What follows belongs to an exercise in optimizing a design on an open flow for small area; a production flow would make more cautious choices.
Function was checked by simulation only, so behaviour that the tests miss may differ from the original.
Some runs may be left out. An edit can pass the tests and still lose a function that they never use.
The clock cells of runs 2 to 9 come from the design's own scripts or RTL, not from TritonCTS.
No driver is modelled on the clock port, so clock power and skew are understated where the tree is cut down; a real chip needs a root buffer or a tree.
Power is estimated from default activity; no workload was simulated.

### Gate families picked out, run 1

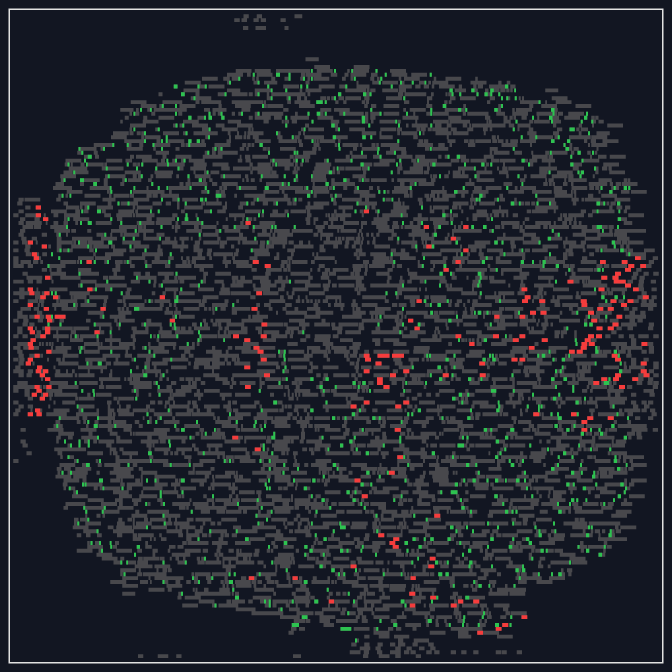
### Placed cells, one colour a class, run 1

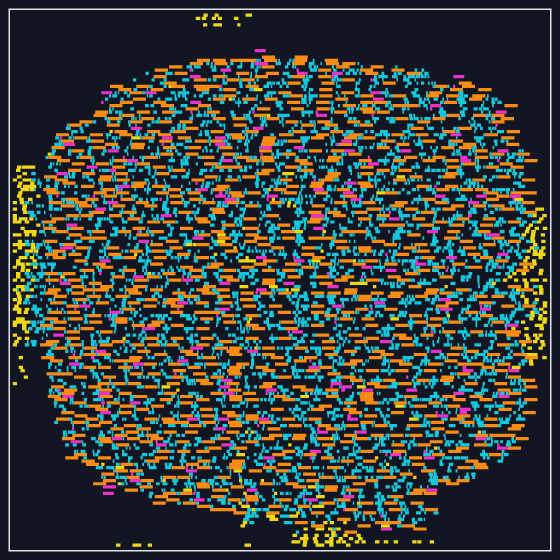
### The worst timing path, run 1

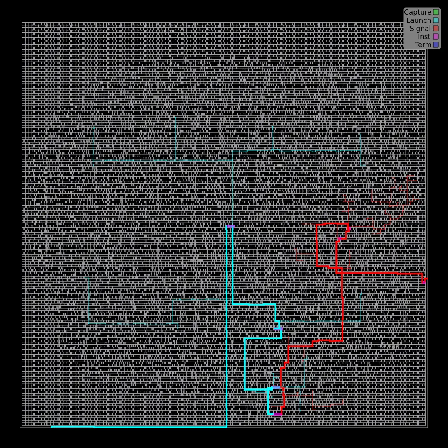
### Drive-strength map, run 1

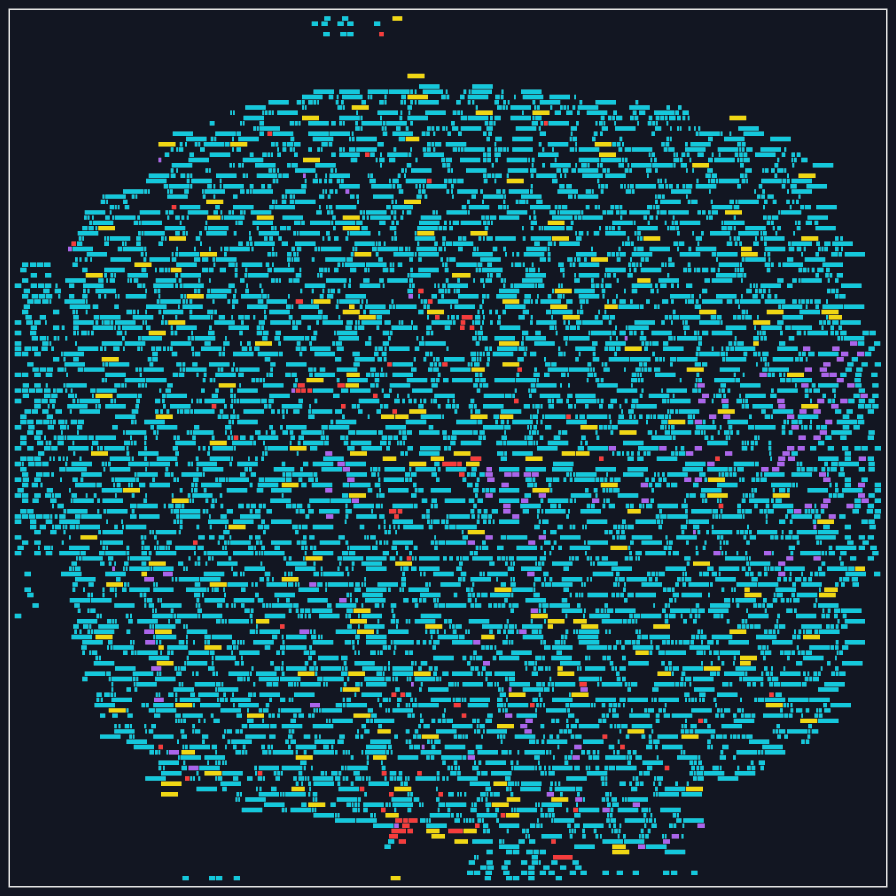
<file path="design/flow/config.mk">
export PLATFORM = sky130hd
export DESIGN_NAME = a_buf
export DESIGN_NICKNAME = a_buf
export VERILOG_FILES = /design/flow/design.v
export SDC_FILE = /design/flow/constraint.sdc
export NUM_CORES = 4
export LEC_CHECK = 0
export CAP_MARGIN = 20
export CORE_MARGIN = 2
export CORE_UTILIZATION = 30
export PLACE_DENSITY = 0.45
export SLEW_MARGIN = 20
</file>
<file path="design/flow/constraint.sdc">
create_clock -name core_clock -period 7.0 [get_ports {clk}]
set_input_delay 1.4000 -clock core_clock [delete_from_list [all_inputs] [get_ports {clk}]]
set_output_delay 1.4000 -clock core_clock [all_outputs]
set_load 0.01 [all_outputs]
</file>
<file path="design/flow/design.v">
module a_buf_shift_reg(
	input 								clk,
	input 								rst_n,
	input  [3-1:0]		shift_mode_i,
	input  [0:0]						right_input_data_valid_i,
	input  [31:0]  						right_input_data_i,
	output [0:0]  						left_output_data_valid_o,
	output [31:0] 						left_output_data_o,
	input  [0:0]   						down_input_data_valid_i,
	input  [31:0]  						down_input_data_i,
	output [0:0]  						up_output_data_valid_o,
	output [31:0] 						up_output_data_o
);
	reg [31:0] buf_data;
	wire shift_byte_mode;
	wire shift_2byte_mode;
	wire shift_4byte_mode;
	wire shift_out_mode;
	assign shift_byte_mode  = shift_mode_i[0]  & right_input_data_valid_i;
	assign shift_2byte_mode = shift_mode_i[1] & right_input_data_valid_i;
	assign shift_4byte_mode = shift_mode_i[2] & right_input_data_valid_i;
	assign shift_out_mode = down_input_data_valid_i;
	always @(posedge clk) begin
		if(shift_byte_mode) begin
			buf_data[7:0]   <= right_input_data_i[7:0];
			buf_data[15:8]  <= buf_data[7:0];
			buf_data[23:16] <= buf_data[15:8];
			buf_data[31:24] <= buf_data[23:16];
		end
		else if(shift_2byte_mode) begin
			buf_data[15:0]  <= right_input_data_i[15:0];
			buf_data[31:16] <= buf_data[15:0];
		end
		else if(shift_4byte_mode) begin
			buf_data[31:0] <= right_input_data_i[31:0];
		end
		else if(shift_out_mode) begin
			buf_data[31:0] <= down_input_data_i;
		end
	end
	assign left_output_data_valid_o = right_input_data_valid_i;
	assign left_output_data_o = {32{shift_byte_mode}} & {24'b0, buf_data[31:24]} |
								{32{shift_2byte_mode}} & {16'b0, buf_data[31:15]} |
								{32{shift_4byte_mode}} & buf_data[31:0];
	assign up_output_data_valid_o = shift_out_mode;
	assign up_output_data_o = buf_data[31:0];
endmodule
module a_buf(
	input  							clk,
	input  							rst_n,
	input  [0:0] 					wr_a_buf_valid_i,
	input  [0:0] 					wr_a_buf_id_i,
	input  [3-1:0] wr_a_buf_data_width_i,
	input  [128-1:0] wr_a_buf_data_i,
	input  [0:0] 					rd_a_buf_valid_i,
	input  [0:0] 					rd_a_buf_id_i,
	output [0:0] 					rd_a_buf_ret_valid_o,
	output [128-1:0] rd_a_buf_ret_data_o
);
	wire wr_1b;
	wire wr_2b;
	wire wr_4b;
	wire [31:0] wr_a_buf_data_rearrenged[4];
	reg [0:0] rd_a_buf_id_r;
	wire [2:0]		reg_i_shift_mode[2][4][4];
	wire [0:0]		reg_i_right_input_data_valid[2][4][4];
	wire [31:0]  	reg_i_right_input_data[2][4][4];
	wire [0:0]  	reg_o_left_output_data_valid[2][4][4];
	wire [31:0] 	reg_o_left_output_data[2][4][4];
	wire [0:0]   	reg_i_down_input_data_valid[2][4][4];
	wire [31:0]  	reg_i_down_input_data[2][4][4];
	wire [0:0]  	reg_o_up_output_data_valid[2][4][4];
	wire [31:0] 	reg_o_up_output_data[2][4][4];
	assign wr_1b = wr_a_buf_data_width_i[0];
	assign wr_2b = wr_a_buf_data_width_i[1];
	assign wr_4b = wr_a_buf_data_width_i[2];
genvar id;
genvar i;
genvar j;
generate
for(i=0; i<4; i=i+1) begin
	assign wr_a_buf_data_rearrenged[i] = wr_1b ? wr_a_buf_data_i[i*8+:8]   : 
										 wr_2b ? wr_a_buf_data_i[i*16+:16] :
												 wr_a_buf_data_i[i*32+:32];
end
endgenerate
generate
for(id=0; id<2; id=id+1) begin
for(i=0; i<4; i=i+1) begin
for(j=0; j<4; j=j+1) begin
	a_buf_shift_reg u_a_buf_shift_reg(
		.clk						(clk),
		.rst_n						(rst_n),
		.shift_mode_i				(reg_i_shift_mode[id][i][j]),
		.right_input_data_valid_i	(reg_i_right_input_data_valid[id][i][j]),
		.right_input_data_i			(reg_i_right_input_data[id][i][j]),
		.left_output_data_valid_o	(reg_o_left_output_data_valid[id][i][j]),
		.left_output_data_o			(reg_o_left_output_data[id][i][j]),
		.down_input_data_valid_i	(reg_i_down_input_data_valid[id][i][j]),
		.down_input_data_i			(reg_i_down_input_data[id][i][j]),
		.up_output_data_valid_o		(reg_o_up_output_data_valid[id][i][j]),
		.up_output_data_o			(reg_o_up_output_data[id][i][j])
	);
	assign reg_i_shift_mode[id][i][j] = wr_a_buf_data_width_i;
if(j==4-1) begin
	assign reg_i_right_input_data_valid[id][i][j] = wr_a_buf_valid_i && id==wr_a_buf_id_i;
	assign reg_i_right_input_data[id][i][j] = wr_a_buf_data_rearrenged[i];
end
else begin
	assign reg_i_right_input_data_valid[id][i][j] = reg_o_left_output_data_valid[id][i][j+1];
	assign reg_i_right_input_data[id][i][j] = reg_o_left_output_data[id][i][j+1];
end
if(i==4-1) begin
	assign reg_i_down_input_data_valid[id][i][j] = rd_a_buf_valid_i && id==rd_a_buf_id_i;
	assign reg_i_down_input_data[id][i][j] = 'b0;
end
else begin
	assign reg_i_down_input_data_valid[id][i][j] = reg_o_up_output_data_valid[id][i+1][j];
	assign reg_i_down_input_data[id][i][j] = reg_o_up_output_data[id][i+1][j];
end
end
end
end
endgenerate
always @(posedge clk or negedge rst_n) begin
	if(!rst_n) begin
		rd_a_buf_id_r <= 'b0;
	end
	else begin
		rd_a_buf_id_r <= rd_a_buf_id_i;
	end
end
generate
for(j=0; j<4; j=j+1) begin
	assign rd_a_buf_ret_data_o[j*32+:32] = reg_o_up_output_data[rd_a_buf_id_r][0][j];
end
endgenerate
	assign rd_a_buf_ret_valid_o = reg_o_up_output_data_valid[rd_a_buf_id_r][0][0];
endmodule
</file>
<file path="design/flow/run.sh">
#!/bin/bash
# synth_recipe.tcl (not shown) runs the flow's synth.tcl, then flattens the netlist and writes it again
# the make line also repeats each setting of config.mk as NAME=value (left out here)
make -C /OpenROAD-flow-scripts/flow DESIGN_CONFIG=/design/flow/config.mk WORK_HOME=/design/flow/orfs CLKGATE_MAP_FILE= SYNTH_SCRIPT=/design/flow/synth_recipe.tcl finish
</file>
==> impl_metrics.json, run 1 <==
{
  "status": "complete, no violations",
  "ys_seq_elements": 1025,
  "startpoint": "rd_a_buf_id_r",
  "synth_cell_types": 44,
  "fmax_ghz": 0.217,
  "clock_latency_ns": 0.78,
  "syn_nets": 6348,
  "cp-start-kind": "flip-flop",
  "drive_gt1_frac": 0.0677,
  "antenna_found_initial": 7,
  "die_area_mm2": 0.207,
  "min_period_over_period": 0.658,
  "clock_skew_ns": 0.0328,
  "crit_chain": "buf_4 > mux2_2 > clkdlybuf4s50_1",
  "numCtsBuffers": 134,
  "drtAntennaViolNets": 0,
  "n_fill_cell": 20559,
  "start_util": 0.302,
  "drc": 0,
  "ff2ff_path_depth": 4,
  "multi_input_area_mm2": 0.0269,
  "dieWidth_um": 455,
  "h-tree-depth": 4,
  "cts.path.max_buffers": 3,
  "drt_iter0_drc": 8293,
  "end_kind": "output pin",
  "whs_path_depth": 2,
  "port_buffers": 265,
  "path_class": "flip-flop to output pin",
  "seq_area_frac_synth": 0.505,
  "cts_tree": "done",
  "grt_pass1_vias": 50280,
  "netlist_instances": 6211,
  "syn2layout_area_growth_pct": 13.6,
  "crit_path_top_delay_cell": "dfrtp_4",
  "die_height_um": 455,
  "cts_resized": 0,
  "nets": 6154,
  "finalMaxSlewViolations": 0,
  "r2r_setup_slack_ns": 5.31,
  "yosys.area.top_type_share": 0.505,
  "ff_latch_area_mm2": 0.0308,
  "syn_area_per_cell_um2": 9.80,
  "synth_area_leader_cell": "edfxtp_1",
  "cp_max_fo": 53,
  "clkTransAtPathRegs_ns": 0.06,
  "preCtsSetupSlack_ns": 2.33,
  "required_ns": 5.60,
  "grt_use_total": 0.268,
  "grt_setup_unrepaired": "false",
  "rows": 165,
  "slew_headroom": 0.246,
  "power_density_mw_per_mm2": 261,
  "syn_area_mm2": 0.0609,
  "yosys_warnings": 2,
  "drv_cap": 0,
  "setup_viol": 0,
  "cts_root_buffer": "clkbuf_16",
  "grt_max_degree": 230,
  "dp_hpwl_mm": 191,
  "wl_per_cell_um": 32.6,
  "hold_viol": 0,
  "post_cts_buffers": 0,
  "via_per_inst": 6.14,
  "cts.sinks": 1025,
  "vdd_drop_max_v": 0.000274,
  "ys.flop_type": "edfxtp_1",
  "critPathTopFamily": "buffers and inverters",
  "via_count": 54016,
  "leakagePower_nw": 24.0,
  "critPathBufInv": 2,
  "async_reset_ff_frac": 0.000976,
  "min_path_type": "flip-flop to flip-flop",
  "gp_congestion": 0.934
}
About 'Gate families picked out':
family	colour	cells	most used
mux cells	red	199	mux2_2
nand cells	green	1050	nand2_1

About 'Placed cells, one colour a class':
class	colour	cells	share of their area
clock drivers and dummy loads	magenta	237	6.1%
combinational and other logic	cyan	4500	41%
remaining buffers and delay cells	yellow	356	5.8%
sequential cells	orange	1025	47%

About 'The worst timing path':
setup TNS: 0 ns
Finished Layout Cells: 8798
Final WS setup: 2.40 ns
post-layout min period: 4.60 ns
Finished Core Util: 0.343

About 'Drive-strength map':
size	colour	cells	share	most used
_3 and _4 cells	red	77	1.3%	buf_4
_0 and _1 cells	cyan	5704	93%	edfxtp_1
_2 cells	purple	145	2.4%	mux2_2
_6 and larger	yellow	192	3.1%	clkbuf_16

==> run 1: synthesized netlist by cell type (8+ instances only) <==
cell / instances
edfxtp_1: 1024
nand2_1: 853
o21ai_0: 672
nor2_1: 496
clkbuf_1: 371
o22ai_1: 256
a221o_1: 254
buf_2: 239
a21oi_1: 230
a22oi_1: 198
nand2b_1: 188
and3_1: 184
a221oi_1: 179
a222oi_1: 144
mux2_2: 120
o21ai_1: 109
nor2b_1: 97
inv_1: 87
a22o_1: 76
mux2i_1: 72
a311oi_1: 51
o31ai_1: 49
buf_1: 42
a2bb2oi_1: 37
a32oi_1: 32
a31oi_1: 23
buf_4: 23
o221ai_1: 21
nor3_1: 19
nor4_1: 12
buf_6: 11
a221oi_2: 10
nand3_1: 8
==> run 1: how the worst max path moves through the flow <==
stage	endpoint	slack [ns]	cells past startpoint
after floorplan	flip-flop	-3.18	1
after global placement	flip-flop	2.35	7
after detailed placement	flip-flop	2.33	7
after CTS	rd_a_buf_ret_data_o[67]	2.33	3
after global routing	rd_a_buf_ret_data_o[67]	2.26	3
final	rd_a_buf_ret_data_o[67]	2.40	3
==> run 1: registers in the layout, indices dropped and copies added, names as in the netlist <==
name	count
genblk2.genblk1.genblk1.u_a_buf_shift_reg.buf_data	1024
rd_a_buf_id_r	1
==> run 1: where the power goes <==
group / internal, W / switching [W]
Sequential: 0.00757 / 0.00107
Clock: 0.00376 / 0.00286
Combinational: 0.00110 / 0.00171
Total: 0.0124 / 0.00564
==> run 1: layout by cell type (no fill, tap or decap), types with 86 or more instances in the layout <==
master,count
a221oi_1,179
o21ai_0,672
inv_1,86
nand2_1,849
clkdlybuf4s50_1,262
a222oi_1,144
edfxtp_1,1024
o22ai_1,256
o21ai_1,107
and3_1,181
mux2_2,120
nor2b_1,95
clkbuf_16,138
a221o_1,254
nand2b_1,188
a21oi_1,230
a22oi_1,198
nor2_1,492
==> run 1: worst register-to-register path: cells and delay by family, from the launching register on <==
family	cells	cell delay, ns
flops	1	0.59
simple gates	1	0.23
compound gates	3	0.59
==> run 1: layer usage <==
layer / GRT usage / vias up / routed length [um]
met4: 0.126 / 2 / 15200
met2: 0.398 / 2999 / 124000
met3: 0.0355 / 440 / 22900
li1: - / 23689 / -
met5: 0 / - / 13
met1: 0.385 / 26886 / 125000
==> run 1: final cells by class <==
type / instances / area share
multi-input cells: 4413 / 0.389
diodes: 8 / 0.000289
clock buffers: 184 / 0.0524
clock inverters: 53 / 0.00561
well taps: 2672 / 0.0483
repair buffers: 356 / 0.0550
flip-flops and latches: 1025 / 0.445
inverters: 87 / 0.00476
==> run 1: cells by family (layout without fill, tap and decap cells) <==
kind of cell / Yosys count / in the layout / synth area share
buffers and inverters: 773 / 680 / 0.0553
flip-flops: 1025 / 1025 / 0.505
AO/OA/AOI/OAI: 2344 / 2344 / 0.268
other: 0 / 8 / 0
multiplexers: 199 / 199 / 0.0353
XOR/XNOR: 1 / 1 / 0.000144
AND/OR/NAND/NOR: 1869 / 1869 / 0.136
==> run 1: per-stage QoR <==
stage	std cells	power [W]	hold WS, ns	instance area [um2]	utilization
2_1_floorplan	6211	0.00992	0.512	60900	-
3_3_place_gp	8552	0.0115	0.523	65100	0.323
3_5_place_dp	8553	0.0115	0.547	65200	0.323
4_1_cts	8790	0.0181	0.560	69200	0.343
5_1_grt	8791	0.0186	0.568	69200	0.343
6_report	8798	0.0181	0.552	69200	0.343
--- run 2 (changed files replaced; the others as in run 1) ---
removed: design/flow/run.sh
==> design/flow/design.v <==
module a_buf_sop #(
	parameter N = 5
)(
	input  [N-1:0] s,
	input  [N-1:0] d,
	output         y
);
	assign y = |(s & d);
endmodule
module a_buf(
	input  							clk,
	input  							rst_n,
	input  [0:0] 					wr_a_buf_valid_i,
	input  [0:0] 					wr_a_buf_id_i,
	input  [3-1:0] wr_a_buf_data_width_i,
	input  [128-1:0] wr_a_buf_data_i,
	input  [0:0] 					rd_a_buf_valid_i,
	input  [0:0] 					rd_a_buf_id_i,
	output [0:0] 					rd_a_buf_ret_valid_o,
	output [128-1:0] rd_a_buf_ret_data_o
);
	localparam H  = 4;
	localparam NC = 2 * H * H;
	wire d_by = wr_a_buf_data_width_i[0];
	wire d_hf = wr_a_buf_data_width_i[1];
	wire d_wd = wr_a_buf_data_width_i[2];
	reg  [0:0]      rd_a_buf_id_r;
	reg  [32*NC-1:0] c;
	wire [31:0] din [0:H-1];
genvar b, i, j, k;
generate
for (i = 0; i < H; i = i + 1) begin : g_din
	assign din[i][7:0]   = d_by ? wr_a_buf_data_i[i*8+:8] :
	                       d_hf ? wr_a_buf_data_i[i*16+:8] : wr_a_buf_data_i[i*32+:8];
	assign din[i][15:8]  = d_hf ? wr_a_buf_data_i[i*16+8+:8] : wr_a_buf_data_i[i*32+8+:8];
	assign din[i][31:16] = wr_a_buf_data_i[i*32+16+:16];
end
for (b = 0; b < 2; b = b + 1) begin : g_b
	wire w      = wr_a_buf_valid_i & (wr_a_buf_id_i == b);
	wire by     = w & d_by;
	wire hf     = w & d_hf;
	wire wd     = w & d_wd;
	wire any    = by | hf | wd;
	wire rd     = rd_a_buf_valid_i & (rd_a_buf_id_i == b) & ~any;
	wire hd     = ~any & ~rd;
	wire hf_nb  = hf & ~by;
	wire wd_nb  = wd & ~by;
	wire hw_nb  = (hf | wd) & ~by;
	wire wd_nbh = wd & ~by & ~hf;
	for (i = 0; i < H; i = i + 1) begin : g_i
	for (j = 0; j < H; j = j + 1) begin : g_j
		wire [31:0] cur = c[32*((b*H+i)*H+j)+:32];
		wire [31:0] dn;
		wire [31:0] n;
		wire [31:0] nxt;
		if (i == H-1) begin : g_dn0
			assign dn = 32'b0;
		end else begin : g_dn
			assign dn = c[32*((b*H+i+1)*H+j)+:32];
		end
		if (j == H-1) begin : g_n0
			assign n = din[i];
		end else begin : g_n
			assign n = c[32*((b*H+i)*H+j+1)+:32];
		end
		for (k = 0; k < 32; k = k + 1) begin : g_k
			wire [2:0] ws;
			wire [2:0] wv;
			if (j == H-1) begin : g_e
				if (k < 8) begin : g_lo
					assign ws = {any, 1'b0, 1'b0};
					assign wv = {n[k], 1'b0, 1'b0};
				end else if (k < 16) begin : g_mid
					assign ws = {by, hw_nb, 1'b0};
					assign wv = {cur[k-8], n[k], 1'b0};
				end else begin : g_hi
					assign ws = {by, hf_nb, wd_nbh};
					assign wv = {cur[k-8], cur[k-16], n[k]};
				end
			end else begin : g_m
				if (k < 8) begin : g_lo
					assign ws = {by, hf, wd};
					assign wv = {n[24+k], n[15+k], n[k]};
				end else if (k < 16) begin : g_mid
					assign ws = {by, hf_nb, wd_nb};
					assign wv = {cur[k-8], n[15+k], n[k]};
				end else begin : g_hi
					assign ws = {by, hf_nb, wd_nbh};
					assign wv = {cur[k-8], cur[k-16], n[k]};
				end
			end
			localparam NW = (j == H-1) ? ((k < 8) ? 1 : (k < 16) ? 2 : 3) : 3;
			localparam NR = (i == H-1) ? 0 : 1;
			wire [NW+NR:0] s;
			wire [NW+NR:0] v;
			if (NR == 1) begin : g_r
				assign s = {ws[2:3-NW], rd, hd};
				assign v = {wv[2:3-NW], dn[k], cur[k]};
			end else begin : g_nr
				assign s = {ws[2:3-NW], hd};
				assign v = {wv[2:3-NW], cur[k]};
			end
			a_buf_sop #(.N(NW+NR+1)) u_sop (.s(s), .d(v), .y(nxt[k]));
		end
		always @(posedge clk)
			c[32*((b*H+i)*H+j)+:32] <= nxt;
	end
	end
end
for (j = 0; j < H; j = j + 1) begin : g_out
	for (k = 0; k < 32; k = k + 1) begin : g_k
		a_buf_sop #(.N(2)) u_sop (
			.s({rd_a_buf_id_r, ~rd_a_buf_id_r}),
			.d({c[32*(H*H+j)+k], c[32*j+k]}),
			.y(rd_a_buf_ret_data_o[j*32+k])
		);
	end
end
endgenerate
always @(posedge clk or negedge rst_n) begin
	if (!rst_n)
		rd_a_buf_id_r <= 1'b0;
	else
		rd_a_buf_id_r <= rd_a_buf_id_i;
end
	assign rd_a_buf_ret_valid_o = rd_a_buf_valid_i & (rd_a_buf_id_i == rd_a_buf_id_r);
endmodule
==> design/flow/flow/run.sh <==
#!/bin/bash
# Layout flow: the standard ORFS flow (standard.sh) run on a private copy
# of the ORFS scripts that differs in two places:
#  - abc_area.script: ABC maps for area only (strash; dc2; dch; amap),
#  - cts.tcl: the clock tree is built by flow/clock_tree.tcl (small inverters
#    over compact groups of flip-flops) instead of TritonCTS.
# Ports get the smallest buffer. Each tool's output goes to the logs in orfs/logs;
# the make output of each part goes to synth.log and layout.log here.
set -euo pipefail
W=$(pwd)
rm -rf "$W/scripts"
cp -r "$FLOW_HOME/scripts" "$W/scripts"
cp "$W/flow/abc_area.script" "$W/scripts/abc_area.script"
grep -q 'log_cmd clock_tree_synthesis {\*}$cts_args' "$W/scripts/cts.tcl"
sed -i 's#log_cmd clock_tree_synthesis {\*}$cts_args#source $::env(MYCTS_TCL)#' "$W/scripts/cts.tcl"

export MYCTS_TCL="$W/flow/clock_tree.tcl"
export MYCTS_LEVELS="inv_4:10 inv_8:8 clkbuf_16:99"
export BUFFER_PORTS_ARGS="-buffer_cell sky130_fd_sc_hd__buf_1"

bash standard.sh SCRIPTS_DIR="$W/scripts" ABC_AREA=1 synth > "$W/synth.log" 2>&1
bash standard.sh SCRIPTS_DIR="$W/scripts" BUFFER_PORTS_ARGS="$BUFFER_PORTS_ARGS" finish > "$W/layout.log" 2>&1
==> design/flow/flow/abc_area.script <==
strash
dc2
dch
amap
==> design/flow/flow/clock_tree.tcl <==
# Clock tree built by recursive bisection of the sinks: each level groups the
# pins below it into compact groups of at most n, each driven by one cell at
# the group centroid; the clock port drives the top level.
set block [ord::get_db_block]
set db [ord::get_db]
set clk_port_net [$block findNet [expr {[info exists ::env(MYCTS_CLK)] ? $::env(MYCTS_CLK) : "clk"}]]
# MYCTS_LEVELS: from the flip-flops up, "cell:group_size ..."; the port drives the last level
set levels $::env(MYCTS_LEVELS)

# sinks: every instance pin on the clock net except the port
set sinks {}
foreach it [$clk_port_net getITerms] {
  set inst [$it getInst]
  set bb [$inst getBBox]
  set x [expr {([$bb xMin] + [$bb xMax]) / 2}]
  set y [expr {([$bb yMin] + [$bb yMax]) / 2}]
  lappend sinks [list $x $y $it]
}
puts "MYCTS sinks [llength $sinks]"

# split points into groups of at most n by recursive bisection along the wider side
proc bisect {pts n} {
  set cnt [llength $pts]
  set g [expr {($cnt + $n - 1) / $n}]
  set xs [lsort -integer [lmap p $pts {lindex $p 0}]]
  set ys [lsort -integer [lmap p $pts {lindex $p 1}]]
  set w [expr {[lindex $xs end] - [lindex $xs 0]}]
  set h [expr {[lindex $ys end] - [lindex $ys 0]}]
  # a group wider or taller than maxspan (dbu) is split even when small enough
  if {$g <= 1 && ($cnt <= 1 || max($w, $h) <= $::maxspan)} { return [list $pts] }
  if {$g <= 1} { set g 2 }
  set idx [expr {$w >= $h ? 0 : 1}]
  set sorted [lsort -integer -index $idx $pts]
  set g1 [expr {$g / 2}]
  set c1 [expr {($cnt * $g1 + $g / 2) / $g}]
  set a [lrange $sorted 0 [expr {$c1 - 1}]]
  set b [lrange $sorted $c1 end]
  return [concat [bisect $a $n] [bisect $b $n]]
}

proc centroid {pts} {
  set sx 0; set sy 0
  foreach p $pts { incr sx [lindex $p 0]; incr sy [lindex $p 1] }
  set c [llength $pts]
  return [list [expr {$sx / $c}] [expr {$sy / $c}]]
}

set core [$block getCoreArea]
proc place_at {inst xy} {
  global core
  set m [$inst getMaster]
  set x [expr {[lindex $xy 0] - [$m getWidth] / 2}]
  set y [expr {[lindex $xy 1] - [$m getHeight] / 2}]
  set x [expr {max([$core xMin], min($x, [$core xMax] - [$m getWidth]))}]
  set y [expr {max([$core yMin], min($y, [$core yMax] - [$m getHeight]))}]
  $inst setLocation $x $y
  $inst setPlacementStatus PLACED
}

set nb 0
proc new_buf {master name xy} {
  global block
  set inst [odb::dbInst_create $block $master $name]
  place_at $inst $xy
  set out [odb::dbNet_create $block "${name}_o"]
  $out setSigType CLOCK
  set o [$inst findITerm X]
  if {$o eq "NULL"} { set o [$inst findITerm Y] }
  $o connect $out
  return [list $inst $out]
}

set pins $sinks
set lv 0
foreach spec $levels {
  lassign [split $spec :] cell n span
  set ::maxspan [expr {$span eq "" ? 1e12 : int($span * 1000)}]
  set m [$db findMaster sky130_fd_sc_hd__$cell]
  set next {}
  set gi 0
  foreach grp [bisect $pins $n] {
    set xy [centroid $grp]
    lassign [new_buf $m "clktree_${lv}_$gi" $xy] inst out
    foreach p $grp {
      set it [lindex $p 2]
      if {[$it getNet] ne "NULL"} { $it disconnect }
      $it connect $out
    }
    lappend next [list {*}$xy [$inst findITerm A]]
    incr gi
  }
  puts "MYCTS level $lv $cell groups $gi"
  set pins $next
  incr lv
}
foreach p $pins { [lindex $p 2] connect $clk_port_net }
$clk_port_net setSigType CLOCK
set_propagated_clock [all_clocks]
==> design/flow/standard.sh <==
#!/bin/bash
# synth_recipe.tcl (not shown) runs the flow's synth.tcl, then flattens the netlist and writes it again
# the make line also repeats each setting of config.mk as NAME=value (left out here)
make -C /OpenROAD-flow-scripts/flow DESIGN_CONFIG=/design/flow/config.mk WORK_HOME=/design/flow/orfs CLKGATE_MAP_FILE= SYNTH_SCRIPT=/design/flow/synth_recipe.tcl "${@:-finish}"
==> design/flow/config.mk <==
export PLATFORM = sky130hd
export DESIGN_NAME = a_buf
export DESIGN_NICKNAME = a_buf
export VERILOG_FILES = /design/flow/design.v
export SDC_FILE = /design/flow/constraint.sdc
export NUM_CORES = 4
export LEC_CHECK = 0
export CAP_MARGIN = 20
export CORE_MARGIN = 2
export CORE_UTILIZATION = 50
export PLACE_DENSITY = 0.6
export SLEW_MARGIN = 20
export SYNTH_HIERARCHICAL = 1
export SYNTH_MINIMUM_KEEP_SIZE = 0
==> run 2 against run 1 <==
Against the previous run:
- still clean
- via count fell by 16%
- cell area fell by 32%
- sequential power fell by 7.1%
- critical path type unchanged
- critical endpoint is now rd_a_buf_ret_data_o[37]
- largest power group unchanged
==> impl_metrics.json, run 2 <==
{
  "synth_area_leader_cell": "dfxtp_1",
  "largest_reg_flops": 1024,
  "grt_max_degree": 242,
  "clkTransAtPathRegs_ns": 0.11,
  "leakagePower_nw": 18.8,
  "drv_cap": 0,
  "cp_max_fo": 84,
  "ys_seq_elements": 1025,
  "finalMaxSlewViolations": 0,
  "syn2layout_area_growth_pct": 10.2,
  "place_inst": 5752,
  "drc": 0,
  "synth_edf_count": 0,
  "port_buffers": 265,
  "top_regs": "c: 1024 flops, rd_a_buf_id_r: 1 flops",
  "ys.flop_type": "dfxtp_1",
  "yosys_warnings": 7,
  "hold_viol": 0,
  "pin_count": 266,
  "syn_nets": 4396,
  "cp-start-kind": "flip-flop",
  "cts_resized": 0,
  "synth_cell_types": 15,
  "layout_commonest_cell": "a22oi_1",
  "die_height_um": 297,
  "rows": 107,
  "worstReg2RegEnd": "c[650]",
  "core-area_mm2": 0.0850,
  "min_period_over_period": 0.646,
  "antenna_found_initial": 2,
  "drtAntennaViolNets": 0,
  "gp_congestion": 0.890,
  "yosysMostFrequentCell": "a22oi_1",
  "via_per_inst": 7.68,
  "drive_gt1_frac": 0.0483,
  "drt_iter0_drc": 9377,
  "die_area_mm2": 0.0880,
  "rr_startpoint": "c[697]",
  "r2r_setup_slack_ns": 5.65,
  "wl_per_cell_um": 31.3,
  "ff2ff_path_depth": 2,
  "critPathArrivalTime_ns": 3.12,
  "synthTopCellsByArea": "dfxtp_1 (48%), a22oi_1 (22%), a222oi_1 (17%)",
  "top_register": "c",
  "via_count": 45109,
  "syn_area_mm2": 0.0428,
  "post_cts_buffers": 0,
  "grt_setup_unrepaired": "false",
  "slew_headroom": 0.112,
  "yosys.area.top_type_share": 0.479,
  "grt_first_pass_wirelength_mm": 271,
  "min_path_type": "primary input to asynchronous set/reset pin",
  "grt_overflow": 0,
  "ys_top_cells_by_count": "a22oi_1 (1240), dfxtp_1 (1024), nand2_1 (948), a222oi_1 (736), a22o_1 (144)",
  "nets": 4864,
  "fmax_ghz": 0.221,
  "seq_area_frac_synth": 0.479,
  "first_pass_iters": 14,
  "path_class": "flip-flop to output pin",
  "startpoint": "rd_a_buf_id_r",
  "setup_viol": 0,
  "routed_wl_mm": 183,
  "tightest_slew_ns": 1.33,
  "p_total_w": 0.0127,
  "netlist_instances": 4259,
  "required_ns": 5.60,
  "vdd_drop_max_v": 0.000362,
  "clock_skew_ns": 0.0340,
  "crit_path_end": "rd_a_buf_ret_data_o[37]",
  "status": "complete, no violations",
  "dieWidth_um": 297,
  "dp_hpwl_mm": 116,
  "syn_area_per_cell_um2": 10.1,
  "grt_pass1_vias": 40937,
  "clock_latency_ns": 0.70,
  "cts_hold_repair.buffers": 0,
  "power_density_mw_per_mm2": 270,
  "end_kind": "output pin",
  "async_reset_ff_frac": 0.000976,
  "start_util": 0.504,
  "final_cell_mix": "a22oi_1 (1240), dfxtp_1 (1024), nand2_1 (947)"
}
==> run 2: cell types whose count changed in the layout (fill, tap and decap cells not counted), sizes merged, moves of 262 or more <==
cell / change
clkdlybuf4s50: -262
o21ai: -779
nor2: -460
dfxtp: +1024
a22oi: +1042
edfxtp: -1024
a222oi: +592
==> run 2: report_power, final <==
group	switching, W	internal (W)
Clock	0.00245	0.000340
Sequential	0.00143	0.00659
Combinational	0.00115	0.000779
==> run 2: stage by stage <==
stage	setup TNS [ns]	hold WS (ns)	instance area, um2	setup WS (ns)	utilization
6_report	0	0.447	47200	2.48	0.555
5_1_grt	0	0.444	47200	2.41	0.555
4_1_cts	0	0.431	47200	2.56	0.555
3_5_place_dp	0	0.452	46400	1.94	0.545
3_3_place_gp	0	0.452	46400	1.91	0.545
2_1_floorplan	-8024.59	0.436	42900	-13.99	-
==> run 2: worst min path at each step <==
stage	from	end	slack, ns
4_1_cts	rst_n	rd_a_buf_id_r	0.43
2_1_floorplan	c[408]	c[408]	0.44
3_5_place_dp	c[924]	c[924]	0.45
3_3_place_gp	c[920]	c[920]	0.45
6_report	rst_n	rd_a_buf_id_r	0.45
5_1_grt	rst_n	rd_a_buf_id_r	0.44
==> run 2: metal layers <==
metal	wire (um)	global-route usage
met5	11	0
met4	7400	0.153
met3	22000	0.0613
met2	80300	0.586
met1	73800	0.574
==> run 2: critical path: stages (launching register included) <==
cell     delay (ns)
dfrtp_4        0.61
inv_6          0.60
buf_4          0.61
a22o_1         0.27
buf_1          0.17
==> run 2: area by class of cell <==
class	instances	area [um2]
multi-input combinational	3163	22200
fill	8064	37800
inverter	187	1080
antenna	1	2.50
timing repair buffer	349	1920
tap	1144	1430
buffer	1	25.0
sequential	1025	20500
==> run 2: cells by family (layout without fill, tap and decap cells) <==
logic type,Yosys count,in the layout,synth area share
flip-flops,1025,1025,0.479
AO/OA/AOI/OAI,2172,2172,0.427
other,0,1,0
buffers and inverters,71,537,0.00623
AND/OR/NAND/NOR,991,991,0.0871
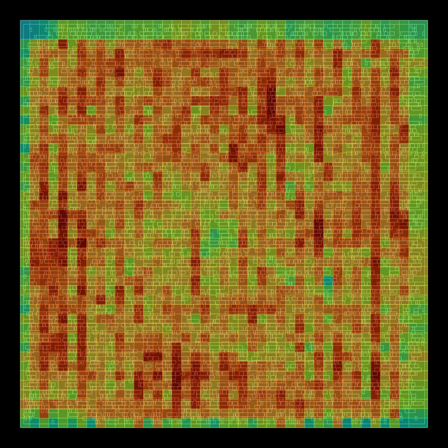
*Routing congestion, run 2*
GRT Util Overall: 0.395
Most Used Layer, Global Route: met2
Finished Core Util: 0.555

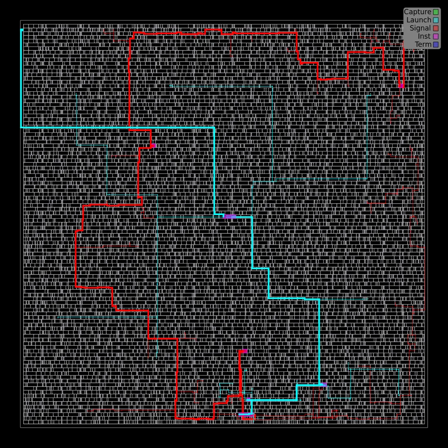
*The worst timing path, run 2*
Final WS setup: 2.48 ns
Finished Layout Cells: 5870
post-layout min period: 4.52 ns

==> inputs of run 3 (changes only) <==
--- a/design/flow/config.mk
+++ b/design/flow/config.mk
@@ -7,7 +7,7 @@
 export LEC_CHECK = 0
-export CAP_MARGIN = 20
+export CAP_MARGIN = 5
 export CORE_MARGIN = 2
-export CORE_UTILIZATION = 50
-export PLACE_DENSITY = 0.6
-export SLEW_MARGIN = 20
+export CORE_UTILIZATION = 60
+export PLACE_DENSITY = 0.7
+export SLEW_MARGIN = 5
 export SYNTH_HIERARCHICAL = 1
==> run 3 against run 2 <==
Against the previous run:
- still clean on timing, DRC and antenna
- combinational power about the same
- setup slack worse by 0.21 ns
- global-route usage up 4.4 points
- area after synthesis unchanged
- flip-flop and latch count did not move
- final cell count fell by 3.7%
- sequential power shrank 0.6%
- largest cell class unchanged
==> impl_metrics.json, run 3 <==
{
  "cp-start-kind": "flip-flop",
  "nets": 4848,
  "crit_path_end": "rd_a_buf_ret_data_o[101]",
  "yosysMostFrequentCell": "a22oi_1",
  "port_buffers": 265,
  "synthTopCellsByArea": "dfxtp_1 (48%), a22oi_1 (22%), a222oi_1 (17%)",
  "ys.flop_type": "dfxtp_1",
  "wl_per_cell_um": 30.4,
  "fmax_ghz": 0.211,
  "setup_viol": 0,
  "grt_first_pass_wirelength_mm": 258,
  "critPathTopFamily": "buffers and inverters",
  "layout_commonest_cell": "a22oi_1",
  "die_height_um": 271,
  "grt_max_degree": 214,
  "cp_max_fo": 62,
  "netlist_instances": 4259,
  "largest_reg_flops": 1024,
  "rr_startpoint": "c[81]",
  "rows": 97,
  "grt_pass1_vias": 41085,
  "slew_headroom": 0.183,
  "yosys.area.top_type_share": 0.479,
  "synth_area_leader_cell": "dfxtp_1",
  "ys_top_cells_by_count": "a22oi_1 (1240), dfxtp_1 (1024), nand2_1 (948), a222oi_1 (736), a22o_1 (144)",
  "end_kind": "output pin",
  "top_regs": "c: 1024 flops, rd_a_buf_id_r: 1 flops",
  "finalMaxSlewViolations": 0,
  "final-instance-count-excl-fill": 5650,
  "first_pass_iters": 14,
  "start_util": 0.608,
  "cts_hold_repair.buffers": 0,
  "drtAntennaViolNets": 0,
  "vdd_drop_max_v": 0.000216,
  "worstReg2RegEnd": "c[34]",
  "n_fill_cell": 6152,
  "via_per_inst": 8.10,
  "ff2ff_path_depth": 2,
  "grt_use_total": 0.439,
  "ys_seq_elements": 1025,
  "tns_ns": 0,
  "status": "complete, no violations",
  "drv_cap": 0,
  "yosys_warnings": 7,
  "startpoint": "rd_a_buf_id_r",
  "async_reset_ff_frac": 0.000976,
  "fin_crit_ns": 4.73,
  "critical_path_depth": 4,
  "antenna_found_initial": 5,
  "pin_count": 266,
  "leakagePower_nw": 18.7,
  "drive_gt1_frac": 0.0450,
  "syn2layout_area_growth_pct": 9.29,
  "clock_latency_ns": 0.69,
  "max_stage_delay_ns": 0.78,
  "top_register": "c",
  "critPathBufInv": 3,
  "required_ns": 5.60,
  "gp_congestion": 0.942,
  "dp_hpwl_mm": 108,
  "crit_path_top_delay_cell": "buf_4",
  "min_path_type": "primary input to asynchronous set/reset pin",
  "routed_wl_mm": 172,
  "syn_nets": 4396,
  "tightest_slew_ns": 1.23,
  "grt_setup_unrepaired": "false",
  "drt_iter0_drc": 12044,
  "finalWorstSetupSlack_ns": 2.27,
  "hold_viol": 0,
  "r2r_setup_slack_ns": 5.54,
  "synth_cell_types": 15,
  "place_inst": 5532,
  "core-area_mm2": 0.0704,
  "min_period_over_period": 0.676,
  "crit_chain": "buf_4 > buf_4 > a22o_1 > buf_1",
  "die_area_mm2": 0.0735,
  "via_count": 45767,
  "clock_skew_ns": 0.0276,
  "path_class": "flip-flop to output pin",
  "grt_overflow": 0,
  "dieWidth_um": 271,
  "synth_edf_count": 0,
  "drc": 0,
  "seq_area_frac_synth": 0.479,
  "multi_input_area_mm2": 0.0222,
  "final_cell_mix": "a22oi_1 (1240), dfxtp_1 (1024), nand2_1 (947)",
  "clkTransAtPathRegs_ns": 0.10,
  "ff_latch_area_mm2": 0.0205,
  "syn_area_mm2": 0.0428,
  "critPathArrivalTime_ns": 3.33,
  "cts_resized": 0,
  "preCtsSetupSlack_ns": 2.31,
  "power_density_mw_per_mm2": 270,
  "syn_area_per_cell_um2": 10.1,
  "p_total_w": 0.0126,
  "post_cts_buffers": 0,
  "critical_path.most_common_cell": "buf_4"
}
-- run 3: worst min path at each step --
stage	to	from	depth (start not counted)	slack, ns
6_report	rd_a_buf_id_r	rst_n	1	0.45
5_1_grt	rd_a_buf_id_r	rst_n	1	0.45
4_1_cts	rd_a_buf_id_r	rst_n	1	0.44
3_5_place_dp	c[926]	c[926]	2	0.45
3_3_place_gp	c[414]	c[414]	2	0.45
2_1_floorplan	c[408]	c[408]	2	0.44
-- run 3: power breakdown --
group,switching (W),internal (W)
registers,0.00139,0.00659
logic,0.00115,0.000763
clock network,0.00239,0.000340
-- run 3: routing by layer --
layer / routed length, um / part of all wire / global-route usage
met1: 63700 / 0.37 / 0.622
met2: 73500 / 0.43 / 0.638
met3: 26200 / 0.15 / 0.104
met4: 8550 / 0.050 / 0.190
met5: 69 / 0.00040 / 0
-- run 3: area by class of cell --
type,instances,share of cell area
inverter,187,0.0231
antenna,1,0.0000535
timing repair buffer,333,0.0381
sequential,1025,0.439
multi-input combinational,3163,0.474
buffer,1,0.000535
tap,940,0.0251
-- run 3: logic make-up (layout without fill, tap and decap cells) --
logic type / after synthesis / count (layout) / synth area share
compound gates: 2172 / 2172 / 0.427
other cells: 0 / 1 / 0
simple gates: 991 / 991 / 0.0871
flops: 1025 / 1025 / 0.479
buf+inv: 71 / 521 / 0.00623
-- run 3: through the flow --
step / cell area, um2 / hold slack [ns] / utilization
after floorplan: 42900 / 0.436 / -
after global placement: 46000 / 0.452 / 0.653
after detailed placement: 46000 / 0.454 / 0.653
after CTS: 46800 / 0.443 / 0.665
after global routing: 46800 / 0.447 / 0.665
final: 46800 / 0.449 / 0.665
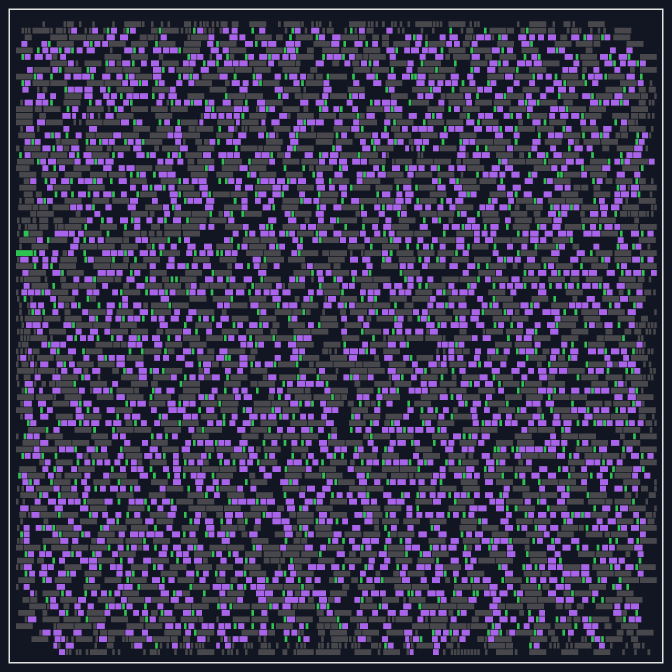
*Gate families picked out, run 3*
family	colour	cells	most used	where
nand cells	green	949	nand2_1	widely spread
aoi and oai cells	purple	2004	a22oi_1	widely spread

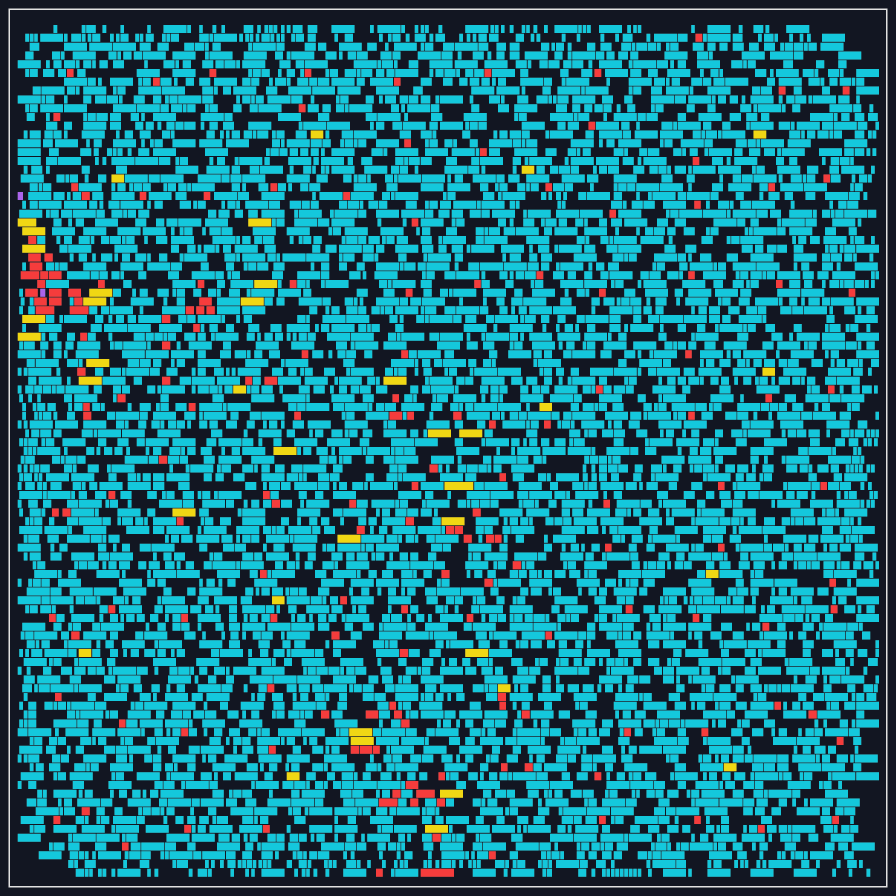
*Drive-strength map, run 3*
size	colour	cells	share
_2 cells	purple	2	0.042%
_6 and larger	yellow	38	0.81%
_3 and _4 cells	red	172	3.7%
_0 and _1 cells	cyan	4497	95%

==> inputs of run 4 (changes only) <==
--- a/design/flow/flow/run.sh
+++ b/design/flow/flow/run.sh
@@ -17,3 +17,3 @@
 export MYCTS_TCL="$W/flow/clock_tree.tcl"
-export MYCTS_LEVELS="inv_4:10 inv_8:8 clkbuf_16:99"
+export MYCTS_LEVELS="inv_4:10 inv_16:26"
 export BUFFER_PORTS_ARGS="-buffer_cell sky130_fd_sc_hd__buf_1"
--- a/design/flow/config.mk
+++ b/design/flow/config.mk
@@ -7,3 +7,3 @@
 export LEC_CHECK = 0
-export CAP_MARGIN = 5
+export CAP_MARGIN = 2
 export CORE_MARGIN = 2
@@ -11,3 +11,3 @@
 export PLACE_DENSITY = 0.7
-export SLEW_MARGIN = 5
+export SLEW_MARGIN = 2
 export SYNTH_HIERARCHICAL = 1
==> run 4 against run 3 <==
Against the previous run:
- final cell count fell by 0.18%
- synthesized cell count did not move
- highest routed layer unchanged
- combinational power barely moved
- sequential power barely moved
- wire length fell by 0.30%
- power fell by 1.8%
- fmax rose by 3.8%
- via count fell by 0.35%
- flip-flop and latch count did not move
- clock power fell by 8.4%
==> impl_metrics.json, run 4 <==
{
  "slew_headroom": 0.234,
  "tightest_slew_ns": 1.15,
  "final_cell_mix": "a22oi_1 (1240), dfxtp_1 (1024), nand2_1 (947)",
  "top_regs": "c: 1024 flops, rd_a_buf_id_r: 1 flops",
  "clkTransAtPathRegs_ns": 0.10,
  "sw_frac_of_total": 0.383,
  "seq_area_frac_synth": 0.479,
  "synth_cell_types": 15,
  "syn_nets": 4396,
  "async_reset_ff_frac": 0.000976,
  "yosysMostFrequentCell": "a22oi_1",
  "cts_hold_repair.buffers": 0,
  "layout_commonest_cell": "a22oi_1",
  "fin_crit_ns": 4.56,
  "synth_area_leader_cell": "dfxtp_1",
  "worstReg2RegEnd": "c[34]",
  "ff2ff_path_depth": 2,
  "port_buffers": 265,
  "cp-start-kind": "primary input",
  "p_comb_frac": 0.154,
  "min_period_over_period": 0.651,
  "die_height_um": 271,
  "drv_cap": 0,
  "first_pass_iters": 15,
  "r2r_setup_slack_ns": 5.56,
  "status": "complete, no violations",
  "synthTopCellsByArea": "dfxtp_1 (48%), a22oi_1 (22%), a222oi_1 (17%)",
  "power_density_mw_per_mm2": 265,
  "post_cts_buffers": 0,
  "pin_count": 266,
  "rows": 97,
  "whs_path_depth": 2,
  "rr_startpoint": "c[81]",
  "nets": 4838,
  "grt_setup_unrepaired": "false",
  "end_kind": "flip-flop",
  "core-area_mm2": 0.0704,
  "critPathArrivalTime_ns": 4.70,
  "syn2layout_area_growth_pct": 9.08,
  "preCtsSetupSlack_ns": 2.31,
  "gp_congestion": 0.942,
  "syn_area_mm2": 0.0428,
  "cp_max_fo": 57,
  "via_per_inst": 8.09,
  "multi_input_area_mm2": 0.0222,
  "syn_area_per_cell_um2": 10.1,
  "setup_viol": 0,
  "ys_seq_elements": 1025,
  "routed_wl_mm": 171,
  "drive_gt1_frac": 0.0430,
  "cts_resized": 0,
  "grt_max_degree": 214,
  "ys_top_cells_by_count": "a22oi_1 (1240), dfxtp_1 (1024), nand2_1 (948), a222oi_1 (736), a22o_1 (144)",
  "hold_start": "c[415]",
  "drc": 0,
  "die_area_mm2": 0.0735,
  "n_fill_cell": 6158,
  "min_path_type": "flip-flop to flip-flop",
  "drt_iter0_drc": 12168,
  "pwr-share-clk": 0.202,
  "path_class": "primary input to flip-flop",
  "max_stage_delay_ns": 0.72,
  "ys.flop_type": "dfxtp_1",
  "wl_per_cell_um": 30.4,
  "ff_latch_area_mm2": 0.0205,
  "synth_edf_count": 0,
  "clock_skew_ns": 0.0234,
  "crit_path_top_delay_cell": "clkinv_2",
  "min_to": "c[415]",
  "required_ns": 7.14,
  "vdd_drop_max_v": 0.000314,
  "p_seq_frac": 0.644,
  "leakagePower_nw": 18.6,
  "top_register": "c"
}
## run 4: cell counts after synthesis
No cell type changed its count.
## run 4: final cells by class
type / count / share of cell area
Tap cell: 940 / 0.0252
Antenna cell: 1 / 0.0000536
Multi-Input combinational cell: 3163 / 0.475
Sequential cell: 1025 / 0.440
Timing Repair Buffer: 333 / 0.0382
Inverter: 178 / 0.0217
## run 4: per-layer routing
metal	wire length (um)	global-route usage
met1	63400	0.620
met2	73200	0.639
met3	26300	0.0998
met4	8500	0.185
met5	78	0
## run 4: cell families (layout without fill, tap and decap cells)
family | count (synthesis) | count (layout) | synth area share
AND/OR/NAND/NOR | 991 | 991 | 0.0871
flip-flops | 1025 | 1025 | 0.479
buffers and inverters | 71 | 511 | 0.00623
other | 0 | 1 | 0
AO/OA/AOI/OAI | 2172 | 2172 | 0.427
## run 4: power by group through the flow
stage | combinational (W) | clock, W | sequential (W)
after global placement | 0.00182 | 0 | 0.00801
final | 0.00191 | 0.00250 | 0.00798
after floorplan | 0.00140 | 0 | 0.00739
after detailed placement | 0.00185 | 0 | 0.00802
after CTS | 0.00186 | 0.00247 | 0.00788
after global routing | 0.00207 | 0.00270 | 0.00802
## run 4: how the worst max path moves through the flow
stage / startpoint / to / slack [ns] / cells past startpoint
2_1_floorplan: wr_a_buf_id_i[0] / c[0] / -13.99 / 7
3_3_place_gp: wr_a_buf_data_width_i[0] / c[612] / 2.34 / 8
6_report: wr_a_buf_data_width_i[0] / c[264] / 2.44 / 8
4_1_cts: wr_a_buf_data_width_i[0] / c[612] / 2.59 / 8
5_1_grt: wr_a_buf_data_width_i[0] / c[612] / 2.33 / 8
3_5_place_dp: wr_a_buf_data_width_i[0] / c[612] / 2.31 / 8
## run 4: worst register-to-register path: stages, from the launching register on
cell and delay [ns]:
dfxtp_1 0.40, a222oi_1 0.80, nand2_1 0.11
## run 4: through the flow
step                      cells  cell area [um2]  total power, W  hold WS (ns)  setup TNS (ns)
after floorplan            4259            42900         0.00879         0.436        -8024.59
after global placement     5532            46000         0.00982         0.452               0
after detailed placement   5532            46000         0.00987         0.454               0
after CTS                  5639            46700          0.0122         0.479               0
after global routing       5639            46700          0.0128         0.510               0
final                      5640            46700          0.0124         0.481               0
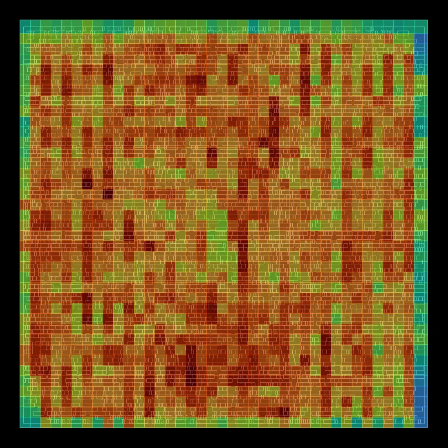
*Routing congestion, run 4*
met2 usage: 0.639
GR Layer Usage met3: 0.0998
Finished Core Util: 0.663
grt met1 use: 0.620
GRT Util Overall: 0.437

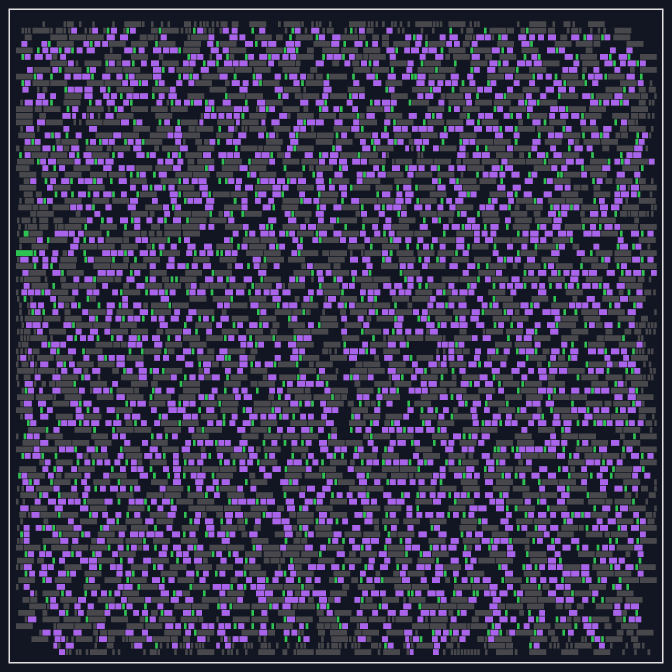
*Gate families picked out, run 4*
family	colour	cells	most used	where
nand cells	green	949	nand2_1	widely spread
aoi and oai cells	purple	2004	a22oi_1	widely spread

==> inputs of run 5 (changes only) <==
--- a/design/flow/design.v
+++ b/design/flow/design.v
@@ -8,2 +8,9 @@
 	assign y = |(s & d);
+endmodule
+module a_buf_pos4(
+	input  [3:0] sn,
+	input  [3:0] d,
+	output       y
+);
+	assign y = &(sn | d);
 endmodule
@@ -49,2 +56,3 @@
 	wire wd_nbh = wd & ~by & ~hf;
+	wire [3:0] sn_e = ~{by, hw_nb, rd, hd};
 	for (i = 0; i < H; i = i + 1) begin : g_i
@@ -102,3 +110,7 @@
 			end
-			a_buf_sop #(.N(NW+NR+1)) u_sop (.s(s), .d(v), .y(nxt[k]));
+			if (j == H-1 && k >= 8 && k < 16 && NR == 1) begin : g_pos
+				a_buf_pos4 u_pos (.sn(sn_e), .d(v), .y(nxt[k]));
+			end else begin : g_sop
+				a_buf_sop #(.N(NW+NR+1)) u_sop (.s(s), .d(v), .y(nxt[k]));
+			end
 		end
--- a/design/flow/flow/run.sh
+++ b/design/flow/flow/run.sh
@@ -2,4 +2,5 @@
 # Layout flow: the standard ORFS flow (standard.sh) run on a private copy
-# of the ORFS scripts that differs in two places:
+# of the ORFS scripts that differs in three places:
 #  - abc_area.script: ABC maps for area only (strash; dc2; dch; amap),
+#  - synth.tcl: module a_buf_pos4 is mapped by ABC with flow/abc_pos.script,
 #  - cts.tcl: the clock tree is built by flow/clock_tree.tcl (small inverters
@@ -13,2 +14,5 @@
 cp "$W/flow/abc_area.script" "$W/scripts/abc_area.script"
+grep -q '  log_cmd abc {\*}$abc_args' "$W/scripts/synth.tcl"
+sed -i 's#^  log_cmd abc {\*}$abc_args#  log_cmd abc -script $::env(POS_ABC_SCRIPT) {*}[lrange $abc_args 2 end] a_buf_pos4\n&#' "$W/scripts/synth.tcl"
+export POS_ABC_SCRIPT="$W/flow/abc_pos.script"
 grep -q 'log_cmd clock_tree_synthesis {\*}$cts_args' "$W/scripts/cts.tcl"
==> design/flow/flow/abc_pos.script (new file) <==
strash
dch
map -a
==> run 5 against run 4 <==
Against the previous run:
- via count rose by 1.6%
- area after synthesis fell by 0.22%
- still clean
- sequential share of layout area rose by 0.18 points
- flip-flop and latch count did not move
- largest cell class unchanged
- cell area fell by 0.42%
- clock power barely moved
- power rose by 3.3%
- wire length rose by 3.2%
- die area fell by 0.21%
- core utilization fell by 0.16 points
- combinational power rose by 7%
==> impl_metrics.json, run 5 <==
{
  "pin_count": 266,
  "place_area_mm2": 0.0458,
  "drc": 0,
  "synth_edf_count": 0,
  "syn_area_mm2": 0.0427,
  "synth_cell_types": 14,
  "pwr-share-clk": 0.197,
  "top_register": "c",
  "core-area_mm2": 0.0703,
  "critPathArrivalTime_ns": 5.10,
  "power_density_mw_per_mm2": 275,
  "ff2ff_path_depth": 2,
  "min_period_over_period": 0.701,
  "r2r_setup_slack_ns": 5.70,
  "gp_congestion": 0.924,
  "rows": 97,
  "setup_viol": 0,
  "sw_frac_of_total": 0.390,
  "grt_setup_unrepaired": "false",
  "first_pass_iters": 22,
  "drive_gt1_frac": 0.0413,
  "port_buffers": 265,
  "cp_max_fo": 195,
  "die_area_mm2": 0.0733,
  "drv_cap": 0,
  "ys_top_cells_by_count": "a22oi_1 (1144), dfxtp_1 (1024), nand2_1 (901), a222oi_1 (736), a22o_1 (144)",
  "fin_crit_ns": 4.91,
  "min_to": "c[410]",
  "leakagePower_nw": 18.4,
  "tightest_slew_ns": 1.32,
  "top_layer": "met5",
  "wl_per_cell_um": 31.4,
  "status": "complete, no violations",
  "ys.flop_type": "dfxtp_1",
  "syn_nets": 4403,
  "min_path_type": "flip-flop to flip-flop",
  "clock_skew_ns": 0.0171,
  "seq_area_frac_synth": 0.481,
  "cts_resized": 0,
  "hold_start": "c[410]",
  "path_class": "primary input to flip-flop",
  "vdd_drop_max_v": 0.000312,
  "die_height_um": 271,
  "end_kind": "flip-flop",
  "whs_path_depth": 2,
  "cts_hold_repair.buffers": 0,
  "final_cell_mix": "a22oi_1 (1144), dfxtp_1 (1024), nand2_1 (898)",
  "syn_area_per_cell_um2": 10.0,
  "dr_wl_met3_mm": 27.2,
  "top_regs": "c: 1024 flops, rd_a_buf_id_r: 1 flops",
  "routed_wl_mm": 177,
  "cp-start-kind": "primary input",
  "synth_area_leader_cell": "dfxtp_1",
  "clkTransAtPathRegs_ns": 0.10,
  "crit_path_top_delay_cell": "buf_4",
  "ys_seq_elements": 1025,
  "required_ns": 7.19,
  "whs_ns": 0.484
}
[run 5: cell types whose count changed after synthesis, sizes merged]
cell	before	now
nor2	39	84
a21oi	25	26
nand2	948	901
o22ai	1	96
clkinv	71	80
o21ai	2	0
nor3	2	4
nor2b	1	0
a221oi	0	1
a22oi	1240	1144
[run 5: worst reg2reg max path: stages (launching register included)]
cell,delay (ns)
dfxtp_1,0.46
a222oi_1,0.62
nand2_1,0.10
[run 5: final cells by class]
cell class / instances / area, um2
Timing Repair Buffer: 325 / 1660
Inverter: 187 / 1060
Antenna cell: 3 / 7.51
Sequential cell: 1025 / 20500
Tap cell: 940 / 1180
Fill cell: 6133 / 23800
Multi-Input combinational cell: 3161 / 22100
[run 5: power groups by stage]
| stage | logic [W] | clock network [W] | registers [W] |
|---|---|---|---|
| 6_report | 0.00205 | 0.00251 | 0.00822 |
| 3_5_place_dp | 0.00199 | 0 | 0.00824 |
| 4_1_cts | 0.00200 | 0.00248 | 0.00810 |
| 2_1_floorplan | 0.00147 | 0 | 0.00752 |
| 3_3_place_gp | 0.00195 | 0 | 0.00824 |
| 5_1_grt | 0.00222 | 0.00269 | 0.00826 |
[run 5: layer usage]
metal	GRT usage	vias up
li1	-	19635
met1	0.630	21846
met2	0.661	4228
met3	0.0945	617
met4	0.229	4
met5	0	-
[run 5: modules after synthesis (local to each module, per instance), excerpt]
module | cells inside | flip-flops and latches | area, um2
a_buf | 1162 | 1025 | 21300
a_buf_pos4 | 3 | 0 | 16.3
[run 5: through the flow]
step / power [W] / worst slack (ns) / TNS (ns) / utilization / std cells
floorplan: 0.00899 / -6.31 / -5211.15 / - / 4266
global placement: 0.0102 / 1.98 / 0 / 0.651 / 5531
detailed placement: 0.0102 / 1.94 / 0 / 0.651 / 5531
CTS: 0.0126 / 2.18 / 0 / 0.662 / 5638
global route: 0.0132 / 1.91 / 0 / 0.662 / 5640
finish: 0.0128 / 2.09 / 0 / 0.662 / 5641
[run 5: worst max-delay path by stage]
| stage | startpoint | cells after the start | to | slack (ns) |
|---|---|---|---|---|
| 2_1_floorplan | wr_a_buf_id_i[0] | 8 | c[104] | -6.31 |
| 3_3_place_gp | wr_a_buf_data_width_i[1] | 10 | c[60] | 1.98 |
| 3_5_place_dp | wr_a_buf_data_width_i[1] | 10 | c[83] | 1.94 |
| 4_1_cts | wr_a_buf_data_width_i[1] | 10 | c[131] | 2.18 |
| 5_1_grt | wr_a_buf_data_width_i[1] | 10 | c[244] | 1.91 |
| 6_report | wr_a_buf_data_width_i[1] | 10 | c[526] | 2.09 |
[run 5: kinds of logic (layout without fill, tap and decap cells)]
group,count (synthesis),after routing,synth area share
buf+inv,80,512,0.00703
compound gates,2171,2171,0.425
flops,1025,1025,0.481
other cells,0,3,0
simple gates,990,990,0.0872
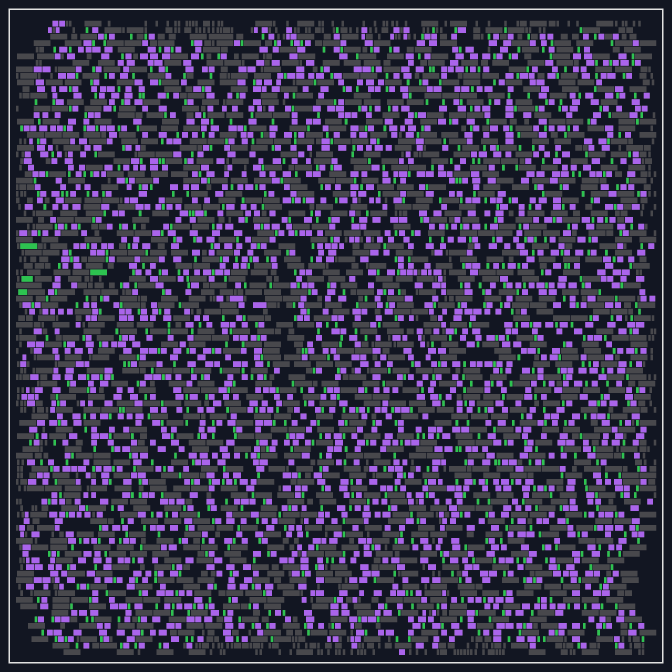
*Gate families picked out, run 5*
family	colour	cells	most used	where
nand cells	green	902	nand2_1	widely spread
aoi and oai cells	purple	2003	a22oi_1	widely spread

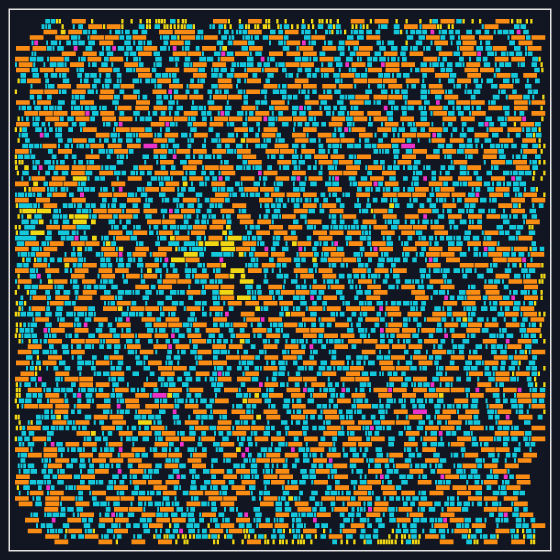
*Placed cells, one colour a class, run 5*
class	colour	cells	share of their area
sequential cells	orange	1025	45%
remaining buffers and delay cells	yellow	325	3.7%
combinational and other logic	cyan	3241	49%
clock drivers	magenta	107	1.6%

==> inputs of run 6 (changes only) <==
--- a/design/flow/flow/run.sh
+++ b/design/flow/flow/run.sh
@@ -21,3 +21,3 @@
 export MYCTS_TCL="$W/flow/clock_tree.tcl"
-export MYCTS_LEVELS="inv_4:10 inv_16:26"
+export MYCTS_LEVELS="inv_8:20 inv_16:13"
 export BUFFER_PORTS_ARGS="-buffer_cell sky130_fd_sc_hd__buf_1"
==> run 6 against run 5 <==
Against the previous run:
- still clean
- sequential power about the same
- global-route usage is 0.19 points lower
- hold slack worse by 0.0036 ns
- critical path type unchanged
- largest power group unchanged
==> impl_metrics.json, run 6 <==
{
  "status": "complete, no violations",
  "hold_viol": 0,
  "fin_area_mm2": 0.0464,
  "required_ns": 7.19,
  "clock_skew_ns": 0.0200,
  "top_regs": "c: 1024 flops, rd_a_buf_id_r: 1 flops",
  "async_reset_ff_frac": 0.000976,
  "syn2layout_area_growth_pct": 8.71,
  "die_area_mm2": 0.0733,
  "min_path_type": "flip-flop to flip-flop",
  "antenna_found_initial": 2,
  "start_util": 0.608,
  "dp_hpwl_mm": 109,
  "largest_reg_flops": 1024,
  "drive_gt1_frac": 0.0308,
  "crit_path_top_delay_cell": "buf_4",
  "grt_pass1_vias": 41216,
  "critPathBufInv": 4,
  "ys_top_cells_by_count": "a22oi_1 (1144), dfxtp_1 (1024), nand2_1 (901), a222oi_1 (736), a22o_1 (144)",
  "wl_met2_mm": 75.1,
  "dieWidth_um": 271,
  "rows": 97,
  "slew_headroom": 0.128,
  "port_buffers": 265,
  "clock_latency_ns": 0.25,
  "ys_seq_elements": 1025,
  "multi_input_area_mm2": 0.0221,
  "drv_cap": 0,
  "place_area_mm2": 0.0458,
  "syn_nets": 4403,
  "synth_area_leader_cell": "dfxtp_1",
  "setup_viol": 0,
  "drt_iter0_drc": 12583,
  "max_stage_delay_ns": 0.87,
  "core-area_mm2": 0.0703,
  "synthTopCellsByArea": "dfxtp_1 (48%), a22oi_1 (20%), a222oi_1 (17%)",
  "synth_cell_types": 14,
  "yosysMostFrequentCell": "a22oi_1",
  "crit_chain": "buf_2 > inv_2 > nor2_4 > nor2_1 > nand2_8 > nor3_4 > buf_12 > buf_4 > a222oi_1 > nand2_1",
  "dr_wl_met3_mm": 26.0,
  "critPathArrivalTime_ns": 5.11,
  "die_height_um": 271,
  "cts_resized": 0,
  "via_count": 46047,
  "grt_overflow": 0,
  "clkTransAtPathRegs_ns": 0.10,
  "ff_latch_area_mm2": 0.0205,
  "tightest_slew_ns": 1.31,
  "via_per_inst": 8.24,
  "post_cts_buffers": 0,
  "yosys.area.top_type_share": 0.480,
  "end_kind": "flip-flop",
  "yosys_warnings": 7,
  "netlist_instances": 4266,
  "p_total_w": 0.0127,
  "nets": 4786,
  "min_period_over_period": 0.703,
  "grt_first_pass_wirelength_mm": 262,
  "critPathTopFamily": "buffers and inverters",
  "leakagePower_nw": 18.3,
  "synth_edf_count": 0,
  "seq_area_frac_synth": 0.481,
  "finalMaxSlewViolations": 0,
  "path_class": "primary input to flip-flop",
  "layout_commonest_cell": "a22oi_1",
  "cp-start-kind": "primary input",
  "power_density_mw_per_mm2": 274,
  "ys.flop_type": "dfxtp_1",
  "routed_wl_mm": 176,
  "pin_count": 266,
  "syn_area_mm2": 0.0427,
  "drtAntennaViolNets": 0,
  "wl_met1_mm": 64.3,
  "final_cell_mix": "a22oi_1 (1144), dfxtp_1 (1024), nand2_1 (898)",
  "cp_max_fo": 195,
  "top_layer": "met5",
  "grt_max_degree": 233,
  "vdd_drop_max_v": 0.000273,
  "first_pass_iters": 15,
  "drc": 0,
  "cts_hold_repair.buffers": 0,
  "gp_congestion": 0.924,
  "grt_setup_unrepaired": "false",
  "n_fill_cell": 6164,
  "syn_area_per_cell_um2": 10.0,
  "fin_crit_ns": 4.92,
  "fmax_ghz": 0.203,
  "top_register": "c"
}
-- run 6: final cells by class --
type,instances,share of cell area
tap,940,0.0253
antenna,1,0.0000539
sequential,1025,0.442
inverter,136,0.0215
timing repair buffer,325,0.0357
multi-input combinational,3161,0.475
-- run 6: through the flow --
stage,cells,TNS [ns],setup WS (ns),hold WS (ns)
2_1_floorplan,4266,-5211.15,-6.31,0.439
3_3_place_gp,5531,0,1.98,0.452
3_5_place_dp,5531,0,1.94,0.456
4_1_cts,5587,0,2.19,0.484
5_1_grt,5588,0,1.89,0.515
6_report,5588,0,2.08,0.481
-- run 6: worst min-delay path: cells and delay by family, from the launching register on --
family | cells | cell delay, ns
AO/OA/AOI/OAI | 1 | 0.07
flip-flops | 1 | 0.34
AND/OR/NAND/NOR | 1 | 0.05
-- run 6: per-layer routing --
layer | global-route usage | vias up
li1 | - | 19508
met2 | 0.657 | 4082
met5 | 0.0118 | -
met4 | 0.221 | 4
met1 | 0.634 | 21855
met3 | 0.0880 | 598
-- run 6: path summary, 6_finish.rpt --
path | from | endpoint | slack, ns | depth (start not counted)
min in group asynchronous | rst_n | rd_a_buf_id_r | 0.89 | 1
worst min-delay path | c[925] | c[925] | 0.48 | 2
worst min register to register | c[925] | c[925] | 0.48 | 2
worst max register to register | c[698] | c[651] | 5.74 | 2
worst max-delay path | wr_a_buf_data_width_i[1] | c[694] | 2.08 | 10
max in group asynchronous | rst_n | rd_a_buf_id_r | 6.00 | 1
-- run 6: per-module statistics from Yosys (local to each module, per instance), a selection --
module      times used  flip-flops and latches  cell area [um2]
a_buf                1                    1025            21300
a_buf_pos4          48                       0             16.3
-- run 6: logic make-up after synthesis --
logic type / synth area share
AND/OR/NAND/NOR: 0.0872
AO/OA/AOI/OAI: 0.425
buffers and inverters: 0.00703
flip-flops: 0.481
-- run 6: report_power, final --
group	leakage (nW)	total (W)	switching (W)	internal [W]
clock network	0.354	0.00243	0.00213	0.000300
logic	9.54	0.00205	0.00121	0.000839
registers	8.40	0.00822	0.00156	0.00666
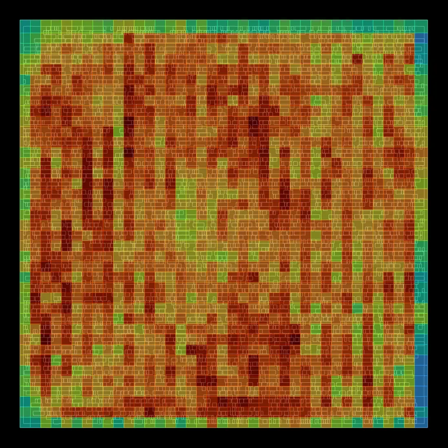
*Routing congestion, run 6*
grt met1 use: 0.634
met2 usage: 0.657
routed len/inst: 31.4 um
GRT Util Overall: 0.450
Finished Core Util: 0.661

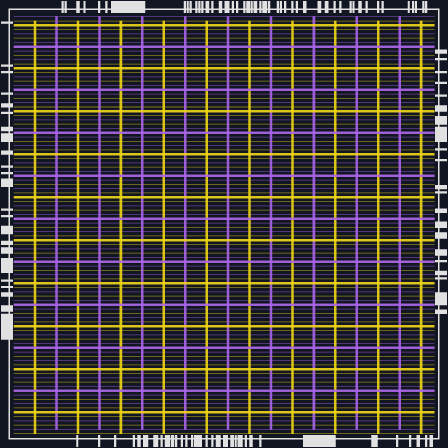
*Supply network, run 6*
Pins as bars on the die edge.
net	colour
VDD	purple
VSS	yellow
rows	97
met4 straps	19
signal pins	266
met1 rails	98

==> inputs of run 7 (changes only) <==
--- a/design/flow/flow/run.sh
+++ b/design/flow/flow/run.sh
@@ -21,3 +21,3 @@
 export MYCTS_TCL="$W/flow/clock_tree.tcl"
-export MYCTS_LEVELS="inv_8:20 inv_16:13"
+export MYCTS_LEVELS="inv_8:22 inv_16:12"
 export BUFFER_PORTS_ARGS="-buffer_cell sky130_fd_sc_hd__buf_1"
==> run 7 against run 6 <==
Against the previous run:
- clock power shrank 2%
- first-iteration DRC count is 1.9% lower
- area after synthesis did not move
- power shrank 0.37%
- fmax fell by 1.1%
- global-route usage about the same
- setup slack got worse by 0.054 ns
- via count shrank 0.28%
- sequential share of layout area grew 0.051 points
- wire length up 0.20%
- synthesized cell count is the same
==> impl_metrics.json, run 7 <==
{
  "switchingPower_w": 0.00487,
  "synth_edf_count": 0,
  "synthTopCellsByArea": "dfxtp_1 (48%), a22oi_1 (20%), a222oi_1 (17%)",
  "whs_ns": 0.490,
  "fin_area_mm2": 0.0464,
  "first_pass_iters": 17,
  "start_util": 0.608,
  "cts_resized": 0,
  "post_cts_buffers": 0,
  "place_inst": 5531,
  "yosysMostFrequentCell": "a22oi_1",
  "end_kind": "flip-flop",
  "multi_input_area_mm2": 0.0221,
  "clock_latency_ns": 0.25,
  "layout_commonest_cell": "a22oi_1",
  "preCtsSetupSlack_ns": 1.94,
  "largest_reg_flops": 1024,
  "pwr-share-clk": 0.188,
  "die_height_um": 271,
  "yosys_warnings": 7,
  "drc": 0,
  "min_period_over_period": 0.711,
  "critPathArrivalTime_ns": 5.16,
  "via_per_inst": 8.22,
  "cp-start-kind": "primary input",
  "final_cell_mix": "a22oi_1 (1144), dfxtp_1 (1024), nand2_1 (898)",
  "grt_setup_unrepaired": "false",
  "place_area_mm2": 0.0458,
  "synth_cell_types": 14,
  "ys_seq_elements": 1025,
  "port_buffers": 265,
  "fmax_ghz": 0.201,
  "grt_first_pass_wirelength_mm": 262,
  "grt_max_degree": 233,
  "routed_wl_mm": 176,
  "finalMaxSlewViolations": 0,
  "ys_top_cells_by_count": "a22oi_1 (1144), dfxtp_1 (1024), nand2_1 (901), a222oi_1 (736), a22o_1 (144)",
  "max_stage_delay_ns": 0.97,
  "sw_frac_of_total": 0.385,
  "yosys.area.top_type_share": 0.480,
  "wl_per_cell_um": 31.5,
  "clkTransAtPathRegs_ns": 0.11,
  "leakagePower_nw": 18.3,
  "setup_viol": 0,
  "top_register": "c",
  "drive_gt1_frac": 0.0297,
  "tightest_slew_ns": 1.28,
  "min_path_type": "flip-flop to flip-flop",
  "n_fill_cell": 6145,
  "async_reset_ff_frac": 0.000976,
  "ys.flop_type": "dfxtp_1",
  "grt_overflow": 0,
  "core-area_mm2": 0.0703,
  "die_area_mm2": 0.0733,
  "netlist_instances": 4266,
  "cp_max_fo": 232,
  "dp_hpwl_mm": 109,
  "syn_area_per_cell_um2": 10.0,
  "syn_area_mm2": 0.0427,
  "status": "complete, no violations",
  "vdd_drop_max_v": 0.000266,
  "top_regs": "c: 1024 flops, rd_a_buf_id_r: 1 flops",
  "ff_latch_area_mm2": 0.0205,
  "cts_hold_repair.buffers": 0,
  "drv_cap": 0,
  "p_int_w": 0.00778,
  "path_class": "primary input to flip-flop",
  "required_ns": 7.19,
  "slew_headroom": 0.146,
  "power_density_mw_per_mm2": 273,
  "p_seq_frac": 0.650,
  "hold_viol": 0,
  "via_count": 45916,
  "crit_path_top_delay_cell": "buf_4",
  "clock_skew_ns": 0.0171,
  "syn2layout_area_growth_pct": 8.59,
  "gp_congestion": 0.924,
  "drtAntennaViolNets": 0,
  "p_comb_frac": 0.162,
  "grt_pass1_vias": 41090,
  "dieWidth_um": 271,
  "drt_iter0_drc": 12349,
  "nets": 4781,
  "seq_area_frac_synth": 0.481,
  "crit_chain": "buf_2 > inv_2 > nor2_4 > nor2_1 > nand2_8 > a21oi_4 > buf_12 > buf_4 > a22oi_1 > nand2_1",
  "antenna_found_initial": 3,
  "pin_count": 266,
  "syn_nets": 4403,
  "synth_area_leader_cell": "dfxtp_1",
  "rows": 97
}
==> run 7: cell counts after synthesis <==
Identical to the previous run, type by type.
==> run 7: power groups by stage <==
stage / combinational (W) / clock (W) / sequential, W
final: 0.00205 / 0.00238 / 0.00822
after global routing: 0.00222 / 0.00256 / 0.00826
after CTS: 0.00200 / 0.00235 / 0.00810
after detailed placement: 0.00199 / 0 / 0.00824
after global placement: 0.00195 / 0 / 0.00824
after floorplan: 0.00147 / 0 / 0.00752
==> run 7: logic make-up (layout without fill, tap and decap cells) <==
logic type	Yosys count	count (layout)	synth area share
compound gates	2171	2171	0.425
flops	1025	1025	0.481
simple gates	990	990	0.0872
buf+inv	80	456	0.00703
other cells	0	2	0
==> run 7: area by class of cell <==
cell class              count  area share
repair buffers            325      0.0358
diodes                      2    0.000108
inverters                 131      0.0203
flip-flops and latches   1025       0.443
multi-input cells        3161       0.476
well taps                 940      0.0254
==> run 7: modules after synthesis (local to each module, per instance), a selection <==
module,cell area [um2],copies in the design
a_buf_pos4,16.3,48
a_buf,21300,1
==> run 7: through the flow <==
step	total power, W	setup TNS (ns)
floorplan	0.00899	-5211.15
global placement	0.0102	0
detailed placement	0.0102	0
CTS	0.0125	0
global route	0.0130	0
finish	0.0127	0
==> run 7: path summary, 6_finish.rpt <==
check | start | to | slack (ns) | depth (start not counted)
min | c[410] | c[410] | 0.49 | 2
max | wr_a_buf_data_width_i[1] | c[83] | 2.02 | 10
max reg2reg | c[302] | c[270] | 5.72 | 2
min in group asynchronous | rst_n | rd_a_buf_id_r | 0.89 | 1
min reg2reg | c[410] | c[410] | 0.49 | 2
max in group asynchronous | rst_n | rd_a_buf_id_r | 6.00 | 1
==> run 7: critical path, delay by kind of cell <==
kind	cells	cell delay (ns)
AND/OR/NAND/NOR	4	0.92
AO/OA/AOI/OAI	2	0.56
buffers and inverters	4	2.08
==> run 7: per-layer routing <==
layer / global-route usage / vias up / share of wire
met1: 0.631 / 21759 / 0.36
met4: 0.224 / 4 / 0.058
li1: - / 19473 / -
met5: 0.0118 / - / 0.00072
met3: 0.0886 / 580 / 0.15
met2: 0.659 / 4100 / 0.43
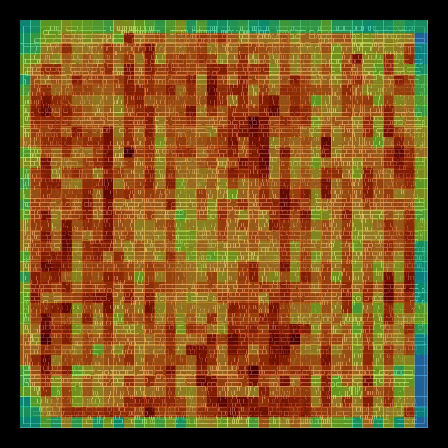
*Routing congestion, run 7*
grt met1 use: 0.631
GRT Util Overall: 0.450
GR Layer Usage met3: 0.0886
Finished Core Util: 0.660

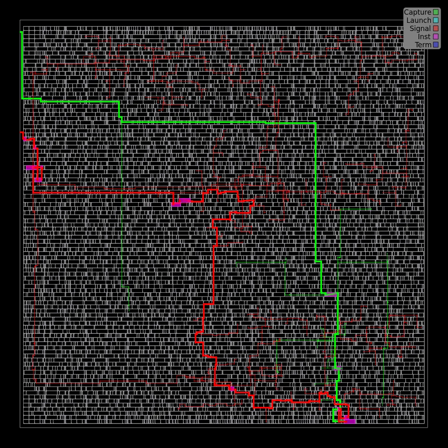
*The worst timing path, run 7*
Finished Layout Cells: 5584
post-layout min period: 4.98 ns
Final WS setup: 2.02 ns

==> inputs of run 8 (changes only) <==
--- a/design/flow/config.mk
+++ b/design/flow/config.mk
@@ -7,3 +7,3 @@
 export LEC_CHECK = 0
-export CAP_MARGIN = 2
+export CAP_MARGIN = 0
 export CORE_MARGIN = 2
@@ -11,3 +11,3 @@
 export PLACE_DENSITY = 0.7
-export SLEW_MARGIN = 2
+export SLEW_MARGIN = 0
 export SYNTH_HIERARCHICAL = 1
==> run 8 against run 7 <==
Against the previous run:
- critical path type unchanged
- clock power about the same
- final cell count unchanged
- core utilization unchanged
- highest routed layer unchanged
==> impl_metrics.json, run 8 <==
{
  "status": "complete, no violations",
  "layout_commonest_cell": "a22oi_1",
  "die_area_mm2": 0.0733,
  "ys_top_cells_by_count": "a22oi_1 (1144), dfxtp_1 (1024), nand2_1 (901), a222oi_1 (736), a22o_1 (144)",
  "whs_ns": 0.490,
  "grt_pass1_vias": 41090,
  "dp_hpwl_mm": 109,
  "pwr-share-clk": 0.188,
  "p_comb_frac": 0.162,
  "antenna_found_initial": 3,
  "start_util": 0.608,
  "cp_max_fo": 232,
  "preCtsSetupSlack_ns": 1.94,
  "path_class": "primary input to flip-flop",
  "cts_hold_repair.buffers": 0,
  "core-area_mm2": 0.0703,
  "drc": 0,
  "final_cell_mix": "a22oi_1 (1144), dfxtp_1 (1024), nand2_1 (898)",
  "syn_area_per_cell_um2": 10.0,
  "yosys_warnings": 7,
  "via_count": 45916,
  "rows": 97,
  "grt_first_pass_wirelength_mm": 262,
  "fmax_ghz": 0.201,
  "min_path_type": "flip-flop to flip-flop",
  "critPathArrivalTime_ns": 5.16,
  "top_layer": "met5",
  "setup_viol": 0,
  "clock_skew_ns": 0.0171,
  "utilization": 0.660,
  "wl_per_cell_um": 31.5,
  "wl_met2_mm": 75.6,
  "sw_frac_of_total": 0.385,
  "clock_latency_ns": 0.25,
  "yosys.area.top_type_share": 0.480,
  "top_register": "c",
  "end_kind": "flip-flop",
  "cp-start-kind": "primary input",
  "leakagePower_nw": 18.3,
  "synth_edf_count": 0,
  "fin_crit_ns": 4.98,
  "top_regs": "c: 1024 flops, rd_a_buf_id_r: 1 flops",
  "synth_cell_types": 14,
  "ys_seq_elements": 1025,
  "tightest_slew_ns": 1.28,
  "finalMaxSlewViolations": 0,
  "syn2layout_area_growth_pct": 8.59,
  "grt_overflow": 0,
  "grt_setup_unrepaired": "false",
  "die_height_um": 271,
  "drtAntennaViolNets": 0,
  "required_ns": 7.19,
  "seq_area_frac_synth": 0.481,
  "synthTopCellsByArea": "dfxtp_1 (48%), a22oi_1 (20%), a222oi_1 (17%)",
  "routed_wl_mm": 176,
  "nets": 4781,
  "async_reset_ff_frac": 0.000976,
  "switchingPower_w": 0.00487,
  "post_cts_buffers": 0,
  "first_pass_iters": 17,
  "dr_wl_met3_mm": 26.1,
  "netlist_instances": 4266,
  "p_seq_frac": 0.650,
  "drt_iter0_drc": 12349,
  "syn_nets": 4403,
  "p_total_w": 0.0127,
  "via_per_inst": 8.22,
  "synth_area_leader_cell": "dfxtp_1",
  "finalWorstSetupSlack_ns": 2.02,
  "gp_congestion": 0.924,
  "wl_met1_mm": 64.0,
  "grt_use_total": 0.450,
  "port_buffers": 265,
  "vdd_drop_max_v": 0.000266,
  "final-instance-count-excl-fill": 5584,
  "power_density_mw_per_mm2": 273,
  "grt_max_degree": 233,
  "p_int_w": 0.00778
}
[run 8: cell counts after synthesis]
Identical to the previous run, type by type.
[run 8: path summary, 6_finish.rpt]
path | startpoint | to | slack (ns) | cells after the start
worst max-delay path | wr_a_buf_data_width_i[1] | c[83] | 2.02 | 10
min in group asynchronous | rst_n | rd_a_buf_id_r | 0.89 | 1
max in group asynchronous | rst_n | rd_a_buf_id_r | 6.00 | 1
worst min-delay path | c[410] | c[410] | 0.49 | 2
worst min register to register | c[410] | c[410] | 0.49 | 2
worst max register to register | c[302] | c[270] | 5.72 | 2
[run 8: area by class of cell]
type | instances | area (um2) | area share
diodes | 2 | 5.00 | 0.000108
inverters | 131 | 943 | 0.0203
multi-input cells | 3161 | 22100 | 0.476
flip-flops and latches | 1025 | 20500 | 0.443
well taps | 940 | 1180 | 0.0254
repair buffers | 325 | 1660 | 0.0358
[run 8: Yosys stat by module, one instance, submodules excluded, a selection]
module,flops+latches,cell area (um2),times used,cells inside
a_buf,1025,21300,1,1162
a_buf_pos4,0,16.3,48,3
[run 8: power groups by stage]
| stage | Clock [W] | Sequential (W) | Combinational, W |
|---|---|---|---|
| 2_1_floorplan | 0 | 0.00752 | 0.00147 |
| 3_3_place_gp | 0 | 0.00824 | 0.00195 |
| 3_5_place_dp | 0 | 0.00824 | 0.00199 |
| 4_1_cts | 0.00235 | 0.00810 | 0.00200 |
| 5_1_grt | 0.00256 | 0.00826 | 0.00222 |
| 6_report | 0.00238 | 0.00822 | 0.00205 |
[run 8: cell families (layout without fill, tap and decap cells)]
kind of cell,count (synthesis),in the layout,synth area share
compound gates,2171,2171,0.425
flops,1025,1025,0.481
simple gates,990,990,0.0872
buf+inv,80,456,0.00703
other cells,0,2,0
[run 8: routing by layer]
layer,up-vias,global-route usage
li1,19473,-
met3,580,0.0886
met4,4,0.224
met5,-,0.0118
met1,21759,0.631
met2,4100,0.659
[run 8: metrics by stage]
stage | instance area (um2) | setup TNS [ns]
2_1_floorplan | 42900 | -5211.15
3_3_place_gp | 45800 | 0
3_5_place_dp | 45800 | 0
4_1_cts | 46400 | 0
5_1_grt | 46400 | 0
6_report | 46400 | 0
[run 8: critical path, cell delays in order]
cell,delay [ns]
buf_2,0.11
inv_2,0.28
nor2_4,0.07
nor2_1,0.35
nand2_8,0.38
a21oi_4,0.33
buf_12,0.72
buf_4,0.97
a22oi_1,0.23
nand2_1,0.12
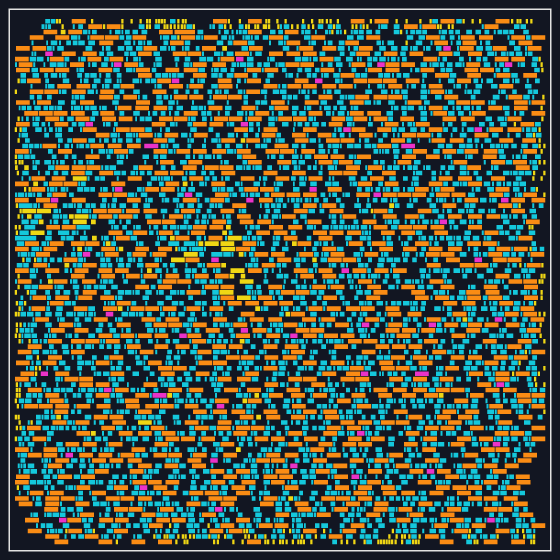
*Placed cells, one colour a class, run 8*
class	colour	cells	share of their area
combinational and other logic	cyan	3241	50%
remaining buffers and delay cells	yellow	325	3.7%
clock drivers	magenta	51	1.3%
sequential cells	orange	1025	45%

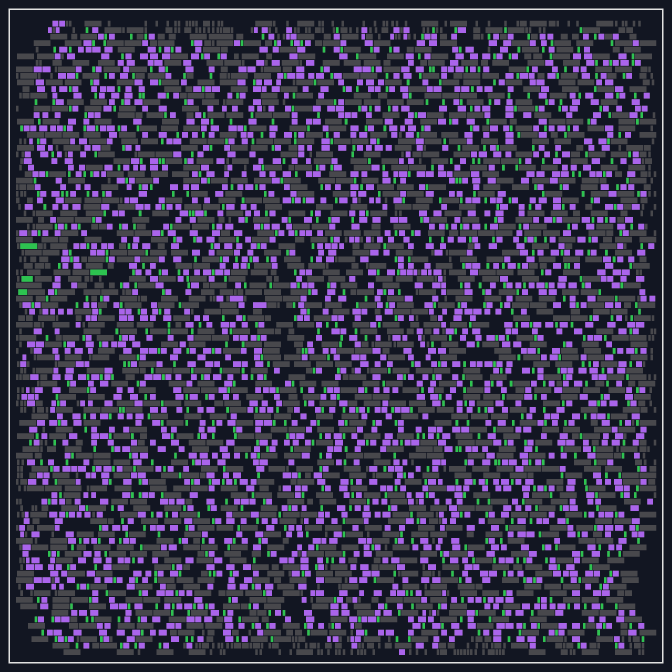
*Gate families picked out, run 8*
family	colour	cells	most used	where
nand cells	green	902	nand2_1	widely spread
aoi and oai cells	purple	2003	a22oi_1	widely spread

==> inputs of run 9 (changes only) <==
--- a/design/flow/flow/run.sh
+++ b/design/flow/flow/run.sh
@@ -21,3 +21,3 @@
 export MYCTS_TCL="$W/flow/clock_tree.tcl"
-export MYCTS_LEVELS="inv_8:22 inv_16:12"
+export MYCTS_LEVELS="inv_8:20 inv_16:13"
 export BUFFER_PORTS_ARGS="-buffer_cell sky130_fd_sc_hd__buf_1"
==> run 9 against run 8 <==
Against the previous run:
- still clean
- sequential share of layout area fell by 0.051 points
- first-iteration DRC count rose by 1.9%
- clock skew rose by 0.0028 ns
- flip-flop and latch count did not move
- final cell count barely moved
- highest routed layer unchanged
==> impl_metrics.json, run 9 <==
{
  "yosysMostFrequentCell": "a22oi_1",
  "yosys.area.top_type_share": 0.480,
  "top_regs": "c: 1024 flops, rd_a_buf_id_r: 1 flops",
  "post_cts_buffers": 0,
  "drc": 0,
  "synth_cell_types": 14,
  "dieWidth_um": 271,
  "yosys_warnings": 7,
  "grt_max_degree": 233,
  "grt_use_total": 0.450,
  "tightest_slew_ns": 1.31,
  "port_buffers": 265,
  "synthTopCellsByArea": "dfxtp_1 (48%), a22oi_1 (20%), a222oi_1 (17%)",
  "wl_per_cell_um": 31.4,
  "via_count": 46047,
  "startpoint": "wr_a_buf_data_width_i[1]",
  "required_ns": 7.19,
  "grt_pass1_vias": 41216,
  "min_period_over_period": 0.703,
  "netlist_instances": 4266,
  "seq_area_frac_synth": 0.481,
  "fin_crit_ns": 4.92,
  "ys_top_cells_by_count": "a22oi_1 (1144), dfxtp_1 (1024), nand2_1 (901), a222oi_1 (736), a22o_1 (144)",
  "ys.flop_type": "dfxtp_1",
  "grt_first_pass_wirelength_mm": 262,
  "cts_resized": 0,
  "ff2ff_path_depth": 2,
  "yosys.area_share.simple": 0.0872,
  "synth_mux_area_frac": 0,
  "cp-start-kind": "primary input",
  "preCtsSetupSlack_ns": 1.94,
  "final_cell_mix": "a22oi_1 (1144), dfxtp_1 (1024), nand2_1 (898)",
  "grt_overflow": 0,
  "die_height_um": 271,
  "n_fill_cell": 6164,
  "slew_headroom": 0.128,
  "routed_wl_mm": 176,
  "min_path_type": "flip-flop to flip-flop",
  "synth_compound_area_frac": 0.425,
  "p_seq_frac": 0.647,
  "cp_max_fo": 195,
  "switchingPower_w": 0.00490,
  "core-area_mm2": 0.0703,
  "largest_reg_flops": 1024,
  "end_kind": "flip-flop",
  "drt_iter0_drc": 12583,
  "rr_startpoint": "c[698]",
  "clkTransAtPathRegs_ns": 0.10,
  "layout_commonest_cell": "a22oi_1",
  "utilization": 0.661,
  "antenna_found_initial": 2,
  "clock_skew_ns": 0.0200,
  "sw_frac_of_total": 0.386,
  "min_to": "c[925]",
  "synth_edf_count": 0,
  "grt_setup_unrepaired": "false",
  "finalMaxSlewViolations": 0,
  "leakagePower_nw": 18.3,
  "gp_congestion": 0.924,
  "power_density_mw_per_mm2": 274,
  "p_int_w": 0.00780,
  "start_util": 0.608,
  "drtAntennaViolNets": 0,
  "yosys.area_share.xor_xnor": 0,
  "top_register": "c",
  "rows": 97,
  "whs_path_depth": 2,
  "nets": 4786,
  "first_pass_iters": 15,
  "pin_count": 266,
  "syn2layout_area_growth_pct": 8.71,
  "path_class": "primary input to flip-flop",
  "via_per_inst": 8.24,
  "p_comb_frac": 0.162,
  "fmax_ghz": 0.203,
  "r2r_setup_slack_ns": 5.74,
  "syn_nets": 4403,
  "ys_seq_elements": 1025,
  "syn_area_per_cell_um2": 10.0,
  "vdd_drop_max_v": 0.000273,
  "critPathArrivalTime_ns": 5.11,
  "pwr-share-clk": 0.191,
  "clock_latency_ns": 0.25,
  "status": "complete, no violations",
  "finalWorstSetupSlack_ns": 2.08,
  "hold_start": "c[925]",
  "synth_top_family_by_area": "compound AO/OA/AOI/OAI gates",
  "yosys.area_share.adder": 0,
  "async_reset_ff_frac": 0.000976,
  "worstReg2RegEnd": "c[651]",
  "die_area_mm2": 0.0733,
  "synth_area_leader_cell": "dfxtp_1",
  "setup_viol": 0,
  "cts_hold_repair.buffers": 0,
  "dp_hpwl_mm": 109
}
## run 9: cells by family after synthesis
kind of cell / Yosys count
buffers and inverters: 80
AOI/OAI and AO/OA: 2171
DFF: 1025
and+or+nand+nor: 990
## run 9: Yosys stat by module (local to each module, per instance), a selection
module	times used	cells inside	area, um2	flops+latches
a_buf_pos4	48	3	16.3	0
a_buf	1	1162	21300	1025
## run 9: critical path, stage by stage
cell and delay, ns:
buf_2 0.11, inv_2 0.27, nor2_4 0.07, nor2_1 0.36, nand2_8 0.37, nor3_4 0.36
buf_12 0.72, buf_4 0.87, a222oi_1 0.18, nand2_1 0.12
## run 9: through the flow
| stage | power, W | cell area [um2] | instances | hold WS [ns] | TNS, ns |
|---|---|---|---|---|---|
| 2_1_floorplan | 0.00899 | 42900 | 4266 | 0.439 | -5211.15 |
| 3_3_place_gp | 0.0102 | 45800 | 5531 | 0.452 | 0 |
| 3_5_place_dp | 0.0102 | 45800 | 5531 | 0.456 | 0 |
| 4_1_cts | 0.0125 | 46400 | 5587 | 0.484 | 0 |
| 5_1_grt | 0.0131 | 46400 | 5588 | 0.515 | 0 |
| 6_report | 0.0127 | 46400 | 5588 | 0.481 | 0 |
## run 9: final cells by class
type                       count  area, um2  share of cell area
antenna                        1       2.50           0.0000539
inverter                     136       1000              0.0215
sequential                  1025      20500               0.442
tap                          940       1180              0.0253
timing repair buffer         325       1660              0.0357
multi-input combinational   3161      22100               0.475
## run 9: worst max path at each step
stage	end	slack, ns
5_1_grt	c[156]	1.89
2_1_floorplan	c[104]	-6.31
4_1_cts	c[83]	2.19
3_5_place_dp	c[83]	1.94
6_report	c[694]	2.08
3_3_place_gp	c[60]	1.98
## run 9: per-layer routing
metal | vias up | track usage | routed length, um
li1 | 19508 | - | -
met1 | 21855 | 0.634 | 64300
met2 | 4082 | 0.657 | 75100
met3 | 598 | 0.0880 | 26000
met4 | 4 | 0.221 | 10200
met5 | - | 0.0118 | 123
## run 9: power groups by stage
stage	sequential [W]	clock (W)	combinational, W
detailed placement	0.00824	0	0.00199
global placement	0.00824	0	0.00195
global route	0.00826	0.00262	0.00222
finish	0.00822	0.00243	0.00205
CTS	0.00810	0.00241	0.00200
floorplan	0.00752	0	0.00147
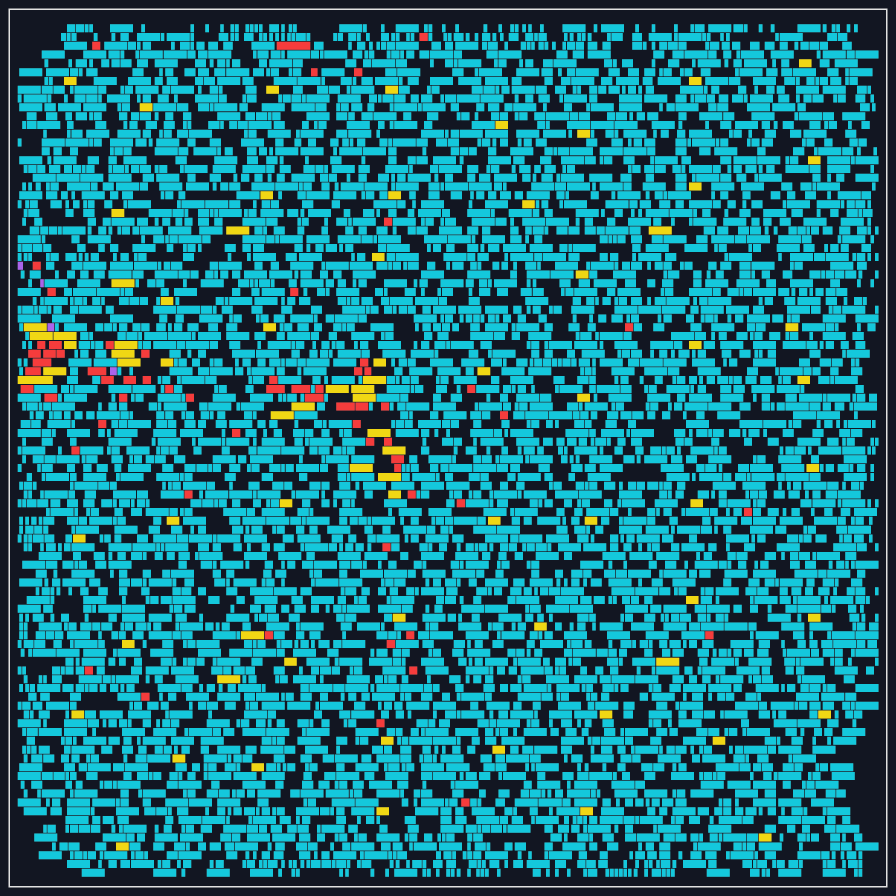
*Drive-strength map, run 9*
size	colour	cells	share	most used
_0 and _1 cells	cyan	4504	97%	a22oi_1
_6 and larger	yellow	76	1.6%	inv_8
_2 cells	purple	4	0.086%	nor2_2
_3 and _4 cells	red	63	1.4%	buf_4

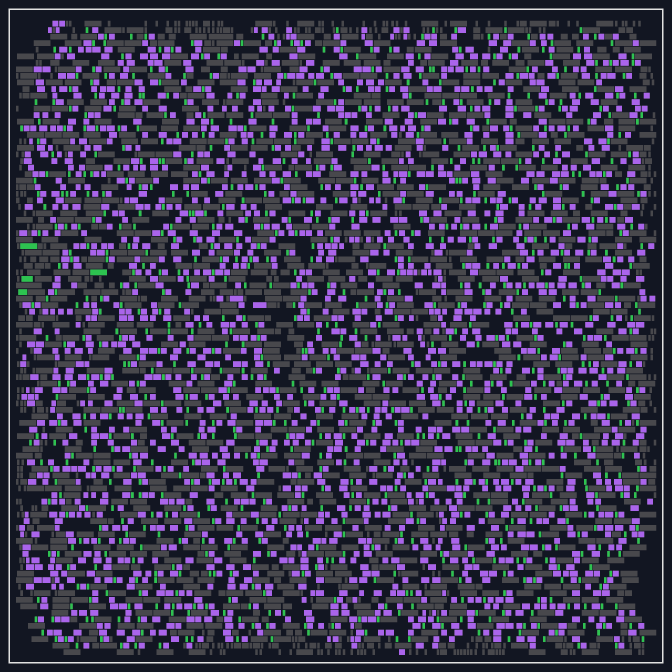
*Gate families picked out, run 9*
family	colour	cells	most used	where
nand cells	green	902	nand2_1	widely spread
aoi and oai cells	purple	2003	a22oi_1	widely spread

port drivers added, routing unchanged:
No port has a modelled driver above. Below, the same layouts with a new extraction and two added sets of constraints. Step 1, drivers: a clkbuf_16 drives clk and a buf_2 each remaining input, both assumed. Step 2 also shifts input and output timing later by t, the mid clock arrival at the registers, as if the neighbouring blocks saw the same clock. Slacks: ideal ports / drivers / drivers and shift; pairs: ideal ports / drivers.
run	shift t [ns]	slack for setup (ns)	hold WS [ns]	worst setup path after step 2
run 1	0.847	2.396 / 2.316 / 2.276	0.552 / 0.552 / 0.552	input to register
run 2	0.757	2.480 / 2.405 / 1.834	0.447 / 0.393 / 0.475	input to register
run 3	0.750	2.265 / 2.191 / 2.181	0.449 / 0.400 / 0.476	input to register
run 4	0.516	2.440 / 2.398 / 2.172	0.481 / 0.482 / 0.482	input to register
run 5	0.524	2.090 / 2.299 / 1.817	0.484 / 0.485 / 0.485	input to register
run 6	0.502	2.078 / 2.292 / 1.816	0.481 / 0.482 / 0.482	input to register
run 7	0.498	2.024 / 2.262 / 1.764	0.490 / 0.491 / 0.491	input to register
run 8	0.498	2.024 / 2.262 / 1.764	0.490 / 0.491 / 0.491	input to register
run 9	0.502	2.078 / 2.292 / 1.816	0.481 / 0.482 / 0.482	input to register
After both steps every run listed still meets setup and hold. For run 2, which loses most, drivers alone change the setup slack by -0.075 ns; drivers and shift together by -0.646 ns.
